Background: an optimization exercise with open tools, aiming at small area. Do not read the settings as production practice.
The RTL was checked by simulation tests, not by an equivalence proof against the original design.
Some runs may be left out. An edit can pass the tests and still lose a function that they never use.
Power and IR drop assume default switching activity.

`flow/design.v`:
```
module flappy_bird
	(
		clk,
		resetn,
		key1,
		x,
		y,
		colour,
		plot,
		crash,
		HEX0,
		HEX1
	);
	input			clk;
	input			resetn;
	input			key1;
	output	[7:0]	x;
	output	[6:0]	y;
	output	[2:0]	colour;
	output			plot;
	output			crash;
	output	[6:0]	HEX0;
	output	[6:0]	HEX1;
	wire [2:0] colour;
	wire [7:0] x;
	wire [6:0] y;
	wire writeEn;
	assign plot = writeEn;
	wire [2:0] colour_clear;
	wire [7:0] x_clear;
	wire [6:0] y_clear;
	wire [2:0] colour_go;
	wire [7:0] x_go;
	wire [6:0] y_go;
	wire clr_go;
	wire clr_load_en;
	wire clr_end_signal;
	wire [7:0] scores;
	wire fm;
	wire old_cur;
	wire load_en;
	wire [6:0] y_out;
	wire printEnd;
	wire moveEn_ac;
	wire moveEn_pp;
	wire jumpEn;
	wire jump_c2;
	wire is_crash;
	datapath d0(.x_in(8'd78), .y_in(y_out), .load_en(load_en), .pp_move_en(moveEn_pp),
	.x_out(x_go), .y_out(y_go), .clk(clk), .reset_n(resetn), .color_output(colour_go), .old_cur(old_cur), 
	.all_end_signal(printEnd), .is_crash(is_crash), .scores(scores));
	control c0(.key1(key1), .frame(fm), .clk(clk), .reset_n(resetn), .print_end(printEnd), .is_crash(is_crash), .clear_end_signal(clr_end_signal),
	.write_en(writeEn), .old_cur(old_cur), .load_en(load_en), .move_en_ac(moveEn_ac), .move_en_pp(moveEn_pp),
	.clr_load_en(clr_load_en), .clr_go(clr_go));
	control_2 c1(.click(key1), .jump_en(jump_c2), .clk(clk), .reset_n(resetn));
	gravity g(.move_signal(moveEn_ac), .jump_enable(jumpEn), .old_cur(old_cur), .y_out(y_out), .clk(clk), .reset_n(resetn));
	FrameCounter fc(.frame(clk), .reset_n(resetn), .fm(fm));
	clear_go cg(.clr_go(clr_go), .x_clear_in(x_clear), .y_clear_in(y_clear), .clear_color(colour_clear),
				.x_go_in(x_go), .y_go_in(y_go), .go_color(colour_go),
				.x_out(x), .y_out(y), .color_out(colour));
	datapath_clear dc(.color_input(3'b000), .load_en(clr_load_en), .x_out(x_clear), .y_out(y_clear), .clk(clk), .reset_n(resetn), 
				.color_output(colour_clear), .end_signal(clr_end_signal));
	decoder dec0(.in(scores[3:0]), .hex(HEX0));
	decoder dec1(.in(scores[7:4]), .hex(HEX1));
	assign jumpEn = jump_c2 & !is_crash;
	assign crash = is_crash;
endmodule
module control(key1, frame, clk, reset_n, print_end, is_crash, clear_end_signal, write_en, 
			old_cur, load_en, move_en_ac, move_en_pp, clr_load_en, clr_go);
	input key1;
	input frame;
	input clk;
	input reset_n;
	input print_end;
	input is_crash;
	input clear_end_signal;
	output reg write_en;
	output reg old_cur;
	output reg load_en;
	output reg move_en_ac;
	output reg move_en_pp;
	output reg clr_load_en;
	output reg clr_go;
   localparam  KEEP = 4'd0,
               CLEAN_LOAD = 4'd1,
					CLEAN = 4'd2,
					PRINT_LOAD = 4'd3,
					PRINT = 4'd4,
					MOVE = 4'd5,
					CRASH_CHECK = 4'd6,
					CRASH = 4'd7,
					CLEAR = 4'd8,
					CLEAR_LOAD = 4'd9,
					FIRST_FRAME_LOAD = 4'd10,
					FIRST_FRAME = 4'd11,
					START_WAIT = 4'd12;
	reg [3:0] next_state;
	reg [3:0] current_state;
   always@(*)
   begin: state_table 
           case (current_state)
					CLEAR_LOAD: 			next_state = CLEAR; 
					CLEAR:					next_state = clear_end_signal ? FIRST_FRAME_LOAD : CLEAR;
					FIRST_FRAME_LOAD: 	next_state = FIRST_FRAME;
					FIRST_FRAME: 			next_state = print_end ? START_WAIT : FIRST_FRAME;
					START_WAIT: 			next_state = key1 ? START_WAIT : KEEP;
					KEEP: 					next_state = frame ? CLEAN_LOAD : KEEP;
					CLEAN_LOAD: 			next_state = CLEAN;
					CLEAN: 					next_state = print_end ? PRINT_LOAD: CLEAN;
					PRINT_LOAD: 			next_state = PRINT;
               PRINT: 					next_state = print_end ? CRASH_CHECK : PRINT;
					CRASH_CHECK: 			next_state = is_crash ? CRASH : MOVE;
					MOVE: 					next_state = KEEP;
					CRASH: 					next_state = KEEP;
					default:     next_state = KEEP;
       endcase
   end  
   always@(posedge clk)
   begin: state_FFs
		if(!reset_n)
			begin
				current_state <= CLEAR_LOAD;
			end
      else
           current_state <= next_state;
   end  
	always @(*)
	begin: enable_signals
		move_en_ac = 1'b0;
		move_en_pp = 1'b0;
		clr_load_en = 1'b0;
		clr_go = 1'b1;
		write_en = 1'b0;
		load_en = 1'b0;
		old_cur = 1'b0;
		case (current_state)
			KEEP:	write_en = 1'b0;
			CLEAN_LOAD: begin
				load_en = 1'b1;
				old_cur = 1'b0;
			end
			CLEAN: begin
				load_en = 1'b0;
				write_en = 1'b1;
			end
			PRINT_LOAD: begin
				load_en = 1'b1;
				old_cur = 1'b1;
				if (is_crash)
					move_en_pp = 1'b0;
				else
					move_en_pp = 1'b1;
			end
			PRINT: begin
				load_en = 1'b0;
				write_en = 1'b1;
			end
			MOVE: begin
				move_en_ac = 1'b1;
			end
			CRASH: begin
				move_en_ac = 1'b1;
			end
			CLEAR_LOAD: begin
				clr_load_en = 1'b1;
				clr_go = 1'b0;
			end
			CLEAR: begin
				clr_load_en = 1'b0;
				clr_go = 1'b0;
				write_en = 1'b1;
			end
			FIRST_FRAME_LOAD: begin
				load_en = 1'b1;
				old_cur = 1'b1;
				move_en_pp = 1'b0;
			end
			FIRST_FRAME: begin
				load_en = 1'b0;
				write_en = 1'b1;
			end
		endcase
	end
endmodule
module datapath(x_in, y_in, load_en, pp_move_en, x_out, y_out, clk, reset_n, color_output, old_cur, 
		all_end_signal, is_crash, scores);
	input [7:0] x_in;
	input [6:0] y_in;
	input load_en;
	input pp_move_en;
	input clk;
	input reset_n;
	input old_cur;
	output reg [7:0] scores;
	output reg [7:0] x_out;
	output reg [6:0] y_out;
	output reg [2:0] color_output;
	output reg all_end_signal;
	output is_crash;
	reg [2:0] ac_pp;
	reg [7:0] x;
	reg [6:0] y;
	reg [3:0] count;
	reg [7:0] x_pp_1;
	reg [6:0] y_pp_1;
	reg [7:0] x_pp_2;
	reg [6:0] y_pp_2;
	reg [7:0] x_pp_3;
	reg [6:0] y_pp_3;
	reg [4:0] count_width;
	reg [7:0] count_height;
	reg upper_half_end;
	reg [2:0] color_ac;
	reg [2:0] color_pp;
	reg [2:0] color_coin;
	wire [2:0] speed;
	assign speed = 3'd1;
	wire [7:0] height;
	wire [4:0] width;
	assign height = 8'd40;  
	assign width = 5'd6;  
	reg [4:0] new_pipe_y;
	wire is_crash_1;
	wire is_crash_2;
	wire is_crash_3;
	wire is_crash_4;
	wire is_ac;
	assign is_ac = (ac_pp > 0) ? 1'b0 : 1'b1;  
	crash ck0(.check_en(1'b1), .craft_x(x_in), .craft_y(y_in), .pipe_x(x_pp_1), .pipe_y(y_pp_1), .clk(clk),
			.reset_n(reset_n), .height(height), .width(width), .is_crash(is_crash_1));
	crash ck1(.check_en(1'b1), .craft_x(x_in), .craft_y(y_in), .pipe_x(x_pp_2), .pipe_y(y_pp_2), .clk(clk),
			.reset_n(reset_n), .height(height), .width(width), .is_crash(is_crash_2));
	crash ck2(.check_en(1'b1), .craft_x(x_in), .craft_y(y_in), .pipe_x(x_pp_3), .pipe_y(y_pp_3), .clk(clk),
			.reset_n(reset_n), .height(height), .width(width), .is_crash(is_crash_3));
	crash_ground ck3(.check_en(1'b1), .craft_y(y_in), .reset_n(reset_n), .clk(clk), .is_crash(is_crash_4));
	assign is_crash = is_crash_1 | is_crash_2 | is_crash_3 | is_crash_4;
	always @(posedge clk)
	begin
		if (reset_n == 1'b0)
		begin
			x <= 8'd78;
			y <= 7'd58;
			x_out <= 8'd0;
			y_out <= 7'd0;
			x_pp_1 <= 8'd135;
			y_pp_1 <= 7'd40;
			x_pp_2 <= 8'd20;
			y_pp_2 <= 7'd60;
			x_pp_3 <= 8'd60;
			y_pp_3 <= 7'd30;
			scores <= 8'd0;
			ac_pp <= 3'd7;
			color_coin <= 3'd0;
			count_width <= 5'd0;
			count_height <= 8'd0;
			upper_half_end <= 1'd0;
			color_ac <= 3'd0;
			color_pp <= 3'd0;
			count <= 4'd0;
			all_end_signal <= 1'd0;
			color_output <= 3'd0;
		end
		else if (load_en == 1'b1)
		begin
				x <= x_in;
				x_out <= x_in;
				y <= y_in;
				x_out <= y_in;
				count <= 4'b0000;
				all_end_signal <= 1'b0;
				ac_pp = 1'b0;
				if (old_cur == 1'b1)
					if (x_pp_1 - speed >= 8'd160)
					begin
						x_pp_1 <= 8'd154;
						y_pp_1 <= 7'd30 + new_pipe_y;
					end
					else
					begin
						if (!is_crash) 
						begin
							if (x_pp_1 + width >= 8'd78 && x_pp_1 + width - speed < 8'd78)
								scores <= scores + 1;
							x_pp_1 <= x_pp_1 - speed;
						end
						else
							x_pp_1 <= x_pp_1;
					end
				else
					x_pp_1 <= x_pp_1;
				if (old_cur == 1'b1)
					if (x_pp_2 - speed >= 8'd160)
					begin
						x_pp_2 <= 8'd160;
						y_pp_2 <= 7'd20 + new_pipe_y;
					end
					else
					begin
						if (!is_crash)
						begin
							if (x_pp_2 + width >= 8'd78 && x_pp_2 + width - speed < 8'd78)
								scores <= scores + 1;
							x_pp_2 <= x_pp_2 - speed;
						end
						else
							x_pp_2 <= x_pp_2;
					end
				else
					x_pp_2 <= x_pp_2;
				if (old_cur == 1'b1)
					if (x_pp_3 - speed >= 8'd160)
					begin
						x_pp_3 <= 8'd160;
						y_pp_3 <= 7'd40 + new_pipe_y;
					end
					else
					begin
						if (!is_crash)
						begin
							if (x_pp_3 + width >= 8'd78 && x_pp_3 + width - speed < 8'd78)
								scores <= scores + 1;
							x_pp_3 <= x_pp_3 - speed;
						end
						else
							x_pp_3 <= x_pp_3;
					end
				else
					x_pp_3 <= x_pp_3;
				x_out <= 8'd0;
				y_out <= 7'd0;
				count_width <= 5'd0;
				count_height <= 8'd0;
				all_end_signal <= 1'b0;
				upper_half_end <= 1'b0;
				if (old_cur == 1'b0)
				begin
					color_ac <= 3'b000;
					color_pp <= 3'b000;
					color_coin <= 3'b000;
				end
				else
				begin
					color_ac <= 3'b100;
					color_pp <= 3'b010;
					color_coin <= 3'b110;
				end
		end
		else if (ac_pp == 3'b0)
		begin
			color_output <= color_ac;
			if (count != 4'b1111)
			begin
				x_out <= x + count[3:2];
				y_out <= y + count[1:0];
				count <= count + 1'b1;
			end
			else
			begin
				x_out <= x + count[3:2];
				y_out <= y + count[1:0];
				ac_pp = 3'd1;
			end
		end
		else if (ac_pp == 3'b1)
		begin
			color_output <= color_pp;
			if (!upper_half_end)
			begin
				if (count_width != (width - 1) || y_out != 0)  
				begin
					if (count_width < width)
					begin  
						color_output <= color_pp;
						x_out <= x_pp_1 + count_width;
						count_width <= count_width + 1'b1;
						y_out <= y_pp_1 - count_height;
					end
					else
					begin  
						count_width <= 0;
						count_height <= count_height + 1;
						x_out <= x_pp_1;
						y_out <= y_pp_1 - count_height;
					end
				end
				else
				begin  
					x_out <= x_pp_1 + count_width;
					count_width <= 0;
					count_height <= height;
					upper_half_end <= 1'b1;
				end
			end
			else
			begin
				if (count_width != (width - 1) || y_out != 119)  
				begin
					if (count_width < width)
					begin  
						x_out <= x_pp_1 + count_width;
						count_width <= count_width + 1'b1;
						y_out <= y_pp_1 + count_height;
					end
					else
					begin  
						count_width <= 0;
						count_height <= count_height + 1;
						x_out <= x_pp_1;
						y_out <= y_pp_1 + count_height;
					end
				end
				else
				begin  
					x_out <= x_pp_1 + count_width;
					upper_half_end <= 1'b0;
					count_width <= 5'd0;
					count_height <= 8'd0;
					count <= 4'b0000;
					if (x_pp_1 >= 8'd82)
						ac_pp <= 3'd4;
					else
						ac_pp <= 3'd2;
				end
			end
		end
		else if (ac_pp == 3'd4)
		begin  
			color_output <= color_coin;
			if (count != 4'b1111)
			begin
				x_out <= x_pp_1 + count[3:2];
				y_out <= y_pp_1 + 7'd19 + count[1:0];
				count <= count + 1'b1;
			end
			else
			begin
				x_out <= x_pp_1 + count[3:2];
				y_out <= y_pp_1 + 7'd19 + count[1:0];
				ac_pp <= 3'd2;
			end
		end
		else if (ac_pp == 3'd2)
		begin
			color_output <= color_pp;
			if (!upper_half_end)
			begin
				if (count_width != (width - 1) || y_out != 0)  
				begin
					if (count_width < width)
					begin  
						color_output <= color_pp;
						x_out <= x_pp_2 + count_width;
						count_width <= count_width + 1'b1;
						y_out <= y_pp_2 - count_height;
					end
					else
					begin  
						count_width <= 0;
						count_height <= count_height + 1;
						x_out <= x_pp_2;
						y_out <= y_pp_2 - count_height;
					end
				end
				else
				begin  
					x_out <= x_pp_2 + count_width;
					count_width <= 0;
					count_height <= height;
					upper_half_end <= 1'b1;
				end
			end
			else
			begin
				if (count_width != (width - 1) || y_out != 119)  
				begin
					if (count_width < width)
					begin  
						x_out <= x_pp_2 + count_width;
						count_width <= count_width + 1'b1;
						y_out <= y_pp_2 + count_height;
					end
					else
					begin  
						count_width <= 0;
						count_height <= count_height + 1;
						x_out <= x_pp_2;
						y_out <= y_pp_2 + count_height;
					end
				end
				else
				begin  
					x_out <= x_pp_2 + count_width;	
					upper_half_end <= 1'b0;
					count_width <= 5'd0;
					count_height <= 8'd0;
					count <= 4'b0000;
					if (x_pp_2 >= 8'd82)
						ac_pp <= 3'd5;
					else
						ac_pp <= 3'd3;
				end
			end
		end
		else if (ac_pp == 3'd5)
		begin  
			color_output <= color_coin;
			if (count != 4'b1111)
			begin
				x_out <= x_pp_2 + count[3:2];
				y_out <= y_pp_2 + 7'd19 + count[1:0];
				count <= count + 1'b1;
			end
			else
			begin
				x_out <= x_pp_2 + count[3:2];
				y_out <= y_pp_2 + 7'd19 + count[1:0];
				ac_pp <= 3'd3;
			end
		end
		else if (ac_pp == 3'd3)
		begin
			color_output <= color_pp;
			if (!upper_half_end)
			begin
				if (count_width != (width - 1) || y_out != 0)  
				begin
					if (count_width < width)
					begin  
						color_output <= color_pp;
						x_out <= x_pp_3 + count_width;
						count_width <= count_width + 1'b1;
						y_out <= y_pp_3 - count_height;
					end
					else
					begin  
						count_width <= 0;
						count_height <= count_height + 1;
						x_out <= x_pp_3;
						y_out <= y_pp_3 - count_height;
					end
				end
				else
				begin  
					x_out <= x_pp_3 + count_width;
					count_width <= 0;
					count_height <= height;
					upper_half_end <= 1'b1;
				end
			end
			else
			begin
				if (count_width != (width - 1) || y_out != 119)  
				begin
					if (count_width < width)
					begin  
						x_out <= x_pp_3 + count_width;
						count_width <= count_width + 1'b1;
						y_out <= y_pp_3 + count_height;
					end
					else
					begin  
						count_width <= 0;
						count_height <= count_height + 1;
						x_out <= x_pp_3;
						y_out <= y_pp_3 + count_height;
					end
				end
				else
				begin  
					x_out <= x_pp_3 + count_width;	
					upper_half_end <= 1'b0;
					count_width <= 5'd0;
					count_height <= 8'd0;
					count <= 4'b0000;
					if (x_pp_3 >= 8'd82)
						ac_pp <= 3'd6;
					else
						all_end_signal = 1'b1;
				end
			end
		end  
		else if (ac_pp == 3'd6)
		begin  
			color_output <= color_coin;
			if (count != 4'b1111)
			begin
				x_out <= x_pp_3 + count[3:2];
				y_out <= y_pp_3 + 7'd19 + count[1:0];
				count <= count + 1'b1;
			end
			else
			begin
				x_out <= x_pp_3 + count[3:2];
				y_out <= y_pp_3 + 7'd19 + count[1:0];
				all_end_signal = 1'b1;
			end
		end
	end
	always @(posedge clk)
	begin
		if (!reset_n)
			new_pipe_y <= 7'd0;
		else
			new_pipe_y <= new_pipe_y + 4'd5;
	end
endmodule
module clear_go(clr_go, x_clear_in, y_clear_in, clear_color, x_go_in, y_go_in, go_color, x_out, y_out, color_out);
	input clr_go;
	input [7:0] x_clear_in;
	input [6:0] y_clear_in;
	input [2:0] clear_color;
	input [7:0] x_go_in;
	input [6:0] y_go_in;
	input [2:0] go_color;
	output reg [7:0] x_out;
	output reg [6:0] y_out;
	output reg [2:0] color_out;
	always @(*)
	begin
		case (clr_go)
			1'b0:
			begin
				x_out = x_clear_in;
				y_out = y_clear_in;
				color_out = clear_color;
			end
			1'b1:
			begin
				x_out = x_go_in;
				y_out = y_go_in;
				color_out = go_color;
			end
		endcase
	end
endmodule
module datapath_clear(color_input, load_en, x_out, y_out, clk, reset_n, color_output, end_signal);
	input load_en;
	input clk;
	input reset_n;
	input [2:0] color_input;
	output reg [7:0] x_out;
	output reg [6:0] y_out;
	output reg [2:0] color_output;
	output reg end_signal;
	reg [7:0] x;
	reg [6:0] y;
	reg [7:0] count_x;
	reg [6:0] count_y;
	always @(posedge clk)
	begin
		if (reset_n == 1'b0)
		begin
			x <= 8'd0;
			y <= 7'd0;
		end
		else if (load_en == 1'b1)
		begin
			x_out <= x;
			y_out <= y;
			count_x <= 8'd0;
			count_y <= 7'd0;
			end_signal <= 1'b0;
			color_output <= color_input;
		end
		else	
		begin
			if (count_y != 7'd120)
			begin
				if (count_x != 8'd160)
				begin
					x_out <= x + count_x;
					y_out <= y + count_y;
					count_x <= count_x + 1'd1;
					color_output <= color_input;
				end
				else if (count_x == 8'd160)
				begin
					count_x <= 8'd0;
					x_out <= x + count_x;
					y_out <= y + count_y;
					count_y <= count_y + 1'd1;
					color_output <= color_input;
				end
			end
			else
			begin
				x_out <= x + count_x;
				y_out <= y + count_y;
				color_output <= color_output;
				end_signal <= 1'b1;
			end
		end
	end
endmodule
module control_2(click, jump_en, clk, reset_n);
	input click;
	input clk;
	input reset_n;
	output reg jump_en;
	reg [4:0] current_state;
	reg [4:0] next_state;
	localparam JUMP = 2'd0,  JUMP_WAIT = 2'd1;
	always @(*)
	begin
		case (current_state)
			JUMP:			next_state = JUMP_WAIT;
			JUMP_WAIT:  next_state = click ? JUMP_WAIT : JUMP;
			default: 	next_state = JUMP_WAIT;
		endcase
	end
	always @(posedge clk)
   begin: state_FFs
		if(!reset_n)
			begin
				current_state <= JUMP_WAIT;
			end
      else
           current_state <= next_state;
   end
	always @(*)
	begin
		case (current_state)
			JUMP: jump_en = 1'b1;
			JUMP_WAIT: jump_en = 1'b0;
			default: jump_en = 1'b0;
		endcase
	end
endmodule
module gravity(move_signal, jump_enable, old_cur, y_out, clk, reset_n);
	input move_signal;
	input jump_enable;
	input clk;
	input reset_n;
	input old_cur;
	output wire [6:0] y_out;
	reg signed [7:0] y_cur;
	reg signed [7:0] y_old;
	reg signed [6:0] velocity;
	wire [3:0] gravity;
	wire [6:0] init_v;
	assign y_out = old_cur ? y_cur : y_old;
	assign gravity = 4'd1;
	assign init_v = 7'd2;
	always @(posedge clk)
	begin
		if (!reset_n)
		begin
			y_cur <= 8'd58;
			y_old <= 8'd58;
			velocity <= init_v;
		end
		if (jump_enable)
		begin
			velocity <= init_v;
			if (move_signal)
			begin
				y_old <= y_cur;
				y_cur <= y_cur - init_v;
			end
		end	
		else if (move_signal)
			begin
				if (y_cur - velocity >= 0 && y_cur - velocity <= 116)
				begin
					y_old <= y_cur;
					y_cur <= y_cur - velocity;
					velocity <= velocity - gravity;
				end
				else if (y_cur - velocity < 0)
				begin
					if (y_cur == 8'd0)
						y_old <= 8'd0;
					else
						y_old <= y_cur;
					y_cur <= 8'd0;
					velocity <= velocity - gravity;
				end
				else if (y_cur - velocity > 116)
				begin
					if (y_cur == 8'd116)
						y_old <= 8'd116;
					else
						y_old <= y_cur;
					y_cur <= 116;
				end
			end
	end
endmodule
module crash(check_en, craft_x, craft_y, pipe_x, pipe_y, reset_n, clk, height, width, is_crash);
	input check_en;
	input [7:0] craft_x;
	input [6:0] craft_y;
	input [7:0] pipe_x;
	input [6:0] pipe_y;
	input reset_n;
	input [7:0] height;
	input [4:0] width;
	input clk;
	output reg is_crash;
	always@(posedge clk)
	if (!reset_n)
		is_crash <= 1'b0;
	else
	begin
		if (check_en)
		begin
			if (is_crash == 0)
			begin
				if (pipe_x - 4 <= craft_x && craft_x <= pipe_x + width && craft_y <= pipe_y + 1)
					is_crash <= 1'b1;
				else if (pipe_x - 4 <= craft_x && craft_x <= pipe_x + width && craft_y >= pipe_y + height - 4)
					is_crash <= 1'b1;
				else
					is_crash <= 1'b0;
			end
			else
				is_crash <= 1'b1;
		end
	end
endmodule
module crash_ground(check_en, craft_y, reset_n, clk, is_crash);
	input check_en;
	input [6:0] craft_y;
	input reset_n;
	input clk;
	output reg is_crash;
	always@(posedge clk)
	if (!reset_n)
		is_crash <= 1'b0;
	else
	begin
		if (check_en)
		begin
			if (is_crash == 0)
			begin
				if (craft_y >= 7'd116)
					is_crash <= 1'b1;
				else
					is_crash <= 1'b0;
			end
			else
				is_crash <= 1'b1;
		end
	end
endmodule
module FrameCounter(frame, reset_n, fm);
	input frame;
	input reset_n;
	output fm;
	reg [40:0] q;
	always @(posedge frame)
	begin
		if (reset_n == 1'b0)
			q <= 0;
		else
		begin
			if (q == 0)
					q <= 8191; 
			else
				q <= q - 1'b1;
		end
	end
	assign fm = (q == 0) ? 1 : 0;
endmodule
module decoder(in, hex);
	input [3:0] in;
   	output [6:0] hex;
	assign hex[0] = ~((in[3] | in[2] | in[1] | ~in[0]) & (in[3] | ~in[2] | in[1] | in[0])
		& (~in[3] | ~in[2] | in[1] | ~in[0]) & (~in[3] | in[2] | ~in[1] | ~in[0]));
	assign hex[1] = ~((in[3] | ~in[2] | in[1] | ~in[0]) & (~in[3] | ~in[2] | in[1] | in[0]) 
		& (~in[3] | ~in[1] | ~in[0]) & (~in[2] | ~in[1] | in[0]));
	assign hex[2] = ~((~in[3] | ~in[2] | in[1] | in[0]) & (in[3] | in[2] | ~in[1] | in[0]) 
		& (~in[3] | ~in[2] | ~in[1]));
	assign hex[3] = ~((in[3] | ~in[2] | in[1] | in[0]) & (in[3] | in[2] | in[1] | ~in[0]) 
		& (~in[2] | ~in[1] | ~in[0]) & (~in[3] | in[2] | ~in[1] | in[0]));
	assign hex[4] = ~((in[3] | ~in[2] | in[1]) & (in[2] | in[1] | ~in[0]) & (in[3] | ~in[0]));
	assign hex[5] = ~((~in[3] | ~in[2] | in[1] | ~in[0]) & (in[3] | in[2] | ~in[0]) 
		& (in[3] | in[2] | ~in[1]) & (in[3] | ~in[1] | ~in[0]));
	assign hex[6] = ~((in[3] | in[2] | in[1]) & (in[3] | ~in[2] | ~in[1] | ~in[0]) 
		& (~in[3] | ~in[2] | in[1] | in[0]));
endmodule
```
`flow/run.sh`:
```
#!/bin/bash
# synth_recipe.tcl (not shown) runs the flow's synth.tcl, then flattens the netlist and writes it again
# the make line also repeats each setting of config.mk as NAME=value (left out here)
make -C /OpenROAD-flow-scripts/flow DESIGN_CONFIG=/design/flow/config.mk WORK_HOME=/design/flow/orfs CLKGATE_MAP_FILE= SYNTH_SCRIPT=/design/flow/synth_recipe.tcl finish
```
`flow/config.mk`:
```
export PLATFORM = sky130hd
export DESIGN_NAME = flappy_bird
export DESIGN_NICKNAME = flappy_bird
export VERILOG_FILES = /design/flow/design.v
export SDC_FILE = /design/flow/constraint.sdc
export NUM_CORES = 4
export LEC_CHECK = 0
export CAP_MARGIN = 20
export CORE_MARGIN = 2
export CORE_UTILIZATION = 40
export SLEW_MARGIN = 20
```
`flow/constraint.sdc`:
```
create_clock -name core_clock -period 10.0 [get_ports {clk}]
set_input_delay 2.0000 -clock core_clock [delete_from_list [all_inputs] [get_ports {clk}]]
set_output_delay 2.0000 -clock core_clock [all_outputs]
set_load 0.01 [all_outputs]
```
==> run_1/clock_tree.png <==
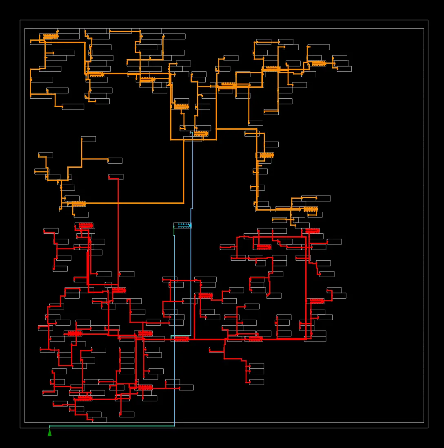
number of sequential cells: 205
clk sinks: 205
CTS buffer count: 24
library cell used as clock root buffer: sky130_fd_sc_hd__clkbuf_16
number of H-tree branching levels: 1

==> run_1/io_placement.png <==
(2 px per um) Pins as bars across the die edge, other pins in grey.
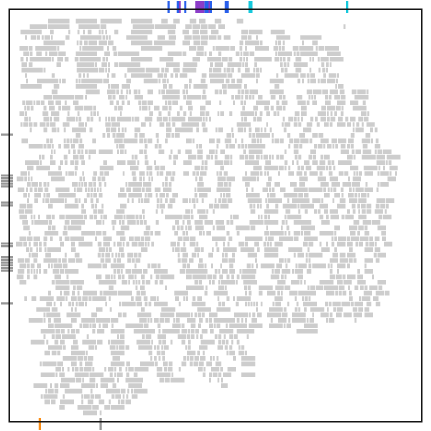
[purple] y | pins: 7 | direction: output | edge: top
[cyan] colour | pins: 3 | direction: output | edge: top
[orange] clk | pins: 1 | direction: input | edge: bottom
[blue] x | pins: 8 | direction: output | edge: top
IO buf count: 35
horizontal die dimension: 205 um
Chip Height: 205 um

==> reports/qor.txt, run 1 <==
global route hottest layer: met2
Compound-Gate Fraction of Synth Area: 21.0%
number of hold-repair buffers added at the cts stage: 0
number of buffers other than clock buffers in the final layout: 51
arrival time at the worst endpoint: 2.57 ns
core footprint: 39,900 sq um
static leakage: 7.09 nW
switching portion of total power: 32.7%
fraction of final layout cells sized beyond drive strength 1: 5.87%
part of the power in combinational logic: 27.0%
Critical Path Fanout Max: 18
commonest non-fill, non-tap cells in the layout: sky130_fd_sc_hd__nor2_1, sky130_fd_sc_hd__dfxtp_1, sky130_fd_sc_hd__nand2_1
CP Launch Type: register
Setup Skew: 0.0205 ns
maximum buffer depth of the clock tree: 3
power per standard cell area: 159 nW/um^2
Hold Crit Depth: 1
cell area after placement: 16,900 sq um
final WL: 46,700 um
number of standard cells after synthesis: 2,056
final non-filler cell total: 2,570
fraction of cell area in non-clock buffers: 2.61%
wire length of the first global-routing pass: 74,900 um
clock period minus worst slack: 4.57 ns
DR WL met2: 21,200 um
pin count of the biggest net entering global routing: 57
library cells used by synthesis: 91
type of the most critical hold path: register to register
Max-cap violations: 0
transition time at the pin with the least slew margin: 0.972 ns
met3 routing resource usage after global routing: 2.11%
growth of design area from synthesis to finish: 9.88%
worst-case hold path end point: c1.current_state[0]
Post-Syn Area per Cell: 7.90 sq um
mean number of vias per cell: 5.70
Initial DRT Pass Iterations: 7
top contributor to total power: sequential cells
post-route cell area: 17,800 sq um
sum of internal, switching and leakage power: 0.00283 W
max layer used: met5
number of global-route vias before repair: 13,900
Clock group: 0.000993 W
GR met1 Demand/Resource: 30.6%
I/O pin total: 37
Final setup violation count: 0
wire per inst: 18.2 um
antenna cell count: 0
DRC Markers: 0
timing-limited maximum frequency: 219 MHz
clock network area share: 5.07%
insertion delay to the later sink of the worst-skew pair: 0.55 ns
startpoint of the worst-slack reg-to-reg timing path: c0.current_state[3]
share of the synthesized netlist area taken by xor and xnor gates: 8.90%
launch instance of the worst min-delay path: c1.current_state[0]
most common library cell in the layout ignoring fill and taps: sky130_fd_sc_hd__nor2_1
most used standard cell by instance count after synthesis: sky130_fd_sc_hd__nor2_1
fraction of the mapped netlist area in adder cells: 14.3%
well-tap cell count: 525
final weighted congestion in routability-driven placement: 0.971
number of placed cells counting well taps: 2,526
clock buffer count: 28
worst setup path start: c0.current_state[3]
synthesized-area fraction occupied by and/or/nand/nor cells: 21.3%
met2 global-route usage: 36.1%
proportion of synthesized flip-flops having asynchronous set or reset: 0%
CP required: 8.00 ns
share of the synthesized area in the top cell type: 21.3%
leading cell types by count after synthesis: sky130_fd_sc_hd__nor2_1, sky130_fd_sc_hd__dfxtp_1, sky130_fd_sc_hd__nand2_1, sky130_fd_sc_hd__ha_1, sky130_fd_sc_hd__a21oi_1
Relative slew margins: 35.2%
end of the critical path: y[6]
internal power summed over all cells: 0.00191 W
nature of the critical path endpoint: primary output
main combinational cell family by area after synthesis: simple AND/OR/NAND/NOR gates
total area of multi-input combinational cells: 11,000 sq um
initial antenna violation count: 2
number of cells traversed by the worst register-to-register path: 13
Post-CTS Setup Bufs: 0
Seq/Total Area, Yosys: 27.2%
synthesized area: 16,200 sq um
Site Rows: 73
Area contributors post-synth: sky130_fd_sc_hd__dfxtp_1, sky130_fd_sc_hd__ha_1, sky130_fd_sc_hd__edfxtp_1, sky130_fd_sc_hd__nor2_1, sky130_fd_sc_hd__xnor2_1
run status: finished clean
number of combinational gates with multiple inputs: 1,634
Seq/total area: 24.8%
total gr overflow: 0
Final TNS setup: 0 ns
Seq pwr share: 37.9%
count of final hold-check violations: 0
reported sequential group power: 0.00107 W
GRT Overall Usage: 22.1%
non-clock inverter count: 111
Nets: 2,207
EDFF count, synth: 32
clock slew at the register clock pins of the worst setup and hold paths: 0.06 ns
largest cell class by area: multi-input gates
count of fill cells added during filler insertion: 3,963
fin crit share: 45.7%
Post-Syn Nets: 2,236
Resized Gates After CTS: 0
post-route ant nets: 0
part of the total power dissipated in the clock network: 35.1%
largest area contributor in the synthesized netlist: sky130_fd_sc_hd__dfxtp_1
Top FF cell, synth: sky130_fd_sc_hd__dfxtp_1
power dissipated in combinational cells: 0.000764 W
worst setup slack for register-to-register paths: 5.81 ns
number of DRC violations after detailed-routing iteration 0: 1,062
capturing point of the worst reg2reg path: d0.ck0.is_crash
half-perimeter wire length of the detailed placement result: 35,000 um
setup repair after global routing missed its margin: false
total of flip-flops plus latches after synthesis: 205
yosys warns: 9
met1 wire length: 21,800 um
fraction of area in multi-input gates: 61.5%
total vias in the final route: 14,600
worst-case vdd ir drop: 124 uV
critical path class: register to primary output
area occupied by registers: 4420 sq um
metal3 WL: 2370 um
mux contribution to synthesized area: 2.00%
initial standard-cell utilization of the core: 40.7%
net switching power: 0.000924 W
clock tree from TritonCTS: done
Max Transition Viols Final: 0
==> run_1/by_instance.png <==
(2 px per um)
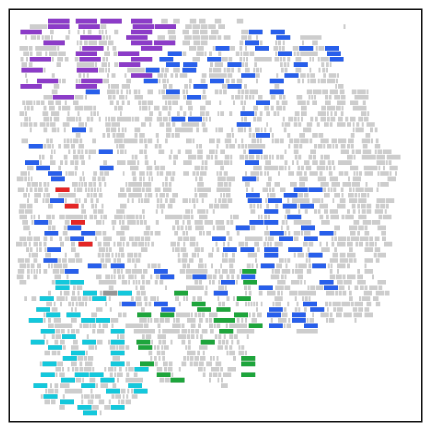
[blue] d0 | placed flops: 106
[purple] dc | placed flops: 31 | where: upper left
[red] c0 | placed flops: 4 | where: middle left
[cyan] fc | placed flops: 41 | where: lower left
[green] g | placed flops: 22 | where: bottom centre
not coloured: 1
Core Util, Final: 44.7%
die footprint: 42,200 sq um

## run 1: through the flow
stage               hold WS [ns]  setup WS [ns]
floorplan                  0.389           6.29
global placement           0.404           5.94
detailed placement         0.423           5.72
CTS                        0.440           5.46
global route               0.456           5.37
finish                     0.438           5.43
## run 1: registers in the layout, summed over array words and instances, names as in the netlist, 4 cells and up
register and flops:
g.y_old 7, d0.count_height 7, d0.x_pp_2 8, d0.scores 8
g.y_cur 8, dc.count_x 8, g.velocity 7, fc.q 41
d0.y_out 7, d0.y_pp_3 7, d0.x_pp_1 8, dc.x_out 8
d0.x_pp_3 8, c0.current_state 4, d0.x_out 8, dc.y_out 7
d0.y_pp_1 6, d0.y_pp_2 6, d0.count_width 5, d0.new_pipe_y 5
d0.y 7, dc.count_y 7, d0.count 4
## run 1: worst max-delay path, stage by stage (launching register included)
cell and delay, ns:
sky130_fd_sc_hd__dfxtp_1 0.62, sky130_fd_sc_hd__nand2_1 0.13, sky130_fd_sc_hd__nor2_1 0.13, sky130_fd_sc_hd__buf_4 0.27
sky130_fd_sc_hd__mux2_2 0.37, sky130_fd_sc_hd__clkdlybuf4s50_1 0.49
==> run_1/chip.png <==
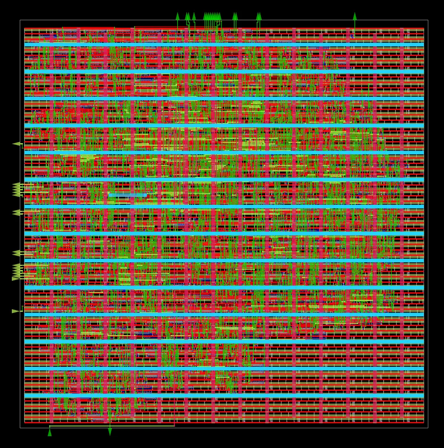

==> run 2: a larger rewrite; changed files in full <==
==> flow/design.v <==
module flappy_bird
	(
		clk,
		resetn,
		key1,
		x,
		y,
		colour,
		plot,
		crash,
		HEX0,
		HEX1
	);
	input			clk;
	input			resetn;
	input			key1;
	output	[7:0]	x;
	output	[6:0]	y;
	output	[2:0]	colour;
	output			plot;
	output			crash;
	output	[6:0]	HEX0;
	output	[6:0]	HEX1;
	localparam	S_KEEP        = 4'd0,
				S_CLEAN_LOAD  = 4'd1,
				S_PRINT_LOAD  = 4'd2,
				S_FF_LOAD     = 4'd3,
				S_CRASH_CHECK = 4'd4,
				S_MOVE        = 4'd5,
				S_START_WAIT  = 4'd6,
				S_CLEAR_LOAD  = 4'd7,
				S_CLEAN       = 4'd8,
				S_PRINT       = 4'd9,
				S_FF          = 4'd10,
				S_CLEAR       = 4'd11;
	localparam	D_P0 = 2'd0, D_BIRD = 2'd1, D_PIPE = 2'd2, D_COIN = 2'd3;
	reg [3:0] st;
	reg [12:0] fc;
	reg jmp;
	reg crash_r;
	reg [7:0] score;
	reg signed [7:0] yc;
	reg [6:0] yo;
	reg signed [4:0] vel;
	reg [7:0] x1, x2, x3;
	reg [6:0] y1, y2, y3;
	reg [1:0] dph;
	reg [1:0] k;
	reg up;
	reg [2:0] cw;
	reg [1:0] j;
	reg [6:0] yd;
	reg p;
	reg [7:0] cx;
	wire load     = (st == S_CLEAN_LOAD) | (st == S_PRINT_LOAD) | (st == S_FF_LOAD);
	wire old_cur  = (st == S_PRINT_LOAD) | (st == S_FF_LOAD);
	wire drawing  = (st == S_CLEAN) | (st == S_PRINT) | (st == S_FF);
	wire clearing = (st == S_CLEAR);
	wire move_ac  = (st == S_MOVE);
	wire fm       = (fc == 13'd0);
	assign plot = st[3];
	assign crash = crash_r;
	reg [7:0] xk;
	always @(*)
		case (k)
			2'd1: xk = x1;
			2'd2: xk = x2;
			default: xk = x3;
		endcase
	wire coin_k = (xk >= 8'd82);
	wire [1:0] m = k + (((dph == D_PIPE) & ~up & ~coin_k) | (dph == D_COIN));
	reg [6:0] ym;
	always @(*)
		case (m)
			2'd1: ym = y1;
			2'd2: ym = y2;
			default: ym = y3;
		endcase
	wire [6:0] ybird = p ? yc[6:0] : yo;
	wire [2:0] xoff = (cw == 3'd6) ? 3'd0 : cw;
	wire [7:0] xbase = (dph == D_P0) ? 8'd0 : (dph == D_BIRD) ? 8'd78 : xk;
	assign x = clearing ? cx : xbase + xoff;
	assign y = yd + j;
	wire coin3 = (x3 >= 8'd82);
	assign colour[0] = 1'b0;
	assign colour[1] = ~clearing & ((dph == D_P0) ? ~p : p & dph[1]);
	assign colour[2] = ~clearing & ((dph == D_P0) ? ~p & coin3 : p & dph[0]);
	wire row_end   = (cw == 3'd5) & (up ? (yd == 7'd0) : (yd == 7'd119));
	wire blk_end   = (cw[1:0] == 2'd3) & (j == 2'd3);
	wire pipe_done = (dph == D_PIPE) & ~up & row_end & ~coin_k;
	wire coin_done = (dph == D_COIN) & blk_end;
	wire print_end = (k == 2'd3) & (pipe_done | coin_done);
	wire clear_end = (yd == 7'd120);
	always @(posedge clk) begin
		if (load) begin
			dph <= D_P0;
			k <= 2'd1;
			cw <= 3'd0;
			j <= 2'd0;
			yd <= 7'd0;
			p <= old_cur;
		end else if (clearing) begin
			if (dph == D_P0)
				dph <= D_BIRD;
			else if (cx == 8'd160) begin
				cx <= 8'd0;
				yd <= yd + 7'd1;
			end else
				cx <= cx + 8'd1;
		end else if (st == S_CLEAR_LOAD) begin
			dph <= D_P0;
			yd <= 7'd0;
			j <= 2'd0;
			cx <= 8'd0;
		end else begin
			case (dph)
				D_P0: begin
					dph <= D_BIRD;
					yd <= ybird;
				end
				D_BIRD, D_COIN: begin
					j <= j + 2'd1;
					if (j == 2'd3)
						cw <= cw + 3'd1;
					if (blk_end) begin
						dph <= D_PIPE;
						up <= 1'b1;
						cw <= 3'd0;
						yd <= ym;
						if (dph == D_COIN)
							k <= k + 2'd1;
					end
				end
				D_PIPE: begin
					if (row_end) begin
						cw <= 3'd0;
						if (up) begin
							up <= 1'b0;
							yd <= ym + 7'd40;
						end else if (coin_k) begin
							dph <= D_COIN;
							yd <= ym + 7'd19;
						end else begin
							up <= 1'b1;
							yd <= ym;
							k <= k + 2'd1;
						end
					end else if (cw == 3'd6) begin
						cw <= 3'd0;
						yd <= up ? yd - 7'd1 : yd + 7'd1;
					end else
						cw <= cw + 3'd1;
				end
			endcase
		end
	end
	always @(posedge clk) begin
		if (!resetn)
			st <= S_CLEAR_LOAD;
		else
			case (st)
				S_CLEAR_LOAD:  st <= S_CLEAR;
				S_CLEAR:       st <= clear_end ? S_FF_LOAD : S_CLEAR;
				S_FF_LOAD:     st <= S_FF;
				S_FF:          st <= print_end ? S_START_WAIT : S_FF;
				S_START_WAIT:  st <= key1 ? S_START_WAIT : S_KEEP;
				S_KEEP:        st <= fm ? S_CLEAN_LOAD : S_KEEP;
				S_CLEAN_LOAD:  st <= S_CLEAN;
				S_CLEAN:       st <= print_end ? S_PRINT_LOAD : S_CLEAN;
				S_PRINT_LOAD:  st <= S_PRINT;
				S_PRINT:       st <= print_end ? S_CRASH_CHECK : S_PRINT;
				S_CRASH_CHECK: st <= S_MOVE;
				default:       st <= S_KEEP;
			endcase
	end
	always @(posedge clk)
		if (!resetn)
			fc <= 13'd0;
		else
			fc <= fc + 13'd1;
	wire [4:0] npy = {fc[4:2] + fc[2:0], fc[1:0]};
	always @(posedge clk)
		if (!resetn)
			jmp <= 1'b0;
		else
			jmp <= ~jmp & ~key1;
	wire jump_en = jmp & ~crash_r;
	wire signed [8:0] dy = yc - vel;
	always @(posedge clk) begin
		if (!resetn) begin
			yc <= 8'sd58;
			yo <= 7'd58;
			vel <= 5'sd2;
		end else if (jump_en) begin
			vel <= 5'sd2;
			if (move_ac) begin
				yo <= yc[6:0];
				yc <= yc - 8'sd2;
			end
		end else if (move_ac) begin
			yo <= yc[6:0];
			if (dy > 9'sd116)
				yc <= 8'sd116;
			else begin
				vel <= vel - 5'sd1;
				yc <= dy[8] ? 8'sd0 : dy[7:0];
			end
		end
	end
	wire [6:0] cy = old_cur ? yc[6:0] : yo;
	function hit;
		input [7:0] px;
		input [6:0] py;
		input [6:0] by;
		begin
			hit = (px >= 8'd72) && (px <= 8'd82) &&
				(({1'b0, by} <= {1'b0, py} + 8'd1) || ({1'b0, by} >= {1'b0, py} + 8'd36));
		end
	endfunction
	always @(posedge clk)
		if (!resetn)
			crash_r <= 1'b0;
		else if (hit(x1, y1, cy) | hit(x2, y2, cy) | hit(x3, y3, cy) | (cy >= 7'd116))
			crash_r <= 1'b1;
	always @(posedge clk) begin
		if (!resetn) begin
			x1 <= 8'd135; y1 <= 7'd40;
			x2 <= 8'd20;  y2 <= 7'd60;
			x3 <= 8'd60;  y3 <= 7'd30;
			score <= 8'd0;
		end else if (old_cur) begin
			if (x1 == 8'd0) begin
				x1 <= 8'd154; y1 <= 7'd30 + npy;
			end else if (!crash_r)
				x1 <= x1 - 8'd1;
			if (x2 == 8'd0) begin
				x2 <= 8'd160; y2 <= 7'd20 + npy;
			end else if (!crash_r)
				x2 <= x2 - 8'd1;
			if (x3 == 8'd0) begin
				x3 <= 8'd160; y3 <= 7'd40 + npy;
			end else if (!crash_r)
				x3 <= x3 - 8'd1;
			if (!crash_r && (x1 == 8'd72 || x2 == 8'd72 || x3 == 8'd72))
				score <= score + 8'd1;
		end
	end
	decoder dec0(.in(score[3:0]), .hex(HEX0));
	decoder dec1(.in(score[7:4]), .hex(HEX1));
endmodule
module decoder(in, hex);
	input [3:0] in;
   	output [6:0] hex;
	assign hex[0] = ~((in[3] | in[2] | in[1] | ~in[0]) & (in[3] | ~in[2] | in[1] | in[0])
		& (~in[3] | ~in[2] | in[1] | ~in[0]) & (~in[3] | in[2] | ~in[1] | ~in[0]));
	assign hex[1] = ~((in[3] | ~in[2] | in[1] | ~in[0]) & (~in[3] | ~in[2] | in[1] | in[0]) 
		& (~in[3] | ~in[1] | ~in[0]) & (~in[2] | ~in[1] | in[0]));
	assign hex[2] = ~((~in[3] | ~in[2] | in[1] | in[0]) & (in[3] | in[2] | ~in[1] | in[0]) 
		& (~in[3] | ~in[2] | ~in[1]));
	assign hex[3] = ~((in[3] | ~in[2] | in[1] | in[0]) & (in[3] | in[2] | in[1] | ~in[0]) 
		& (~in[2] | ~in[1] | ~in[0]) & (~in[3] | in[2] | ~in[1] | in[0]));
	assign hex[4] = ~((in[3] | ~in[2] | in[1]) & (in[2] | in[1] | ~in[0]) & (in[3] | ~in[0]));
	assign hex[5] = ~((~in[3] | ~in[2] | in[1] | ~in[0]) & (in[3] | in[2] | ~in[0]) 
		& (in[3] | in[2] | ~in[1]) & (in[3] | ~in[1] | ~in[0]));
	assign hex[6] = ~((in[3] | in[2] | in[1]) & (in[3] | ~in[2] | ~in[1] | ~in[0]) 
		& (~in[3] | ~in[2] | in[1] | in[0]));
endmodule
==> run_2/chip.png <==
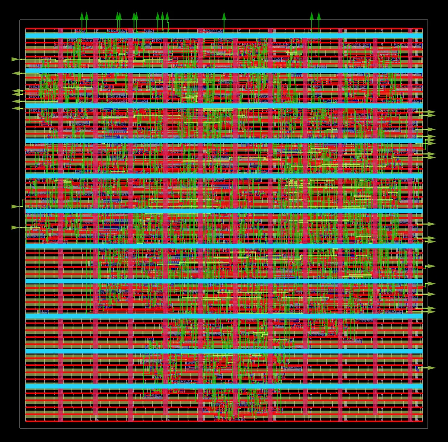
post-route cell area: 10,600 sq um
Chip Height: 158 um

==> run_2/power_grid.png <==
(3 px per um) Pins as bars on the die edge.
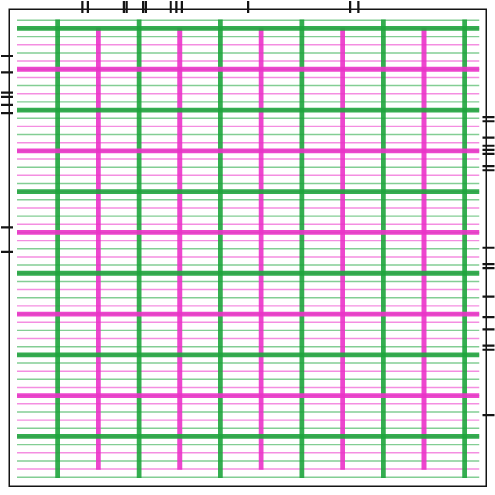
[magenta] VDD
[green] VSS
signal pins: 37
met4 straps: 11
rows: 56
horizontal die dimension: 158 um
core footprint: 23,500 sq um
worst-case vdd ir drop: 103 uV

==> run_2/io_fan.png <==
(4 px per um)
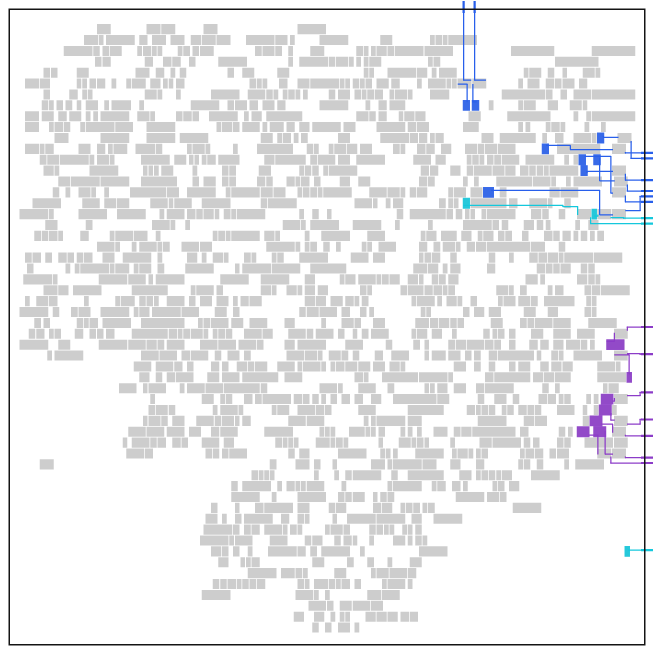
[purple] y | bits: 7 | direction: output | end cells: 7 | buffers: 7 | wire: 69.9 um
[cyan] colour | bits: 3 | direction: output | end cells: 3 | buffers: 2 | wire: 57.3 um
[blue] x | bits: 8 | direction: output | end cells: 8 | buffers: 8 | wire: 176 um
I/O pin total: 37

==> run 2 against run 1 <==
  * Critical path type unchanged
  * Largest cell class unchanged
  * Count of clock-buffer cells in the layout decreased by 7
  * Highest routed layer is now met4
  * Hold slack better by 0.010 ns
  * Register-to-register slack got worse by 1.1 ns
==> reports/qor.txt, run 2 <==
total vias in the final route: 8,741 (-40%)
Final TNS setup: 0 ns (unchanged)
count of fill cells added during filler insertion: 2,351 (-41%)
run status: finished clean
type of the most critical hold path: register to register
count of final hold-check violations: 0 (unchanged)
CTS buffer count: 17 (-29%)
Crit path depth: 12 (+7)
timing-limited maximum frequency: 169 MHz (-23%)
clock buffer count: 21 (-25%)
Clock group: 0.000621 W (-37%)
clock slew at the register clock pins of the worst setup and hold paths: 0.06 ns (about the same)
power per standard cell area: 160 nW/um^2 (+1.1%)
growth of design area from synthesis to finish: 11.3%
launch instance of the worst min-delay path: jmp
part of the total power dissipated in the clock network: 36.5% (+1.4 points)
switching portion of total power: 34.7% (+2.1 points)
number of combinational gates with multiple inputs: 1,003 (-39%)
EDFF count, synth: 10 (-69%)
fraction of cell area in non-clock buffers: 3.72% (+1.1 points)
Relative slew margins: 21.2% (-14 points)
insertion delay to the later sink of the worst-skew pair: 0.42 ns (-0.13 ns)
library cell used as clock root buffer: sky130_fd_sc_hd__clkbuf_16
number of H-tree branching levels: 4 (+3)
fin crit share: 59.3% (+14 points)
static leakage: 4.04 nW (-43%)
Core Util, Final: 45.3% (+0.56 points)
fraction of final layout cells sized beyond drive strength 1: 4.74% (-1.1 points)
Setup Skew: 0.00675 ns (-0.0137 ns)
number of placed cells counting well taps: 1,554 (-38%)
Max-cap violations: 0 (unchanged)
leading cell types by count after synthesis: sky130_fd_sc_hd__nand2_1, sky130_fd_sc_hd__nor2_1, sky130_fd_sc_hd__dfxtp_1, sky130_fd_sc_hd__ha_1, sky130_fd_sc_hd__o21ai_0
critical path class: register to primary output
library cells used by synthesis: 79 (-13%)
capturing point of the worst reg2reg path: yd[6]
total of flip-flops plus latches after synthesis: 116 (-43%)
power dissipated in combinational cells: 0.000492 W (-36%)
Area contributors post-synth: sky130_fd_sc_hd__dfxtp_1, sky130_fd_sc_hd__ha_1, sky130_fd_sc_hd__nand2_1, sky130_fd_sc_hd__o21ai_0, sky130_fd_sc_hd__xnor2_1
DR WL met2: 11,000 um (-48%)
met3 routing resource usage after global routing: 3.35% (+1.2 points)
largest area contributor in the synthesized netlist: sky130_fd_sc_hd__dfxtp_1
wire per inst: 15.7 um (-14%)
max layer used: met4
number of cells traversed by the worst register-to-register path: 19 (+6)
worst setup slack for register-to-register paths: 4.74 ns (-1.07 ns)
Nets: 1,358 (-38%)
area occupied by registers: 2420 sq um (-45%)
startpoint of the worst-slack reg-to-reg timing path: k[0]
cell breakdown of the critical path: inv_1 -> ha_1 -> a221oi_1 -> o31ai_1 -> ha_1 -> a21o_1 -> a21oi_1 -> nor3_1 -> nand3_1 -> xnor2_1 -> o31ai_1 -> clkdlybuf4s50_1
non-clock inverter count: 75 (-32%)
metal3 WL: 1050 um (-56%)
number of hold-repair buffers added at the cts stage: 0 (unchanged)
nature of the critical path endpoint: primary output
total area of multi-input combinational cells: 6530 sq um (-40%)
sum of internal, switching and leakage power: 0.00170 W (-40%)
worst setup path start: k[0]
most used standard cell by instance count after synthesis: sky130_fd_sc_hd__nand2_1
post-route ant nets: 0 (unchanged)
cell area after placement: 10,000 sq um (-41%)
final non-filler cell total: 1,585 (-38%)
synthesized area: 9540 sq um (-41%)
Max Transition Viols Final: 0 (unchanged)
clk sinks: 116 (-43%)
Seq/total area: 22.8% (-2.0 points)
Seq pwr share: 34.7% (-3.2 points)
CP Launch Type: register
antenna cell count: 0 (unchanged)
cell family with most CP delay: compound AO/OA/AOI/OAI gates
part of the power in combinational logic: 28.9% (+1.9 points)
well-tap cell count: 319 (-39%)
commonest non-fill, non-tap cells in the layout: sky130_fd_sc_hd__nand2_1, sky130_fd_sc_hd__nor2_1, sky130_fd_sc_hd__dfxtp_1
number of buffers other than clock buffers in the final layout: 41 (-20%)
initial antenna violation count: 1 (-1)
final WL: 24,900 um (-47%)
global route hottest layer: met2
maximum buffer depth of the clock tree: 2 (-1)
half-perimeter wire length of the detailed placement result: 18,500 um (-47%)
mean number of vias per cell: 5.51 (-3.2%)
Seq/Total Area, Yosys: 25.4% (-1.9 points)
most common library cell in the layout ignoring fill and taps: sky130_fd_sc_hd__nand2_1
arrival time at the worst endpoint: 3.93 ns (+1.36 ns)
Post-Syn Nets: 1,364 (-39%)
die footprint: 25,100 sq um (-41%)
final weighted congestion in routability-driven placement: 0.868 (-11%)
largest reg by FF count: fc
Site Rows: 56 (-23%)
crit path max-delay cell type: sky130_fd_sc_hd__clkdlybuf4s50_1
number of DRC violations after detailed-routing iteration 0: 607 (-43%)
Resized Gates After CTS: 0 (unchanged)
number of sequential cells: 116 (-43%)
Post-Syn Area per Cell: 7.57 sq um (-4.1%)
net switching power: 0.000592 W (-36%)
Critical path buffers and inverters: 2 (unchanged)
GR met1 Demand/Resource: 28.5% (-2.1 points)
largest stage delay on the critical path: 0.60 ns (-0.02 ns)
clock network area share: 5.58% (+0.51 points)
DRC Markers: 0 (unchanged)
setup repair after global routing missed its margin: false
Final setup violation count: 0 (unchanged)
post-placement setup slack: 4.44 ns (-1.28 ns)
top contributor to total power: clock
largest cell class by area: multi-input gates
yosys warns: 1 (-8)
internal power summed over all cells: 0.00111 W (-42%)
clock period minus worst slack: 5.93 ns (+1.36 ns)
initial standard-cell utilization of the core: 40.7% (about the same)
met1 wire length: 12,300 um (-44%)
proportion of synthesized flip-flops having asynchronous set or reset: 0% (unchanged)
transition time at the pin with the least slew margin: 1.15 ns (+0.180 ns)
## run 2: cell types whose count changed after synthesis, moves of 18 or more
| cell | change |
|---|---|
| sky130_fd_sc_hd__nand2_1 | -19 |
| sky130_fd_sc_hd__ha_1 | -66 |
| sky130_fd_sc_hd__edfxtp_1 | -22 |
| sky130_fd_sc_hd__xnor2_1 | -50 |
| sky130_fd_sc_hd__inv_1 | -34 |
| sky130_fd_sc_hd__nor3_1 | -19 |
| sky130_fd_sc_hd__nor2_1 | -131 |
| sky130_fd_sc_hd__and2_1 | -18 |
| sky130_fd_sc_hd__xor2_1 | -33 |
| sky130_fd_sc_hd__o211ai_1 | -19 |
| sky130_fd_sc_hd__dfxtp_1 | -67 |
| sky130_fd_sc_hd__o21ai_0 | -34 |
| sky130_fd_sc_hd__a21oi_1 | -69 |
| sky130_fd_sc_hd__clkbuf_1 | -40 |
## run 2: cell families after synthesis
group                    share of synthesized area (%)
XOR/XNOR                                          7.52
AND/OR/NAND/NOR                                   24.6
other                                           0.0393
adder cells (fa/ha/maj)                           13.7
flip-flops                                        25.4
buffers and inverters                             6.17
multiplexers                                      1.72
AO/OA/AOI/OAI                                     20.9
==> run_2/clock_tree.png <==
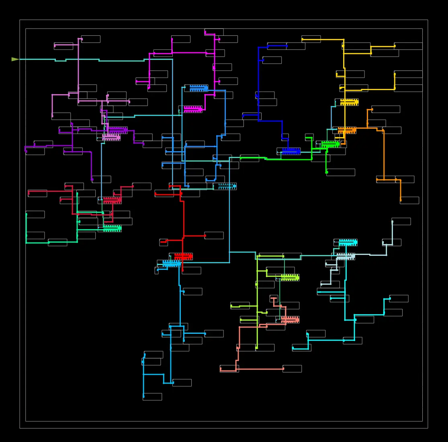

==> run 3: a larger rewrite; changed files in full <==
removed: flow/run.sh
==> flow/design.v <==
module flappy_bird
	(
		clk,
		resetn,
		key1,
		x,
		y,
		colour,
		plot,
		crash,
		HEX0,
		HEX1
	);
	input			clk;
	input			resetn;
	input			key1;
	output	[7:0]	x;
	output	[6:0]	y;
	output	[2:0]	colour;
	output			plot;
	output			crash;
	output	[6:0]	HEX0;
	output	[6:0]	HEX1;
	localparam	S_KEEP        = 4'd0,
				S_CLEAN_LOAD  = 4'd1,
				S_PRINT_LOAD  = 4'd2,
				S_FF_LOAD     = 4'd3,
				S_CRASH_CHECK = 4'd4,
				S_MOVE        = 4'd5,
				S_START_WAIT  = 4'd6,
				S_CLEAR_LOAD  = 4'd7,
				S_CLEAR       = 4'd8,
				S_FF          = 4'd9,
				S_CLEAN       = 4'd10,
				S_PRINT       = 4'd11;
	reg [3:0] st;
	reg [12:0] fc;
	reg jmp;
	reg crash_r;
	reg [7:0] score;
	reg signed [7:0] yc;
	reg [6:0] yo;
	reg signed [4:0] vel;
	reg [7:0] x1, x2, x3;
	reg [6:0] y1, y2, y3;
	reg [2:0] ph;
	reg up;
	reg [2:0] cw;
	reg [1:0] j;
	reg [6:0] yd;
	reg ha, hb, sc;
	wire clean_load = (st == S_CLEAN_LOAD);
	wire print_load = (st == S_PRINT_LOAD);
	wire ff_load    = (st == S_FF_LOAD);
	wire load       = clean_load | print_load | ff_load;
	wire old_cur    = print_load | ff_load;
	wire drawing    = st[3] & (st[1] | st[0]);
	wire clearing   = (st == S_CLEAR);
	wire p          = st[0];
	wire fm         = (fc == 13'd0);
	assign plot = st[3];
	assign crash = crash_r;
	wire [1:0] k = ph[2:1];
	wire is_p0   = (ph == 3'd0);
	wire is_bird = (ph == 3'd1);
	wire is_pipe = (k != 2'd0) & ~ph[0];
	wire is_coin = (k != 2'd0) & ph[0];
	reg [7:0] xk;
	always @(*)
		case (k)
			2'd1: xk = x1;
			2'd2: xk = x2;
			default: xk = x3;
		endcase
	wire coin_k = (xk >= 8'd82);
	wire [1:0] m = k + (is_coin | (is_pipe & ~up & ~coin_k));
	reg [6:0] ym;
	always @(*)
		case (m)
			2'd2: ym = y2;
			2'd3: ym = y3;
			default: ym = y1;
		endcase
	wire [6:0] ybird = p ? yc[6:0] : yo;
	wire [2:0] xoff = (cw[2] & cw[1]) ? 3'd0 : cw;
	wire [7:0] xbase = is_p0 ? 8'd0 : is_bird ? 8'd78 : xk;
	assign x = xbase + xoff;
	assign y = yd + j;
	assign colour[0] = 1'b0;
	assign colour[1] = is_p0 ? ~p : p & (ph[2] | ph[1]);
	assign colour[2] = is_p0 ? ~p & coin_k : p & ph[0];
	wire row_end   = (cw == 3'd5) & (up ? (yd == 7'd0) : (yd == 7'd119));
	wire blk_end   = (cw[1:0] == 2'd3) & (j == 2'd3);
	wire print_end = ((ph == 3'd6) & ~up & row_end & ~coin_k) | ((ph == 3'd7) & blk_end);
	wire clear_end = (yd == 7'd120);
	always @(posedge clk) begin
		if (load) begin
			ph <= 3'd0;
			cw <= 3'd0;
			j <= 2'd0;
			yd <= 7'd0;
		end else if (st == S_CLEAR_LOAD) begin
			ph <= 3'd2;
			cw <= 3'd6;
			j <= 2'd0;
			yd <= 7'd0;
		end else if (clearing) begin
			cw <= 3'd0;
			if (cw == 3'd0 && x1 == 8'd160)
				yd <= yd + 7'd1;
		end else if (is_p0) begin
			ph <= 3'd1;
			yd <= ybird;
		end else if (~is_pipe) begin
			j <= j + 2'd1;
			if (j == 2'd3)
				cw <= cw + 3'd1;
			if (blk_end) begin
				ph <= ph + 3'd1;
				up <= 1'b1;
				cw <= 3'd0;
				yd <= ym;
			end
		end else begin
			if (row_end) begin
				cw <= 3'd0;
				if (up) begin
					up <= 1'b0;
					yd <= ym + 7'd40;
				end else if (coin_k) begin
					ph <= ph + 3'd1;
					yd <= ym + 7'd19;
				end else begin
					ph <= ph + 3'd2;
					up <= 1'b1;
					yd <= ym;
				end
			end else if (cw == 3'd6) begin
				cw <= 3'd0;
				yd <= up ? yd - 7'd1 : yd + 7'd1;
			end else
				cw <= cw + 3'd1;
		end
	end
	always @(posedge clk) begin
		if (!resetn)
			st <= S_CLEAR_LOAD;
		else
			case (st)
				S_CLEAR_LOAD:  st <= S_CLEAR;
				S_CLEAR:       st <= clear_end ? S_FF_LOAD : S_CLEAR;
				S_FF_LOAD:     st <= S_FF;
				S_FF:          st <= print_end ? S_START_WAIT : S_FF;
				S_START_WAIT:  st <= key1 ? S_START_WAIT : S_KEEP;
				S_KEEP:        st <= fm ? S_CLEAN_LOAD : S_KEEP;
				S_CLEAN_LOAD:  st <= S_CLEAN;
				S_CLEAN:       st <= print_end ? S_PRINT_LOAD : S_CLEAN;
				S_PRINT_LOAD:  st <= S_PRINT;
				S_PRINT:       st <= print_end ? S_CRASH_CHECK : S_PRINT;
				S_CRASH_CHECK: st <= S_MOVE;
				default:       st <= S_KEEP;
			endcase
	end
	always @(posedge clk)
		if (!resetn)
			fc <= 13'd0;
		else
			fc <= fc + 13'd1;
	wire [4:0] npy = {fc[4:2] + fc[2:0], fc[1:0]};
	always @(posedge clk)
		if (!resetn)
			jmp <= 1'b0;
		else
			jmp <= ~jmp & ~key1;
	wire jump_en = jmp & ~crash_r;
	wire signed [8:0] dy = yc - (jump_en ? 5'sd2 : vel);
	always @(posedge clk) begin
		if (!resetn) begin
			yc <= 8'sd58;
			yo <= 7'd58;
			vel <= 5'sd2;
		end else begin
			if (jump_en)
				vel <= 5'sd2;
			if (st == S_MOVE) begin
				yo <= yc[6:0];
				if (jump_en)
					yc <= dy[7:0];
				else if (dy > 9'sd116)
					yc <= 8'sd116;
				else begin
					vel <= vel - 5'sd1;
					yc <= dy[8] ? 8'sd0 : dy[7:0];
				end
			end
		end
	end
	wire [6:0] cy = old_cur ? yc[6:0] : yo;
	wire sel_b = cw[0];
	wire [6:0] cyc = sel_b ? yo : yc[6:0];
	wire xoffc = sel_b & ~crash_r;
	wire in_x = xoffc ? (xk >= 8'd73 && xk <= 8'd83) : (xk >= 8'd72 && xk <= 8'd82);
	wire in_y = ({1'b0, cyc} <= {1'b0, ym} + 8'd1) || ({1'b0, cyc} >= {1'b0, ym} + 8'd36);
	wire hit = in_x & in_y;
	wire acc = drawing & is_pipe & up;
	always @(posedge clk) begin
		if (load)
			ha <= 1'b0;
		else if (acc & ~sel_b & hit)
			ha <= 1'b1;
		if (clean_load) begin
			hb <= 1'b0;
			sc <= 1'b0;
		end else if (acc & ~p) begin
			if (sel_b & hit)
				hb <= 1'b1;
			if (xk == 8'd72)
				sc <= 1'b1;
		end
	end
	always @(posedge clk)
		if (!resetn)
			crash_r <= 1'b0;
		else if ((cy >= 7'd116) | (ha & (print_load | (st == S_KEEP))) | (hb & (st == S_PRINT)))
			crash_r <= 1'b1;
	always @(posedge clk) begin
		if (!resetn)
			score <= 8'd0;
		else if (print_load & ~crash_r & sc)
			score <= score + 8'd1;
	end
	always @(posedge clk) begin
		if (st == S_CLEAR_LOAD)
			x1 <= 8'd0;
		else if (clearing) begin
			if (cw == 3'd0)
				x1 <= (x1 == 8'd160) ? 8'd0 : x1 + 8'd1;
		end else if (ff_load) begin
			x1 <= 8'd134; y1 <= 7'd40;
			x2 <= 8'd19;  y2 <= 7'd60;
			x3 <= 8'd59;  y3 <= 7'd30;
		end else if (print_load) begin
			if (x1 == 8'd0) begin
				x1 <= 8'd154; y1 <= 7'd30 + npy;
			end else if (!crash_r)
				x1 <= x1 - 8'd1;
			if (x2 == 8'd0) begin
				x2 <= 8'd160; y2 <= 7'd20 + npy;
			end else if (!crash_r)
				x2 <= x2 - 8'd1;
			if (x3 == 8'd0) begin
				x3 <= 8'd160; y3 <= 7'd40 + npy;
			end else if (!crash_r)
				x3 <= x3 - 8'd1;
		end
	end
	decoder dec0(.in(score[3:0]), .hex(HEX0));
	decoder dec1(.in(score[7:4]), .hex(HEX1));
endmodule
module decoder(in, hex);
	input [3:0] in;
   	output [6:0] hex;
	assign hex[0] = ~((in[3] | in[2] | in[1] | ~in[0]) & (in[3] | ~in[2] | in[1] | in[0])
		& (~in[3] | ~in[2] | in[1] | ~in[0]) & (~in[3] | in[2] | ~in[1] | ~in[0]));
	assign hex[1] = ~((in[3] | ~in[2] | in[1] | ~in[0]) & (~in[3] | ~in[2] | in[1] | in[0]) 
		& (~in[3] | ~in[1] | ~in[0]) & (~in[2] | ~in[1] | in[0]));
	assign hex[2] = ~((~in[3] | ~in[2] | in[1] | in[0]) & (in[3] | in[2] | ~in[1] | in[0]) 
		& (~in[3] | ~in[2] | ~in[1]));
	assign hex[3] = ~((in[3] | ~in[2] | in[1] | in[0]) & (in[3] | in[2] | in[1] | ~in[0]) 
		& (~in[2] | ~in[1] | ~in[0]) & (~in[3] | in[2] | ~in[1] | in[0]));
	assign hex[4] = ~((in[3] | ~in[2] | in[1]) & (in[2] | in[1] | ~in[0]) & (in[3] | ~in[0]));
	assign hex[5] = ~((~in[3] | ~in[2] | in[1] | ~in[0]) & (in[3] | in[2] | ~in[0]) 
		& (in[3] | in[2] | ~in[1]) & (in[3] | ~in[1] | ~in[0]));
	assign hex[6] = ~((in[3] | in[2] | in[1]) & (in[3] | ~in[2] | ~in[1] | ~in[0]) 
		& (~in[3] | ~in[2] | in[1] | in[0]));
endmodule
==> flow/flow/run.sh <==
#!/bin/bash
# Layout flow: the standard synthesis, then the combinational logic
# between the registers is re-mapped by ABC for area (registers, their
# names and cell types are kept), then the standard layout from the
# re-mapped netlist. Each tool's output goes to a log file in this folder.
set -euo pipefail
R=orfs/results/${FLOW_PLATFORM}/flappy_bird/base
bash standard.sh synth > synth.log 2>&1
cp $R/1_2_yosys.v $R/1_2_yosys.std.v
LIB=$(ls ${FLOW_HOME}/platforms/${FLOW_PLATFORM}/lib/sky130_fd_sc_hd__tt_025C_1v80.lib)
YOSYS=$(command -v yosys || echo ${FLOW_HOME}/../tools/install/yosys/bin/yosys)
IN=$R/1_2_yosys.std.v OUT=$R/1_2_yosys.remap.v LIB=$LIB ABCSCRIPT=flow/abc.script \
  $YOSYS -c flow/remap.tcl > remap.log 2>&1
cp $R/1_2_yosys.remap.v $R/1_2_yosys.v
bash standard.sh finish > layout.log 2>&1
==> flow/flow/abc.script <==
strash
balance
rewrite
refactor
balance
rewrite
rewrite -z
balance
refactor -z
rewrite -z
balance
dch
amap
strash
dch
amap
topo
==> flow/flow/remap.tcl <==
yosys -import
set lib $::env(LIB)
set dont_use {}
foreach c {probe_p_8 probec_p_8 lpflow_bleeder_1 lpflow_clkbufkapwr_1 lpflow_clkbufkapwr_16
  lpflow_clkbufkapwr_2 lpflow_clkbufkapwr_4 lpflow_clkbufkapwr_8 lpflow_clkinvkapwr_1
  lpflow_clkinvkapwr_16 lpflow_clkinvkapwr_2 lpflow_clkinvkapwr_4 lpflow_clkinvkapwr_8
  lpflow_decapkapwr_12 lpflow_decapkapwr_3 lpflow_decapkapwr_4 lpflow_decapkapwr_6
  lpflow_decapkapwr_8 lpflow_inputiso0n_1 lpflow_inputiso0p_1 lpflow_inputiso1n_1
  lpflow_inputiso1p_1 lpflow_inputisolatch_1 lpflow_isobufsrc_1 lpflow_isobufsrc_16
  lpflow_isobufsrc_2 lpflow_isobufsrc_4 lpflow_isobufsrc_8 lpflow_isobufsrckapwr_16
  lpflow_lsbuf_lh_hl_isowell_tap_1 lpflow_lsbuf_lh_hl_isowell_tap_2
  lpflow_lsbuf_lh_hl_isowell_tap_4 lpflow_lsbuf_lh_isowell_4 lpflow_lsbuf_lh_isowell_tap_1
  lpflow_lsbuf_lh_isowell_tap_2 lpflow_lsbuf_lh_isowell_tap_4} {
  lappend dont_use -dont_use sky130_fd_sc_hd__$c
}
read_liberty -ignore_miss_func $lib
read_verilog $::env(IN)
hierarchy -top flappy_bird
# keep every sequential cell and tie cell as it is
set seq {}
foreach c [split [exec grep -o {sky130_fd_sc_hd__[a-z0-9_]*} $::env(IN)] "\n"] {
  if {[regexp {__(e?dfx|dfr|dfs|dfb|sdf|edfx|dl|conb)} $c]} { lappend seq $c }
}
set seq [lsort -unique $seq]
puts "kept cells: $seq"
foreach c $seq { delete $c }
read_liberty -lib -nooverwrite $lib
flatten -wb
opt_clean -purge
yosys rename -hide w:*.*
opt_clean -purge
stat
abc -liberty $lib {*}$dont_use -script $::env(ABCSCRIPT)
read_liberty -lib -nooverwrite $lib
opt_clean -purge
hilomap -singleton -hicell sky130_fd_sc_hd__conb_1 HI -locell sky130_fd_sc_hd__conb_1 LO
insbuf -buf sky130_fd_sc_hd__buf_4 A X
splitnets
opt_clean -purge
stat -liberty $lib
check -assert -mapped
select -module flappy_bird
write_verilog -noattr -nohex -nodec -selected $::env(OUT)
==> flow/standard.sh <==
#!/bin/bash
# synth_recipe.tcl (not shown) runs the flow's synth.tcl, then flattens the netlist and writes it again
# the make line also repeats each setting of config.mk as NAME=value (left out here)
make -C /OpenROAD-flow-scripts/flow DESIGN_CONFIG=/design/flow/config.mk WORK_HOME=/design/flow/orfs CLKGATE_MAP_FILE= SYNTH_SCRIPT=/design/flow/synth_recipe.tcl "${@:-finish}"
==> flow/config.mk <==
export PLATFORM = sky130hd
export DESIGN_NAME = flappy_bird
export DESIGN_NICKNAME = flappy_bird
export VERILOG_FILES = /design/flow/design.v
export SDC_FILE = /design/flow/constraint.sdc
export NUM_CORES = 4
export LEC_CHECK = 0
export ABC_AREA = 1
export CAP_MARGIN = 20
export CORE_MARGIN = 2
export CORE_UTILIZATION = 40
export SLEW_MARGIN = 20
==> run_3/clock_tree.png <==
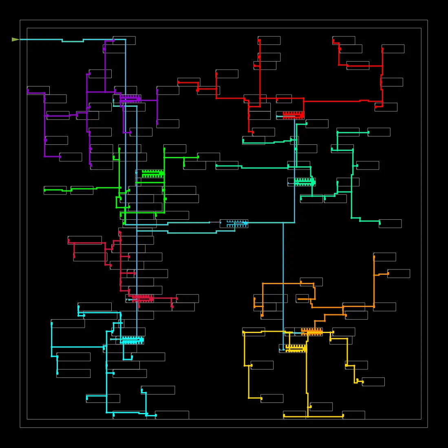
number of sequential cells: 109
number of H-tree branching levels: 3
clk sinks: 109
CTS buffer count: 9

==> run_3/io_fan.png <==
(4 px per um)
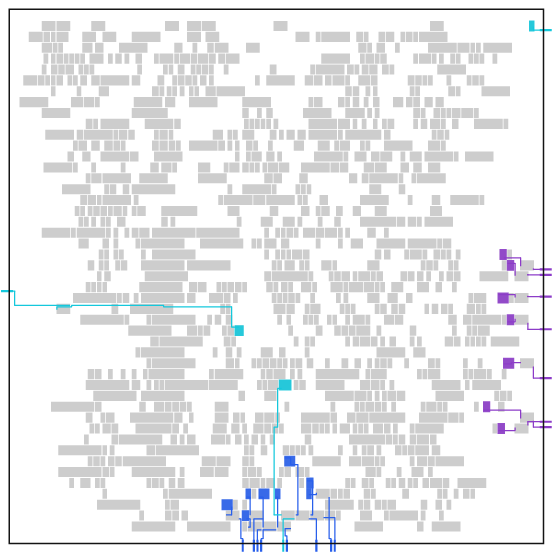
[cyan] colour | bits: 3 | direction: output | end cells: 3 | buffers: 2 | wire: 117 um
[blue] x | bits: 8 | direction: output | end cells: 8 | buffers: 8 | wire: 117 um
[purple] y | bits: 7 | direction: output | end cells: 7 | buffers: 7 | wire: 66.3 um

==> run 3 against run 2 <==
  * Via count fell by 22%
  * Area after synthesis fell by 30%
  * Flip-flop and latch count down 7
  * Routed wire length fell by 26%
  * Hold slack worse by 0.036 ns
  * Synthesized cell count shrank 25%
  * Global-route usage increased by 0.63 points
  * Die area decreased by 29%
  * Power grew 6.5%
  * Fmax shrank 7.0%
  * Final cell count fell by 23%
  * Count of clock-buffer cells in the layout decreased by 11
==> reports/qor.txt, run 3 <==
run status: finished clean
Max-cap violations: 0 (unchanged)
Critical path buffers and inverters: 3 (+1)
number of placed cells counting well taps: 1,206 (-22%)
antenna cell count: 0 (unchanged)
Post-Syn Area per Cell: 7.05 sq um (-6.9%)
clock period minus worst slack: 6.38 ns (+0.449 ns)
static leakage: 2.58 nW (-36%)
smallest hold slack: 0.412 ns
Initial DRT Pass Iterations: 6
met1 wire length: 8880 um (-28%)
wire per inst: 15.0 um (-4.5%)
post-route cell area: 7610 sq um (-28%)
fin crit share: 63.8% (+4.5 points)
GRT Overall Usage: 20.8%
cell family with most CP delay: simple AND/OR/NAND/NOR gates
largest reg by FF count: fc
DRC Markers: 0 (unchanged)
setup repair after global routing missed its margin: false
fraction of final layout cells sized beyond drive strength 1: 2.00% (-2.7 points)
largest stage delay on the critical path: 0.57 ns (-0.03 ns)
Setup Skew: 0.0111 ns (+0.00436 ns)
CP required: 8.00 ns
library cell used as clock root buffer: sky130_fd_sc_hd__clkbuf_16
half-perimeter wire length of the detailed placement result: 13,900 um (-25%)
number of hold-repair buffers added at the cts stage: 0 (unchanged)
wire length of the first global-routing pass: 30,000 um
GR met1 Demand/Resource: 29.9% (+1.4 points)
I/O pin total: 37 (unchanged)
power per standard cell area: 238 nW/um^2 (+49%)
synthesized area: 6680 sq um (-30%)
DR WL met2: 8010 um (-27%)
Final setup violation count: 0 (unchanged)
nature of the critical path endpoint: primary output
Nets: 1,000 (-26%)
cell breakdown of the critical path: clkinv_1 -> nor2_1 -> nor2_1 -> a222oi_1 -> clkinv_1 -> o21ai_0 -> nor2_1 -> a21oi_1 -> nand2_1 -> o21ai_0 -> and2_0 -> nand2_1 -> nor2_1 -> nand2_1 -> a211oi_1 -> clkdlybuf4s50_1
timing-limited maximum frequency: 157 MHz (-7.0%)
Post-Syn Nets: 950 (-30%)
cell area after placement: 7330 sq um (-27%)
maximum buffer depth of the clock tree: 2 (unchanged)
initial antenna violation count: 0 (-1)
growth of design area from synthesis to finish: 14.1%
Max Transition Viols Final: 0 (unchanged)
yosys warns: 1 (unchanged)
final WL: 18,300 um (-26%)
met3 routing resource usage after global routing: 2.25% (-1.1 points)
max layer used: met4
count of final hold-check violations: 0 (unchanged)
most common library cell in the layout ignoring fill and taps: sky130_fd_sc_hd__nor2_1
number of DRC violations after detailed-routing iteration 0: 551 (-9.2%)
mean number of vias per cell: 5.61 (+1.8%)
insertion delay to the later sink of the worst-skew pair: 0.36 ns (-0.06 ns)
global route hottest layer: met2
IO buf count: 35
arrival time at the worst endpoint: 4.38 ns (+0.45 ns)
final weighted congestion in routability-driven placement: 0.922 (+6.2%)
transition time at the pin with the least slew margin: 0.905 ns (-0.246 ns)
sum of internal, switching and leakage power: 0.00181 W (+6.5%)
Resized Gates After CTS: 0 (unchanged)
crit path max-delay cell type: sky130_fd_sc_hd__clkdlybuf4s50_1
Relative slew margins: 39.4% (+18 points)
CP Launch Type: register
die footprint: 17,700 sq um (-29%)
type of the most critical hold path: register to register
Final TNS setup: 0 ns (unchanged)
post-route ant nets: 0 (unchanged)
metal3 WL: 1010 um (-3.9%)
Site Rows: 47 (-16%)
critical path class: register to primary output
Most common cell on crit path: sky130_fd_sc_hd__nor2_1
total vias in the final route: 6,858 (-22%)
post-placement setup slack: 3.99 ns (-0.446 ns)
clock slew at the register clock pins of the worst setup and hold paths: 0.08 ns (+0.02 ns)
initial standard-cell utilization of the core: 40.5% (-0.11 points)
final non-filler cell total: 1,222 (-23%)
commonest non-fill, non-tap cells in the layout: sky130_fd_sc_hd__nor2_1, sky130_fd_sc_hd__clkinv_1, sky130_fd_sc_hd__nand2_1
Core Util, Final: 46.2% (+0.98 points)
==> run_3/power_grid.png <==
(4 px per um) Pins as bars on the die edge.
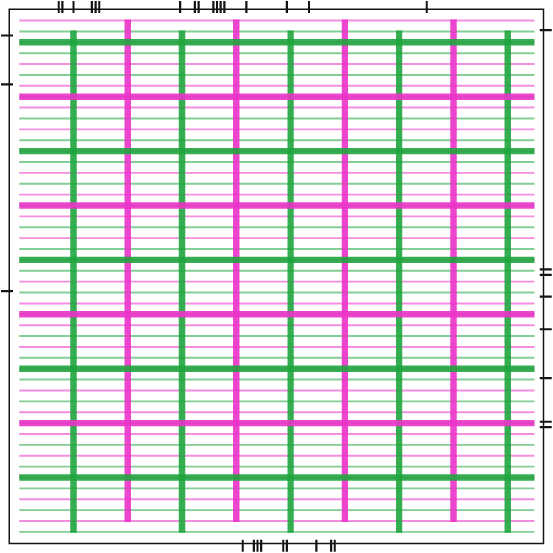
[magenta] VDD
[green] VSS
rows: 47
signal pins: 37
met4 straps: 9
core footprint: 16,500 sq um
worst-case vdd ir drop: 115 uV
horizontal die dimension: 133 um
Chip Height: 133 um

-- run 3: final cells by class --
cell class / count / area [sq um]
fill: 1659 / 8850
multi-input combinational: 715 / 3670
sequential: 109 / 2540
inverter: 123 / 462
timing repair buffer: 39 / 380
tap: 220 / 275
clock buffer: 10 / 239
clock inverter: 6 / 43.8
-- run 3: worst paths after layout --
check             startpoint   end  slack [ns]  depth (start not counted)
hold reg to reg          jmp   jmp        0.41                          1
setup / recovery       ph[1]  x[7]        3.62                         16
setup reg to reg       ph[1]    hb        3.85                         22
hold / removal           jmp   jmp        0.41                          1
-- run 3: worst reg2reg max path: cells and delay by family (launching register included) --
kind / cells / cell delay, ns
AO/OA/AOI/OAI: 10 / 3.11
buffers and inverters: 4 / 0.89
flip-flops: 1 / 0.41
AND/OR/NAND/NOR: 8 / 1.67
-- run 3: power by group --
group / internal (W) / switching (W) / leakage (nW)
registers: 0.000530 / 0.0000865 / 0.926
logic: 0.000317 / 0.000529 / 1.51
clock network: 0.000178 / 0.000174 / 0.141
==> run_3/chip.png <==
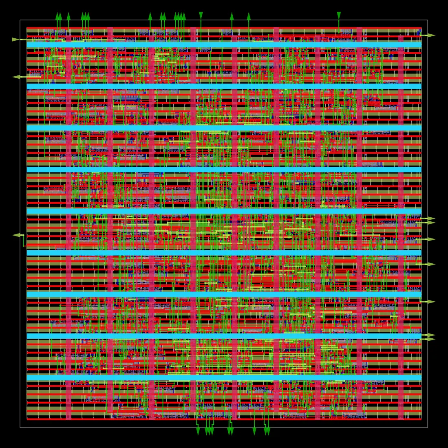

## Run 4: what changed since run 3
--- a/flow/design.v
+++ b/flow/design.v
@@ -23,14 +23,14 @@
 	output	[6:0]	HEX1;
-	localparam	S_KEEP        = 4'd0,
-				S_CLEAN_LOAD  = 4'd1,
-				S_PRINT_LOAD  = 4'd2,
-				S_FF_LOAD     = 4'd3,
-				S_CRASH_CHECK = 4'd4,
-				S_MOVE        = 4'd5,
-				S_START_WAIT  = 4'd6,
-				S_CLEAR_LOAD  = 4'd7,
-				S_CLEAR       = 4'd8,
-				S_FF          = 4'd9,
-				S_CLEAN       = 4'd10,
-				S_PRINT       = 4'd11;
+	localparam	S_KEEP        = 4'b0000,
+				S_CLEAN_LOAD  = 4'b0010,
+				S_FF_LOAD     = 4'b0001,
+				S_PRINT_LOAD  = 4'b0011,
+				S_CLEAR_LOAD  = 4'b0100,
+				S_MOVE        = 4'b0101,
+				S_START_WAIT  = 4'b0110,
+				S_CRASH_CHECK = 4'b0111,
+				S_CLEAR       = 4'b1000,
+				S_FF          = 4'b1001,
+				S_CLEAN       = 4'b1010,
+				S_PRINT       = 4'b1011;
 	reg [3:0] st;
@@ -54,3 +54,3 @@
 	wire ff_load    = (st == S_FF_LOAD);
-	wire load       = clean_load | print_load | ff_load;
+	wire load       = ~st[3] & ~st[2] & (st[1] | st[0]);
 	wire old_cur    = print_load | ff_load;
@@ -61,2 +61,3 @@
 	assign plot = st[3];
+	wire [6:0] cy = st[0] ? yc[6:0] : yo;
 	assign crash = crash_r;
@@ -75,3 +76,3 @@
 	wire coin_k = (xk >= 8'd82);
-	wire [1:0] m = k + (is_coin | (is_pipe & ~up & ~coin_k));
+	wire [1:0] m = k + (is_bird | is_coin | (is_pipe & ~up & ~coin_k));
 	reg [6:0] ym;
@@ -79,7 +80,7 @@
 		case (m)
+			2'd0: ym = cy;
+			2'd1: ym = y1;
 			2'd2: ym = y2;
-			2'd3: ym = y3;
-			default: ym = y1;
+			default: ym = y3;
 		endcase
-	wire [6:0] ybird = p ? yc[6:0] : yo;
 	wire [2:0] xoff = (cw[2] & cw[1]) ? 3'd0 : cw;
@@ -95,3 +96,35 @@
 	wire clear_end = (yd == 7'd120);
-	always @(posedge clk) begin
+	reg ya, yen;
+	reg [6:0] yb;
+	always @(*) begin
+		ya = 1'b0;
+		yen = 1'b0;
+		yb = 7'd0;
+		if (clearing) begin
+			yen = (cw == 3'd0) && (x1 == 8'd160);
+			yb = 7'd1;
+		end else if (is_p0) begin
+			yen = 1'b1;
+			ya = 1'b1;
+		end else if (~is_pipe) begin
+			yen = blk_end;
+			ya = 1'b1;
+		end else if (row_end) begin
+			yen = 1'b1;
+			ya = 1'b1;
+			if (up)
+				yb = 7'd40;
+			else if (coin_k)
+				yb = 7'd19;
+		end else if (cw == 3'd6) begin
+			yen = 1'b1;
+			yb = up ? 7'h7f : 7'd1;
+		end
+	end
+	wire [6:0] ynext = (ya ? ym : yd) + yb;
+	always @(posedge clk) begin
+		if (load | (st == S_CLEAR_LOAD))
+			yd <= 7'd0;
+		else if (yen)
+			yd <= ynext;
 		if (load) begin
@@ -100,3 +133,2 @@
 			j <= 2'd0;
-			yd <= 7'd0;
 		end else if (st == S_CLEAR_LOAD) begin
@@ -105,10 +137,6 @@
 			j <= 2'd0;
-			yd <= 7'd0;
 		end else if (clearing) begin
 			cw <= 3'd0;
-			if (cw == 3'd0 && x1 == 8'd160)
-				yd <= yd + 7'd1;
 		end else if (is_p0) begin
 			ph <= 3'd1;
-			yd <= ybird;
 		end else if (~is_pipe) begin
@@ -121,3 +149,2 @@
 				cw <= 3'd0;
-				yd <= ym;
 			end
@@ -126,17 +153,13 @@
 				cw <= 3'd0;
-				if (up) begin
+				if (up)
 					up <= 1'b0;
-					yd <= ym + 7'd40;
-				end else if (coin_k) begin
+				else if (coin_k)
 					ph <= ph + 3'd1;
-					yd <= ym + 7'd19;
-				end else begin
+				else begin
 					ph <= ph + 3'd2;
 					up <= 1'b1;
-					yd <= ym;
 				end
-			end else if (cw == 3'd6) begin
+			end else if (cw == 3'd6)
 				cw <= 3'd0;
-				yd <= up ? yd - 7'd1 : yd + 7'd1;
-			end else
+			else
 				cw <= cw + 3'd1;
@@ -197,3 +220,2 @@
 	end
-	wire [6:0] cy = old_cur ? yc[6:0] : yo;
 	wire sel_b = cw[0];
--- a/flow/flow/run.sh
+++ b/flow/flow/run.sh
@@ -14,2 +14,2 @@
 cp $R/1_2_yosys.remap.v $R/1_2_yosys.v
-bash standard.sh finish > layout.log 2>&1
+bash standard.sh "BUFFER_PORTS_ARGS=-buffer_cell sky130_fd_sc_hd__buf_1" "CTS_ARGS=-sink_clustering_enable -repair_clock_nets -buf_list sky130_fd_sc_hd__clkbuf_8 -dont_use_dummy_load" finish > layout.log 2>&1
==> flow/flow/abc.script (replaced) <==
strash
&get -n
&deepsyn -T 20
&put
dch
amap
strash
&get -n
&deepsyn -T 20
&put
dch
amap
topo
--- a/flow/config.mk
+++ b/flow/config.mk
@@ -11,2 +11,3 @@
 export CORE_UTILIZATION = 40
+export CTS_BUF_LIST = sky130_fd_sc_hd__clkbuf_8
 export SLEW_MARGIN = 20
==> run_4/chip.png <==
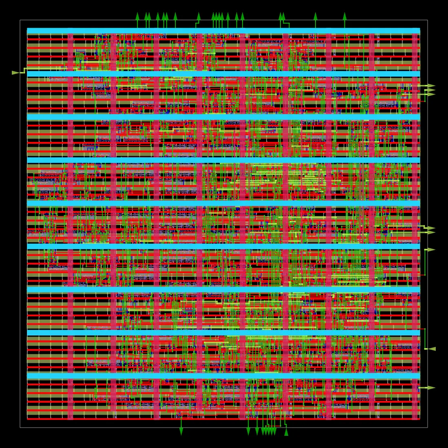
final WL: 17,400 um
Core Util, Final: 44.4%

==> run_4/io_fan.png <==
(4 px per um)
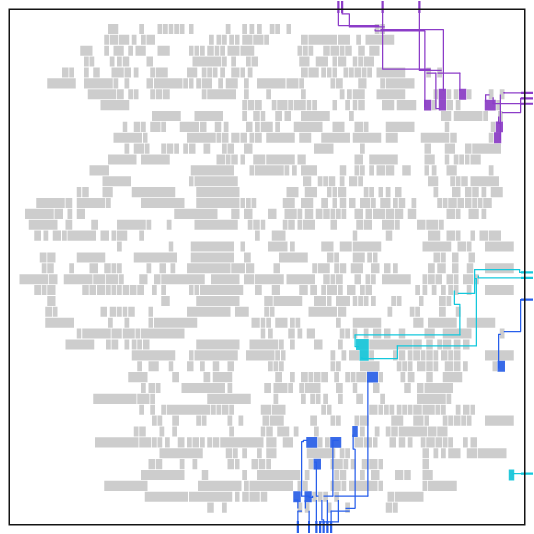
[blue] x | bits: 8 | direction: output | end cells: 8 | buffers: 8 | wire: 173 um
[purple] y | bits: 7 | direction: output | end cells: 7 | buffers: 7 | wire: 198 um
[cyan] colour | bits: 3 | direction: output | end cells: 3 | buffers: 2 | wire: 129 um

==> run_4/clock_tree.png <==
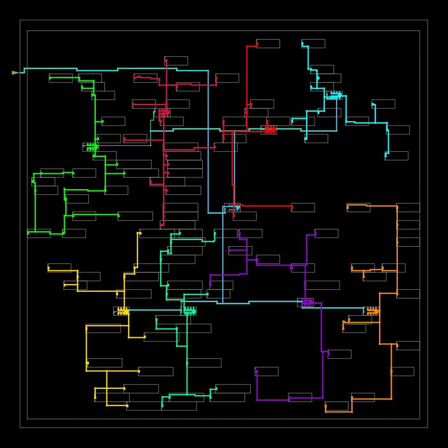
library cell used as clock root buffer: sky130_fd_sc_hd__clkbuf_8

==> run 4 against run 3 <==
  * Still clean
  * Area after synthesis shrank 7.1%
  * Sequential power shrank 12%
  * Setup slack lost 0.19 ns
  * Count of clock-buffer cells in the layout shrank 1
  * Power shrank 18%
  * Critical path depth grew 8
  * Final cell count shrank 11%
  * Critical path type is now register to register
==> reports/qor.txt, run 4 <==
run status: finished clean
Post-CTS Setup Bufs: 0
area occupied by registers: 2540 sq um (unchanged)
CP required: 10.27 ns (+2.27 ns)
cell family with most CP delay: compound AO/OA/AOI/OAI gates
static leakage: 2.20 nW (-14%)
clock period minus worst slack: 6.57 ns (+0.191 ns)
met2 global-route usage: 33.7%
commonest non-fill, non-tap cells in the layout: sky130_fd_sc_hd__nor2_1, sky130_fd_sc_hd__clkinv_1, sky130_fd_sc_hd__dfxtp_1
number of standard cells after synthesis: 850
Most common cell on crit path: sky130_fd_sc_hd__nor2_1
critical path class: register to register
final weighted congestion in routability-driven placement: 1.00 (+8.5%)
fraction of area in multi-input gates: 47.4% (-0.78 points)
Post-Syn Nets: 853 (-10%)
Largest register FFs: 13
clock slew at the register clock pins of the worst setup and hold paths: 0.09 ns (about the same)
Critical Path Fanout Max: 11
number of DRC violations after detailed-routing iteration 0: 489 (-11%)
number of H-tree branching levels: 3 (unchanged)
Site Rows: 45 (-4.3%)
total gr overflow: 0
clock network area share: 1.84% (-1.9 points)
GR met1 Demand/Resource: 30.2% (+0.28 points)
fraction of final layout cells sized beyond drive strength 1: 1.45% (-0.55 points)
timing-limited maximum frequency: 152 MHz (-2.9%)
CTS buffer count: 9 (unchanged)
power per standard cell area: 222 nW/um^2 (-6.6%)
maximum buffer depth of the clock tree: 2 (unchanged)
internal power summed over all cells: 0.000822 W (-20%)
transition time at the pin with the least slew margin: 1.00 ns (+0.0953 ns)
most common library cell in the layout ignoring fill and taps: sky130_fd_sc_hd__nor2_1
initial standard-cell utilization of the core: 40.9% (+0.39 points)
Max-cap violations: 0 (unchanged)
Relative slew margins: 32.9% (-6.5 points)
Critical path buffers and inverters: 4 (+1)
horizontal die dimension: 128 um (-3.5%)
total area of multi-input combinational cells: 3190 sq um (-13%)
yosys warns: 1 (unchanged)
number of global-route vias before repair: 5,485
cell breakdown of the critical path: nor2_1 -> nor2_1 -> clkinv_1 -> a222oi_1 -> clkinv_1 -> nor2_1 -> o2111a_1 -> o21ai_0 -> o21ai_0 -> and3_1 -> nor2_1 -> o21ai_0 -> clkinv_1 -> nor2_1 -> nand2_1 -> o221ai_1 -> o21ai_0 -> or2_0 -> or4_1 -> a41oi_1 -> a21oi_1 -> a2111oi_0 -> clkinv_1 -> o32ai_1
crit path max-delay cell type: sky130_fd_sc_hd__a2111oi_0
Seq/total area: 37.8% (+4.4 points)
Final setup violation count: 0 (unchanged)
type of the most critical hold path: register to register
number of buffers other than clock buffers in the final layout: 39 (unchanged)
well-tap cell count: 188 (-15%)
post-route cell area: 6720 sq um (-12%)
number of combinational gates with multiple inputs: 616 (-14%)
I/O pin total: 37 (unchanged)
total vias in the final route: 6,160 (-10%)
Setup Skew: 0.0313 ns (+0.0202 ns)
global route hottest layer: met2
pin count of the biggest net entering global routing: 31
antenna cell count: 0 (unchanged)
IO buf count: 35 (unchanged)
post-route ant nets: 0 (unchanged)
worst-case vdd ir drop: 84.7 uV (-26%)
arrival time at the worst endpoint: 6.84 ns (+2.46 ns)
non-clock inverter count: 125 (+1.6%)
count of final hold-check violations: 0 (unchanged)
Nets: 903 (-9.7%)
growth of design area from synthesis to finish: 8.42%
mean number of vias per cell: 5.67 (+1.1%)
largest stage delay on the critical path: 0.67 ns (+0.10 ns)
Chip Height: 128 um (-3.5%)
cell area after placement: 6600 sq um (-10%)
CP Launch Type: register
wire length of the first global-routing pass: 28,300 um (-5.8%)
wire per inst: 16.0 um (+6.9%)
number of hold-repair buffers added at the cts stage: 0 (unchanged)
part of the power in combinational logic: 49.0% (+2.4 points)
synthesized area: 6200 sq um (-7.1%)
Resized Gates After CTS: 0 (unchanged)
Initial DRT Pass Iterations: 5 (-1)
part of the total power dissipated in the clock network: 14.8% (-4.6 points)
largest cell class by area: multi-input gates
DRC Markers: 0 (unchanged)
insertion delay to the later sink of the worst-skew pair: 0.39 ns (+0.03 ns)
switching portion of total power: 45.0% (+1.6 points)
Final TNS setup: 0 ns (unchanged)
Post-Syn Area per Cell: 7.29 sq um (+3.5%)
count of fill cells added during filler insertion: 1,562 (-5.8%)
net switching power: 0.000674 W (-15%)
die footprint: 16,500 sq um (-6.9%)
half-perimeter wire length of the detailed placement result: 13,500 um (-2.8%)
Max Transition Viols Final: 0 (unchanged)
setup repair after global routing missed its margin: false
number of sequential cells: 109 (unchanged)
largest reg by FF count: fc
GRT Overall Usage: 21.5% (+0.76 points)
clock buffer count: 9 (-1)
initial antenna violation count: 0 (unchanged)
met3 routing resource usage after global routing: 4.82% (+2.6 points)
core footprint: 15,100 sq um (-8.0%)
fraction of cell area in non-clock buffers: 2.40% (-2.6 points)
clock tree from TritonCTS: done
clk sinks: 109 (unchanged)
Seq pwr share: 36.1% (+2.1 points)
fin crit share: 65.7% (+1.9 points)
nature of the critical path endpoint: register
run 4: path summary, 6_finish.rpt:
kind,cells after the start,slack (ns),endpoint,start
worst max-delay path,24,3.43,hb,ph[2]
worst min-delay path,1,0.43,jmp,jmp
worst max register to register,24,3.43,hb,ph[2]
worst min register to register,1,0.43,jmp,jmp
run 4: per-layer routing:
layer | up-vias | wire length [um]
met5 | - | 0
met4 | 0 | 340
met3 | 26 | 937
met2 | 171 | 7630
met1 | 2813 | 8510
li1 | 3150 | -
run 4: power groups by stage:
stage,Combinational (W),Clock [W],Sequential [W]
6_report,0.000733,0.000222,0.000540
5_1_grt,0.000818,0.000244,0.000544
4_1_cts,0.000721,0.000230,0.000539
3_5_place_dp,0.000718,0,0.000548
3_3_place_gp,0.000721,0,0.000549
2_1_floorplan,0.000533,0,0.000534
run 4: through the flow:
step	util [%]	total power (W)	cells	worst slack [ns]	hold slack, ns
after floorplan	-	0.00107	850	4.76	0.387
after global placement	43.6	0.00127	1077	4.02	0.402
after detailed placement	43.6	0.00127	1077	3.69	0.413
after CTS	44.4	0.00149	1086	3.63	0.425
after global routing	44.4	0.00161	1086	2.95	0.440
final	44.4	0.00150	1086	3.43	0.429
==> run_4/io_placement.png <==
(3 px per um) Pins as bars across the die edge, other pins in grey.
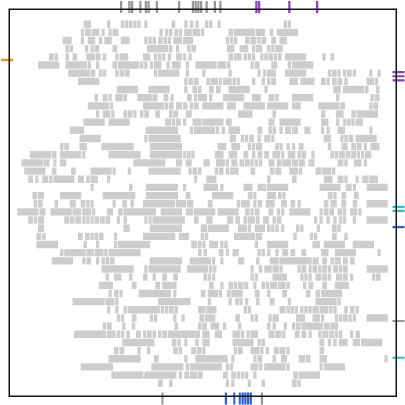

## Run 5: what changed since run 4
--- a/flow/flow/run.sh
+++ b/flow/flow/run.sh
@@ -14,2 +14,2 @@
 cp $R/1_2_yosys.remap.v $R/1_2_yosys.v
-bash standard.sh "BUFFER_PORTS_ARGS=-buffer_cell sky130_fd_sc_hd__buf_1" "CTS_ARGS=-sink_clustering_enable -repair_clock_nets -buf_list sky130_fd_sc_hd__clkbuf_8 -dont_use_dummy_load" finish > layout.log 2>&1
+bash standard.sh finish > layout.log 2>&1
==> flow/flow/abc.script (replaced) <==
strash
&get -n
&deepsyn -T 60
&put
dch
amap
strash
&get -n
&deepsyn -T 60
&put
dch
amap
topo
--- a/flow/config.mk
+++ b/flow/config.mk
@@ -11,3 +11,2 @@
 export CORE_UTILIZATION = 40
-export CTS_BUF_LIST = sky130_fd_sc_hd__clkbuf_8
 export SLEW_MARGIN = 20
==> run_5/io_placement.png <==
(3 px per um) Pins as bars across the die edge, other pins in grey.
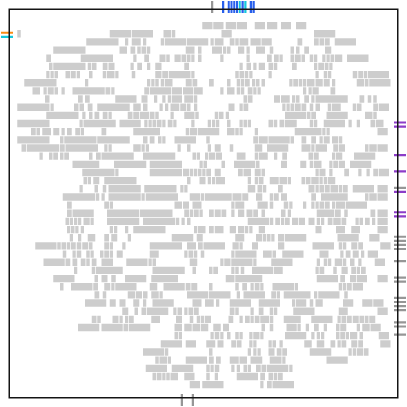
[cyan] colour | pins: 3 | direction: output | edge: 2 top, 1 left
[purple] y | pins: 7 | direction: output | edge: right
[blue] x | pins: 8 | direction: output | edge: top
[orange] clk | pins: 1 | direction: input | edge: left
all pins by edge: 22 right, 11 top, 2 left, 2 bottom
Chip Height: 129 um
horizontal die dimension: 129 um

==> run_5/detail.png <==
Window x 82 to 112, y 82 to 112 um. Cells in grey, sequential cells in the stronger grey; small squares are vias.
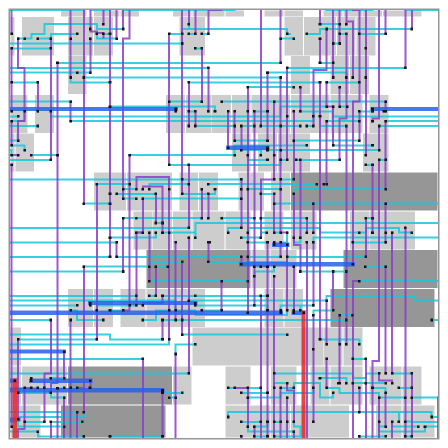
[blue] metal 3
[cyan] metal 1
[red] metal 4
[purple] metal 2
sequential cells in the window: 6
most frequent: nor2_1 (17), clkinv_1 (12), nand2_1 (7)
netlist names of flops here include: yd (2)
cells with their middle in the window: 74

==> run 5 against run 4 <==
  * Count of clock-buffer cells in the layout did not move
  * Setup slack improved by 0.33 ns
  * Critical endpoint is now x[7]
  * Flip-flop and latch count is the same
  * Critical path type is now register to primary output
  * Fmax grew 5.3%
  * Non-clock buffer count is 2 lower
  * Final cell count rose by 3.4%
  * Largest cell class unchanged
  * Sequential share of layout area is 2.4 points lower
  * Largest power group unchanged
  * Highest routed layer unchanged
==> reports/qor.txt, run 5 <==
run status: finished clean
wire per inst: 15.0 um (-6.2%)
fraction of final layout cells sized beyond drive strength 1: 1.97% (+0.53 points)
Setup Skew: 0.0160 ns (-0.0153 ns)
commonest non-fill, non-tap cells in the layout: sky130_fd_sc_hd__nor2_1, sky130_fd_sc_hd__clkinv_1, sky130_fd_sc_hd__dfxtp_1
count of fill cells added during filler insertion: 1,511 (-3.3%)
wire length of the first global-routing pass: 27,900 um (-1.5%)
Largest register FFs: 13 (unchanged)
cell family with most CP delay: compound AO/OA/AOI/OAI gates
yosys warns: 1 (unchanged)
Final setup violation count: 0 (unchanged)
startpoint of the worst-slack reg-to-reg timing path: ph[1]
Most common cell on crit path: sky130_fd_sc_hd__nor2_1
final weighted congestion in routability-driven placement: 0.937 (-6.3%)
smallest hold slack: 0.410 ns (-0.0195 ns)
clk sinks: 109 (unchanged)
maximum buffer depth of the clock tree: 2 (unchanged)
largest stage delay on the critical path: 0.66 ns (about the same)
Site Rows: 45 (unchanged)
fin crit share: 62.4% (-3.3 points)
capturing point of the worst reg2reg path: yd[6]
worst setup slack for register-to-register paths: 3.80 ns (+0.37 ns)
final WL: 16,900 um (-3.0%)
clock slew at the register clock pins of the worst setup and hold paths: 0.08 ns (about the same)
Hold Crit Depth: 1 (unchanged)
worst-case hold path end point: jmp
sum of internal, switching and leakage power: 0.00185 W (+24%)
nature of the critical path endpoint: primary output
Core Util, Final: 47.1% (+2.7 points)
type of the most critical hold path: register to register
pin count of the biggest net entering global routing: 30 (-3.2%)
arrival time at the worst endpoint: 4.24 ns (-2.60 ns)
least setup slack across all paths after layout: 3.76 ns (+0.329 ns)
number of DRC violations after detailed-routing iteration 0: 494 (+1.0%)
CP required: 8.00 ns (-2.27 ns)
library cell used as clock root buffer: sky130_fd_sc_hd__clkbuf_16
number of cells traversed by the worst register-to-register path: 30 (+25%)
half-perimeter wire length of the detailed placement result: 13,000 um (-3.8%)
clock tree from TritonCTS: done
Final TNS setup: 0 ns (unchanged)
total vias in the final route: 6,211 (+0.83%)
antenna cell count: 0 (unchanged)
clock period minus worst slack: 6.24 ns (-0.329 ns)
setup repair after global routing missed its margin: false
insertion delay to the later sink of the worst-skew pair: 0.37 ns (-0.02 ns)
growth of design area from synthesis to finish: 15.0%
largest reg by FF count: fc
number of hold-repair buffers added at the cts stage: 0 (unchanged)
die footprint: 16,600 sq um (+0.72%)
post-route cell area: 7180 sq um (+6.8%)
CP Launch Type: register
I/O pin total: 37 (unchanged)
synthesized area: 6250 sq um (+0.75%)
Nets: 910 (+0.78%)
Max-cap violations: 0 (unchanged)
Post-CTS Setup Bufs: 0 (unchanged)
static leakage: 2.40 nW (+9.1%)
number of placed cells counting well taps: 1,107 (+2.8%)
GRT Overall Usage: 21.2% (-0.36 points)
Post-Syn Nets: 862 (+1.1%)
CTS buffer count: 9 (unchanged)
number of H-tree branching levels: 3 (unchanged)
Max Transition Viols Final: 0 (unchanged)
total gr overflow: 0 (unchanged)
Critical Path Fanout Max: 9 (-2)
Initial DRT Pass Iterations: 7 (+2)
initial standard-cell utilization of the core: 40.9% (about the same)
count of final hold-check violations: 0 (unchanged)
cell breakdown of the critical path: clkinv_1 -> nor2_1 -> nor2_1 -> a222oi_1 -> o21ai_0 -> o21ai_0 -> o21ai_0 -> nand2_1 -> nor2_1 -> nand2_1 -> nor2_1 -> a221oi_1 -> clkdlybuf4s50_1
crit path max-delay cell type: sky130_fd_sc_hd__a222oi_1
final non-filler cell total: 1,123 (+3.4%)
number of global-route vias before repair: 5,522 (+0.67%)
initial antenna violation count: 0 (unchanged)
IO buf count: 35 (unchanged)
DRC Markers: 0 (unchanged)
cell area after placement: 6880 sq um (+4.2%)
mean number of vias per cell: 5.53 (-2.5%)
post-route ant nets: 0 (unchanged)
post-placement setup slack: 3.99 ns (+0.294 ns)
Relative slew margins: 37.6% (+4.7 points)
transition time at the pin with the least slew margin: 0.913 ns (-0.0875 ns)
Post-Syn Area per Cell: 7.27 sq um (-0.31%)
launch instance of the worst min-delay path: jmp
most common library cell in the layout ignoring fill and taps: sky130_fd_sc_hd__nor2_1
critical path class: register to primary output
==> run_5/power_grid.png <==
(4 px per um) Pins as bars on the die edge.
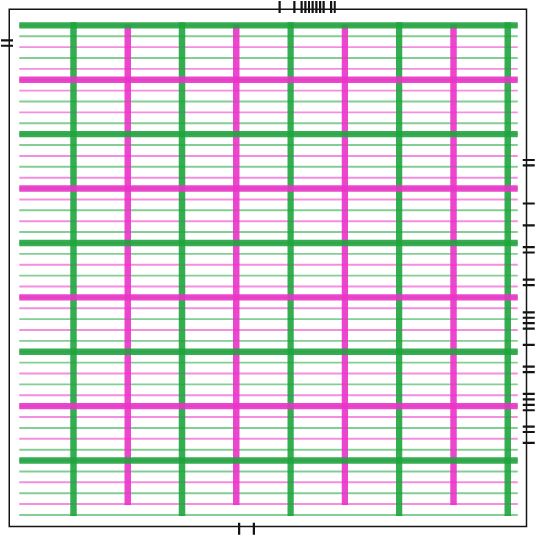
[magenta] VDD
[green] VSS
rows: 45
met1 rails: 46
met5 straps: 9
worst-case vdd ir drop: 144 uV
core footprint: 15,300 sq um

run 5: how the worst max path moves through the flow:
| stage | start | to | slack [ns] | cells past startpoint |
|---|---|---|---|---|
| after CTS | ph[1] | x[7] | 3.82 | 13 |
| after detailed placement | ph[1] | yd[6] | 3.99 | 30 |
| after floorplan | ph[1] | yd[6] | 4.96 | 29 |
| after global placement | ph[1] | yd[6] | 4.24 | 30 |
| after global routing | ph[1] | yd[6] | 2.94 | 31 |
| final | ph[1] | x[7] | 3.76 | 13 |
run 5: cell type report:
type	instances	area, sq um	share of cell area, %
clock buffers	9	225	3.14
multi-input cells	616	3200	44.6
flip-flops and latches	109	2540	35.4
well taps	211	264	3.68
inverters	134	503	7.00
repair buffers	37	365	5.09
clock inverters	7	80.1	1.12
run 5: where the power goes:
| group | leakage (nW) | internal, W | switching (W) |
|---|---|---|---|
| registers | 0.919 | 0.000498 | 0.0000517 |
| logic | 1.34 | 0.000354 | 0.000576 |
| clock network | 0.146 | 0.000180 | 0.000189 |
| total | 2.40 | 0.00103 | 0.000817 |
run 5: routing by layer:
metal	share of wire, %	wire (um)	track usage (%)
met1	49	8260	29.5
met2	44	7410	32.6
met3	6.0	1010	5.65
met4	1.2	210	5.43
met5	0	0	0
==> run_5/clock_tree.png <==
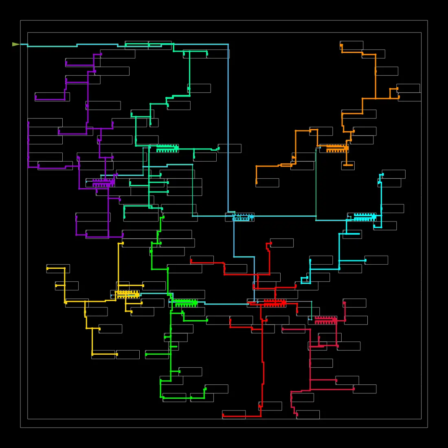

## Run 6: what changed since run 5
--- a/flow/design.v
+++ b/flow/design.v
@@ -40,6 +40,10 @@
 	reg [7:0] score;
-	reg signed [7:0] yc;
+	reg [6:0] yc7;
+	wire signed [7:0] yc = {&yc7[6:1], yc7};
 	reg [6:0] yo;
 	reg signed [4:0] vel;
-	reg [7:0] x1, x2, x3;
+	reg [7:0] x1, x2;
+	reg g;
+	wire [7:0] x3 = g ? ((x2 == 8'd160) ? 8'd40 : 8'd160) :
+		(x2 >= 8'd121) ? x2 - 8'd121 : x2 + 8'd40;
 	reg [6:0] y1, y2, y3;
@@ -201,3 +205,3 @@
 		if (!resetn) begin
-			yc <= 8'sd58;
+			yc7 <= 7'd58;
 			yo <= 7'd58;
@@ -210,8 +214,8 @@
 				if (jump_en)
-					yc <= dy[7:0];
+					yc7 <= dy[6:0];
 				else if (dy > 9'sd116)
-					yc <= 8'sd116;
+					yc7 <= 7'd116;
 				else begin
 					vel <= vel - 5'sd1;
-					yc <= dy[8] ? 8'sd0 : dy[7:0];
+					yc7 <= dy[8] ? 7'd0 : dy[6:0];
 				end
@@ -224,3 +228,4 @@
 	wire in_x = xoffc ? (xk >= 8'd73 && xk <= 8'd83) : (xk >= 8'd72 && xk <= 8'd82);
-	wire in_y = ({1'b0, cyc} <= {1'b0, ym} + 8'd1) || ({1'b0, cyc} >= {1'b0, ym} + 8'd36);
+	wire signed [7:0] dyk = {1'b0, cyc} - {1'b0, ym};
+	wire in_y = (dyk <= 8'sd1) || (dyk >= 8'sd36);
 	wire hit = in_x & in_y;
@@ -262,3 +267,4 @@
 			x2 <= 8'd19;  y2 <= 7'd60;
-			x3 <= 8'd59;  y3 <= 7'd30;
+			y3 <= 7'd30;
+			g <= 1'b0;
 		end else if (print_load) begin
@@ -272,6 +278,6 @@
 				x2 <= x2 - 8'd1;
-			if (x3 == 8'd0) begin
-				x3 <= 8'd160; y3 <= 7'd40 + npy;
-			end else if (!crash_r)
-				x3 <= x3 - 8'd1;
+			if (x3 == 8'd0)
+				y3 <= 7'd40 + npy;
+			if (crash_r && (x2 == 8'd0 || x3 == 8'd0))
+				g <= 1'b1;
 		end
--- a/flow/flow/run.sh
+++ b/flow/flow/run.sh
@@ -14,2 +14,2 @@
 cp $R/1_2_yosys.remap.v $R/1_2_yosys.v
-bash standard.sh finish > layout.log 2>&1
+bash standard.sh "BUFFER_PORTS_ARGS=-buffer_cell sky130_fd_sc_hd__buf_1" "CTS_ARGS=-sink_clustering_enable -repair_clock_nets -buf_list sky130_fd_sc_hd__clkbuf_8 -sink_clustering_size 16 -sink_clustering_max_diameter 80 -dont_use_dummy_load" finish > layout.log 2>&1
==> flow/flow/abc.script (replaced) <==
strash
&get -n
&deepsyn -T 5
&put
dch
amap
strash
&get -n
&deepsyn -T 5
&put
dch
amap
strash
&get -n
&deepsyn -T 5
&put
dch
amap
topo
--- a/flow/config.mk
+++ b/flow/config.mk
@@ -11,2 +11,3 @@
 export CORE_UTILIZATION = 40
+export CTS_BUF_LIST = sky130_fd_sc_hd__clkbuf_8
 export SLEW_MARGIN = 20
==> run_6/clock_tree.png <==
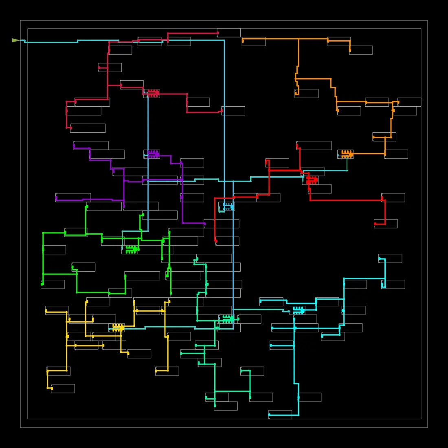
number of sequential cells: 101
clk sinks: 101

==> run_6/power_grid.png <==
(4 px per um) Pins as bars on the die edge.
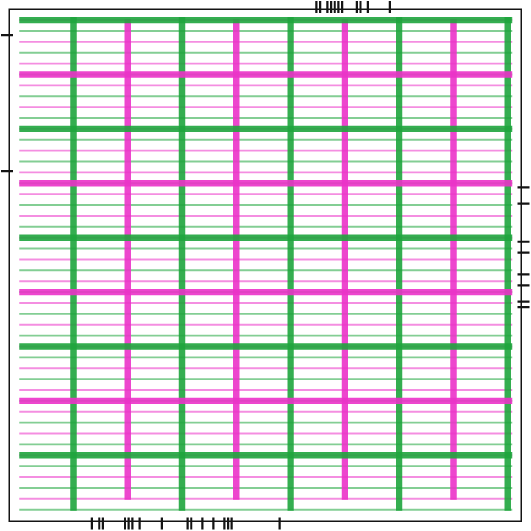
[magenta] VDD
[green] VSS
signal pins: 37
met1 rails: 46
rows: 45
core footprint: 15,100 sq um
horizontal die dimension: 128 um
worst-case vdd ir drop: 73.2 uV
Chip Height: 128 um

==> run_6/io_placement.png <==
(3 px per um) Pins as bars across the die edge, other pins in grey.
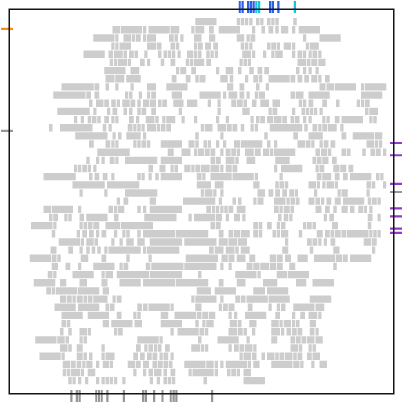
[orange] clk | pins: 1 | direction: input | edge: left
[blue] x | pins: 8 | direction: output | edge: top
[purple] y | pins: 7 | direction: output | edge: right
[cyan] colour | pins: 3 | direction: output | edge: top

==> run 6 against run 5 <==
  * Sequential share of layout area is 0.60 points lower
  * Via count is 0.24% higher
  * Clock skew rose by 0.0069 ns
  * Die area fell by 2.0%
  * Sequential power decreased by 8.5%
  * Final area decreased by 7.5%
  * Non-clock buffer count rose by 3
  * Hold slack got worse by 0.0032 ns
==> reports/qor.txt, run 6 <==
power per standard cell area: 238 nW/um^2
I/O pin total: 37 (unchanged)
GRT Overall Usage: 20.4% (-0.72 points)
run status: finished clean
commonest non-fill, non-tap cells in the layout: sky130_fd_sc_hd__nor2_1, sky130_fd_sc_hd__clkinv_1, sky130_fd_sc_hd__o21ai_0
clock network area share: 1.86% (-2.4 points)
clock tree from TritonCTS: done
largest stage delay on the critical path: 0.72 ns (+0.06 ns)
cell area after placement: 6520 sq um (-5.2%)
post-route cell area: 6640 sq um (-7.5%)
total gr overflow: 0 (unchanged)
total vias in the final route: 6,226 (+0.24%)
Site Rows: 45 (unchanged)
antenna cell count: 0 (unchanged)
Post-Syn Area per Cell: 7.10 sq um (-2.3%)
CTS buffer count: 9 (unchanged)
Core Util, Final: 44.0% (-3.0 points)
wire per inst: 14.9 um (-0.82%)
clock period minus worst slack: 8.47 ns (+2.23 ns)
met1 wire length: 7970 um (-3.6%)
clock slew at the register clock pins of the worst setup and hold paths: 0.08 ns (about the same)
nature of the critical path endpoint: register
initial antenna violation count: 0 (unchanged)
Post-Syn Nets: 864 (+0.23%)
Max-cap violations: 0 (unchanged)
transition time at the pin with the least slew margin: 0.838 ns (-0.0748 ns)
number of hold-repair buffers added at the cts stage: 0 (unchanged)
most common library cell in the layout ignoring fill and taps: sky130_fd_sc_hd__nor2_1
Seq pwr share: 31.8% (+2.1 points)
Critical Path Fanout Max: 8 (-1)
startpoint of the worst-slack reg-to-reg timing path: x2[0]
largest cell class by area: multi-input gates
switching portion of total power: 47.1% (+3.0 points)
fraction of cell area in non-clock buffers: 2.54% (-2.5 points)
crit path max-delay cell type: sky130_fd_sc_hd__a222oi_1
setup repair after global routing missed its margin: false
Setup Skew: 0.0229 ns (+0.00694 ns)
arrival time at the worst endpoint: 8.78 ns (+4.54 ns)
half-perimeter wire length of the detailed placement result: 12,500 um (-4.0%)
part of the power in combinational logic: 54.5% (+4.2 points)
clock buffer count: 9 (unchanged)
number of combinational gates with multiple inputs: 642 (+4.2%)
sum of internal, switching and leakage power: 0.00158 W (-14%)
largest reg by FF count: fc
pin count of the biggest net entering global routing: 32 (+6.7%)
number of H-tree branching levels: 3 (unchanged)
count of fill cells added during filler insertion: 1,571 (+4.0%)
Relative slew margins: 42.7% (+5.1 points)
least setup slack across all paths after layout: 1.53 ns (-2.23 ns)
insertion delay to the later sink of the worst-skew pair: 0.38 ns (about the same)
metal3 WL: 879 um (-13%)
type of the most critical hold path: register to register
CP Launch Type: register
part of the total power dissipated in the clock network: 13.7% (-6.2 points)
growth of design area from synthesis to finish: 8.64%
number of global-route vias before repair: 5,492 (-0.54%)
launch instance of the worst min-delay path: jmp
mean number of vias per cell: 5.67 (+2.5%)
worst-case hold path end point: jmp
smallest hold slack: 0.407 ns (-0.00316 ns)
max layer used: met4
final WL: 16,400 um (-3.0%)
Max Transition Viols Final: 0 (unchanged)
met2 global-route usage: 31.4% (-1.2 points)
Final TNS setup: 0 ns (unchanged)
static leakage: 2.21 nW (-8.1%)
yosys warns: 1 (unchanged)
DR WL met2: 7250 um (-2.2%)
maximum buffer depth of the clock tree: 2 (unchanged)
post-route ant nets: 0 (unchanged)
number of placed cells counting well taps: 1,089 (-1.6%)
fraction of final layout cells sized beyond drive strength 1: 1.54% (-0.44 points)
number of standard cells after synthesis: 861
library cell used as clock root buffer: sky130_fd_sc_hd__clkbuf_8
internal power summed over all cells: 0.000837 W (-19%)
worst setup slack for register-to-register paths: 1.53 ns (-2.27 ns)
Nets: 915 (+0.55%)
final weighted congestion in routability-driven placement: 0.939 (+0.28%)
DRC Markers: 0 (unchanged)
met3 routing resource usage after global routing: 3.56% (-2.1 points)
global route hottest layer: met2
net switching power: 0.000746 W (-8.6%)
Initial DRT Pass Iterations: 5 (-2)
capturing point of the worst reg2reg path: hb
IO buf count: 35 (unchanged)
well-tap cell count: 188 (-11%)
non-clock inverter count: 118 (-12%)
count of final hold-check violations: 0 (unchanged)
Hold Crit Depth: 1 (unchanged)
critical path class: register to register
post-placement setup slack: 1.83 ns (-2.15 ns)
Most common cell on crit path: sky130_fd_sc_hd__nor2_1
fraction of area in multi-input gates: 50.6% (+6.0 points)
Final setup violation count: 0 (unchanged)
Post-CTS Setup Bufs: 0 (unchanged)
final non-filler cell total: 1,098 (-2.2%)
fin crit share: 84.7% (+22 points)
CP required: 10.31 ns (+2.31 ns)
die footprint: 16,300 sq um (-2.0%)
number of buffers other than clock buffers in the final layout: 40 (+8.1%)
synthesized area: 6110 sq um (-2.1%)
GR met1 Demand/Resource: 29.2% (-0.34 points)
number of DRC violations after detailed-routing iteration 0: 576 (+17%)
total area of multi-input combinational cells: 3360 sq um (+5.0%)
wire length of the first global-routing pass: 26,800 um (-4.1%)
Seq/total area: 34.8% (-0.60 points)
initial standard-cell utilization of the core: 40.5% (-0.41 points)
Largest register FFs: 13 (unchanged)
area occupied by registers: 2310 sq um (-9.1%)
number of cells traversed by the worst register-to-register path: 37 (+23%)
==> run 6: power by group through the flow <==
| stage | combinational, W | sequential, W | clock (W) |
|---|---|---|---|
| after floorplan | 0.000652 | 0.000498 | 0 |
| after global placement | 0.000849 | 0.000512 | 0 |
| after detailed placement | 0.000851 | 0.000512 | 0 |
| after CTS | 0.000855 | 0.000503 | 0.000222 |
| after global routing | 0.000991 | 0.000509 | 0.000234 |
| final | 0.000863 | 0.000503 | 0.000216 |
==> run 6: critical path: cells and delay by family, from the launching register on <==
| family | cells | cell delay, ns |
|---|---|---|
| flip-flops | 1 | 0.46 |
| buffers and inverters | 4 | 0.78 |
| AND/OR/NAND/NOR | 15 | 2.43 |
| AO/OA/AOI/OAI | 18 | 4.74 |
==> run 6: how the worst max path moves through the flow <==
stage                      from  end  slack [ns]  cells after the start
after floorplan           x2[0]   hb        3.16                     37
after global placement    x2[0]   hb        2.05                     37
after detailed placement  x2[0]   hb        1.83                     37
after CTS                 x2[0]   hb        1.74                     37
after global routing      x2[0]   hb        0.19                     39
final                     x2[0]   hb        1.53                     37
==> run_6/chip.png <==
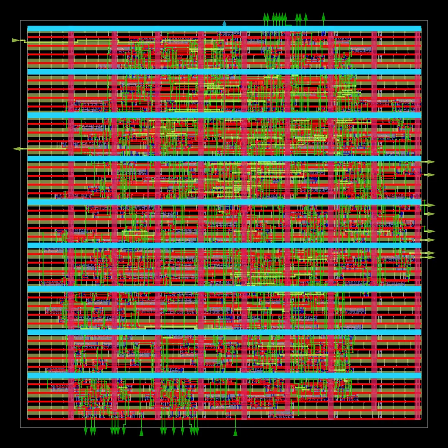

## Run 7: what changed since run 6
--- a/flow/flow/run.sh
+++ b/flow/flow/run.sh
@@ -14,2 +14,2 @@
 cp $R/1_2_yosys.remap.v $R/1_2_yosys.v
-bash standard.sh "BUFFER_PORTS_ARGS=-buffer_cell sky130_fd_sc_hd__buf_1" "CTS_ARGS=-sink_clustering_enable -repair_clock_nets -buf_list sky130_fd_sc_hd__clkbuf_8 -sink_clustering_size 16 -sink_clustering_max_diameter 80 -dont_use_dummy_load" finish > layout.log 2>&1
+bash standard.sh "BUFFER_PORTS_ARGS=-buffer_cell sky130_fd_sc_hd__buf_1" "CTS_ARGS=-sink_clustering_enable -repair_clock_nets -buf_list {sky130_fd_sc_hd__clkbuf_2 sky130_fd_sc_hd__clkbuf_4 sky130_fd_sc_hd__clkbuf_8 sky130_fd_sc_hd__clkbuf_16} -dont_use_dummy_load" finish > layout.log 2>&1
==> run_7/chip.png <==
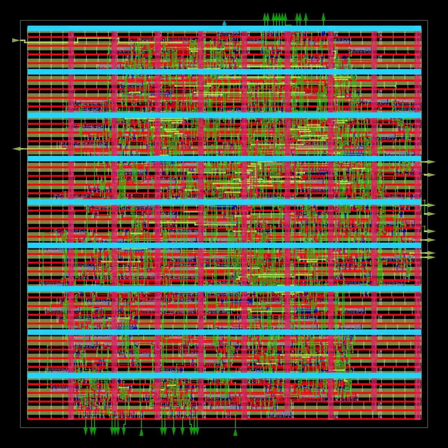
final non-filler cell total: 1,098
die footprint: 16,300 sq um

==> run_7/io_placement.png <==
(3 px per um) Pins as bars across the die edge, other pins in grey.
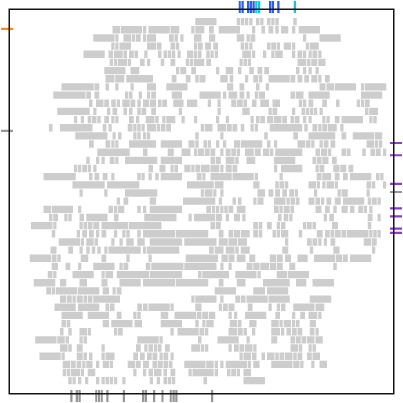
[orange] clk | pins: 1 | direction: input | edge: left
[cyan] colour | pins: 3 | direction: output | edge: top
[blue] x | pins: 8 | direction: output | edge: top
[purple] y | pins: 7 | direction: output | edge: right
all pins by edge: 16 bottom, 11 top, 8 right, 2 left

==> run 7 against run 6 <==
  * Hold slack got worse by 0.0034 ns
  * Register-to-register slack about the same
  * First-iteration DRC count grew 3.5%
  * Core utilization is 0.67 points higher
  * Setup slack gained 0.012 ns
  * Non-clock buffer count stayed put
  * Global-route usage is 0.071 points lower
==> reports/qor.txt, run 7 <==
count of fill cells added during filler insertion: 1,556 (-0.95%)
Max Transition Viols Final: 0 (unchanged)
critical path class: register to register
DRC Markers: 0 (unchanged)
Final setup violation count: 0 (unchanged)
insertion delay to the later sink of the worst-skew pair: 0.35 ns (-0.03 ns)
CTS buffer count: 9 (unchanged)
number of global-route vias before repair: 5,489 (-0.055%)
static leakage: 2.25 nW (+2.1%)
Initial DRT Pass Iterations: 5 (unchanged)
total vias in the final route: 6,207 (-0.31%)
horizontal die dimension: 128 um (unchanged)
cell family with most CP delay: compound AO/OA/AOI/OAI gates
clock tree from TritonCTS: done
Max-cap violations: 0 (unchanged)
I/O pin total: 37 (unchanged)
least setup slack across all paths after layout: 1.55 ns (+0.0122 ns)
Post-Syn Area per Cell: 7.10 sq um (unchanged)
number of DRC violations after detailed-routing iteration 0: 596 (+3.5%)
transition time at the pin with the least slew margin: 0.825 ns (-0.0130 ns)
nature of the critical path endpoint: register
antenna cell count: 0 (unchanged)
initial standard-cell utilization of the core: 40.5% (unchanged)
area occupied by registers: 2310 sq um (unchanged)
pin count of the biggest net entering global routing: 32 (unchanged)
synthesized area: 6110 sq um (unchanged)
number of hold-repair buffers added at the cts stage: 0 (unchanged)
total gr overflow: 0 (unchanged)
maximum buffer depth of the clock tree: 2 (unchanged)
timing-limited maximum frequency: 118 MHz
IO buf count: 35 (unchanged)
wire length of the first global-routing pass: 26,800 um (about the same)
most common library cell in the layout ignoring fill and taps: sky130_fd_sc_hd__nor2_1
Setup Skew: 0.0141 ns (-0.00881 ns)
type of the most critical hold path: register to register
Largest register FFs: 13 (unchanged)
clock period minus worst slack: 8.45 ns (-0.0122 ns)
clk sinks: 101 (unchanged)
Relative slew margins: 43.6% (+0.89 points)
cell area after placement: 6520 sq um (unchanged)
power per standard cell area: 247 nW/um^2 (+3.8%)
worst setup slack for register-to-register paths: 1.55 ns (about the same)
Post-Syn Nets: 864 (unchanged)
Critical path buffers and inverters: 4 (unchanged)
CP required: 10.29 ns (-0.02 ns)
largest stage delay on the critical path: 0.71 ns (about the same)
post-route ant nets: 0 (unchanged)
post-route cell area: 6740 sq um (+1.5%)
CP Launch Type: register
largest reg by FF count: fc
run status: finished clean
Post-CTS Setup Bufs: 0 (unchanged)
Critical Path Fanout Max: 8 (unchanged)
setup repair after global routing missed its margin: false
Resized Gates After CTS: 0
half-perimeter wire length of the detailed placement result: 12,500 um (unchanged)
Core Util, Final: 44.7% (+0.67 points)
post-placement setup slack: 1.83 ns (unchanged)
fraction of final layout cells sized beyond drive strength 1: 1.54% (unchanged)
final weighted congestion in routability-driven placement: 0.939 (unchanged)
yosys warns: 1 (unchanged)
arrival time at the worst endpoint: 8.74 ns (-0.04 ns)
number of standard cells after synthesis: 861 (unchanged)
worst-case vdd ir drop: 84.6 uV (+16%)
total area of multi-input combinational cells: 3360 sq um (unchanged)
Most common cell on crit path: sky130_fd_sc_hd__nor2_1
growth of design area from synthesis to finish: 10.3%
Final TNS setup: 0 ns (unchanged)
Nets: 915 (unchanged)
mean number of vias per cell: 5.65 (-0.31%)
core footprint: 15,100 sq um (unchanged)
crit path max-delay cell type: sky130_fd_sc_hd__a222oi_1
fin crit share: 84.5% (-0.12 points)
commonest non-fill, non-tap cells in the layout: sky130_fd_sc_hd__nor2_1, sky130_fd_sc_hd__clkinv_1, sky130_fd_sc_hd__o21ai_0
initial antenna violation count: 0 (unchanged)
library cell used as clock root buffer: sky130_fd_sc_hd__clkbuf_16
clock slew at the register clock pins of the worst setup and hold paths: 0.06 ns (-0.02 ns)
final WL: 16,400 um (about the same)
number of H-tree branching levels: 3 (unchanged)
Site Rows: 45 (unchanged)
GRT Overall Usage: 20.4% (-0.071 points)
Chip Height: 128 um (unchanged)
wire per inst: 14.9 um (about the same)
count of final hold-check violations: 0 (unchanged)
==> run_7/detail.png <==
Window x 81 to 111, y 81 to 111 um. Cells in grey, sequential cells in the stronger grey; small squares are vias.
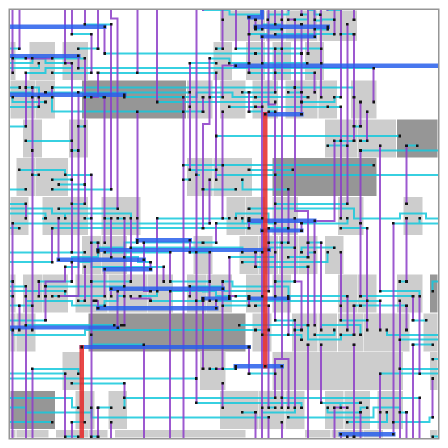

## run 7: metrics by stage
stage          total power (W)  instances  hold slack, ns
3_3_place_gp           0.00136       1089           0.394
3_5_place_dp           0.00136       1089           0.395
6_report               0.00167       1098           0.403
5_1_grt                0.00182       1098           0.450
4_1_cts                0.00167       1098           0.404
2_1_floorplan          0.00115        861           0.383
## run 7: cell type report
type	count	area share, %
Multi-Input combinational cell	642	49.8
Inverter	118	6.57
Tap cell	188	3.49
Sequential cell	101	34.3
Clock buffer	9	3.34
Timing Repair Buffer	40	2.50
## run 7: metal layers
layer	vias to the layer above	part of all wire, %	GRT usage [%]
met5	-	0	0
met4	0	2.0	7.18
met3	26	4.8	2.97
met2	185	44	31.4
met1	2779	49	29.1
li1	3217	-	-
## run 7: final timing paths
check | end | depth (start not counted) | start
max | hb | 37 | x2[0]
min | jmp | 1 | jmp
max reg2reg | hb | 37 | x2[0]
min reg2reg | jmp | 1 | jmp
## run 7: power by group
part           total (W)  internal (W)  leakage (nW)  switching, W
sequential      0.000503      0.000457         0.849     0.0000465
clock           0.000301      0.000159         0.111      0.000142
combinational   0.000864      0.000299          1.29      0.000565

==> screenshots <==
Wires at chosen ports, followed through buffers.
Plate I
(4 px per um)
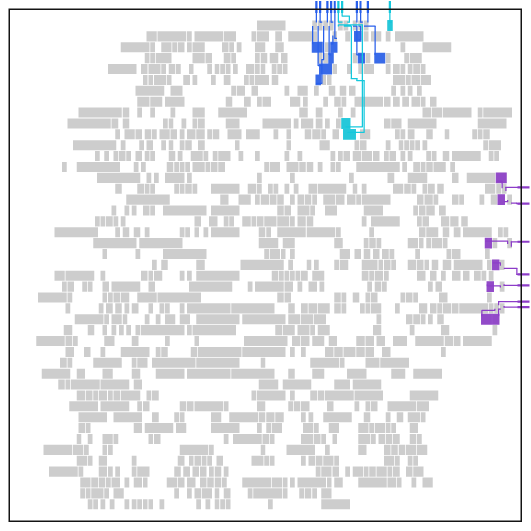
Plate II
(4 px per um)
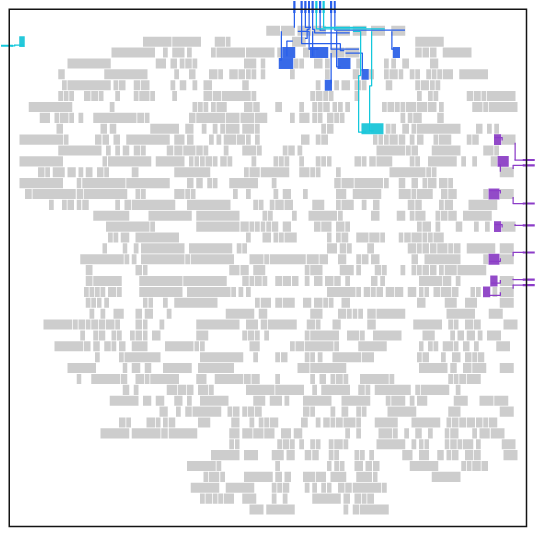
Plate III
(3 px per um)
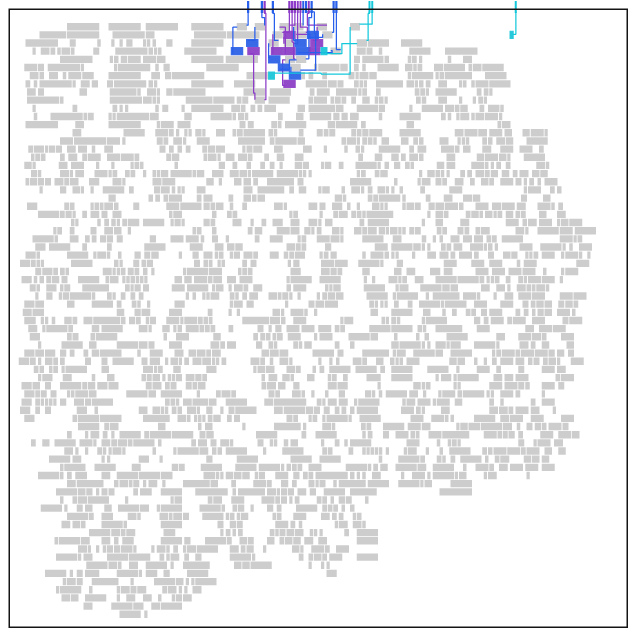
| picture | from |
|---|---|
| Plate III | run 1 |
| Plate II | run 5 |
| Plate I | run 6 |

Key to Plate III:
[cyan] colour | bits: 3 | direction: output | end cells: 3 | buffers: 2 | wire: 82.4 um
[blue] x | bits: 8 | direction: output | end cells: 8 | buffers: 8 | wire: 150 um
[purple] y | bits: 7 | direction: output | end cells: 7 | buffers: 7 | wire: 160 um

-- static timing again, ports no longer ideal --
The flow's constraints put no driver on any port. The routed layouts listed below were extracted and timed again, unchanged, in two steps. Step 1, drivers: a clkbuf_16 drives clk and a buf_2 each remaining input, both assumed. Step 2 moves the port delays by t, midway between the first and last clock arrival at a register: inputs arrive t later, outputs are due t later. That takes back most of the time a late clock gives input paths. Three values: ideal, step 1, step 2; two values: the first two.
run	t, ns	setup slack, ns	clock arrival spread, ns	worst slew at a driven data input, ns
run 1	0.584	5.434 / 5.388 / 5.806	0.020 / 0.020	0.04
run 2	0.462	4.071 / 4.027 / 4.489	0.006 / 0.007	0.04
run 3	0.400	3.622 / 3.579 / 3.851	0.011 / 0.011	0.03
run 4	0.417	3.431 / 3.431 / 3.431	0.033 / 0.033	0.04
run 5	0.401	3.760 / 3.718 / 3.799	0.017 / 0.017	0.03
run 6	0.412	1.535 / 1.535 / 1.535	0.023 / 0.023	0.03
run 7	0.386	1.547 / 1.547 / 1.547	0.014 / 0.014	0.03
After both steps setup and hold are still met in every run listed.
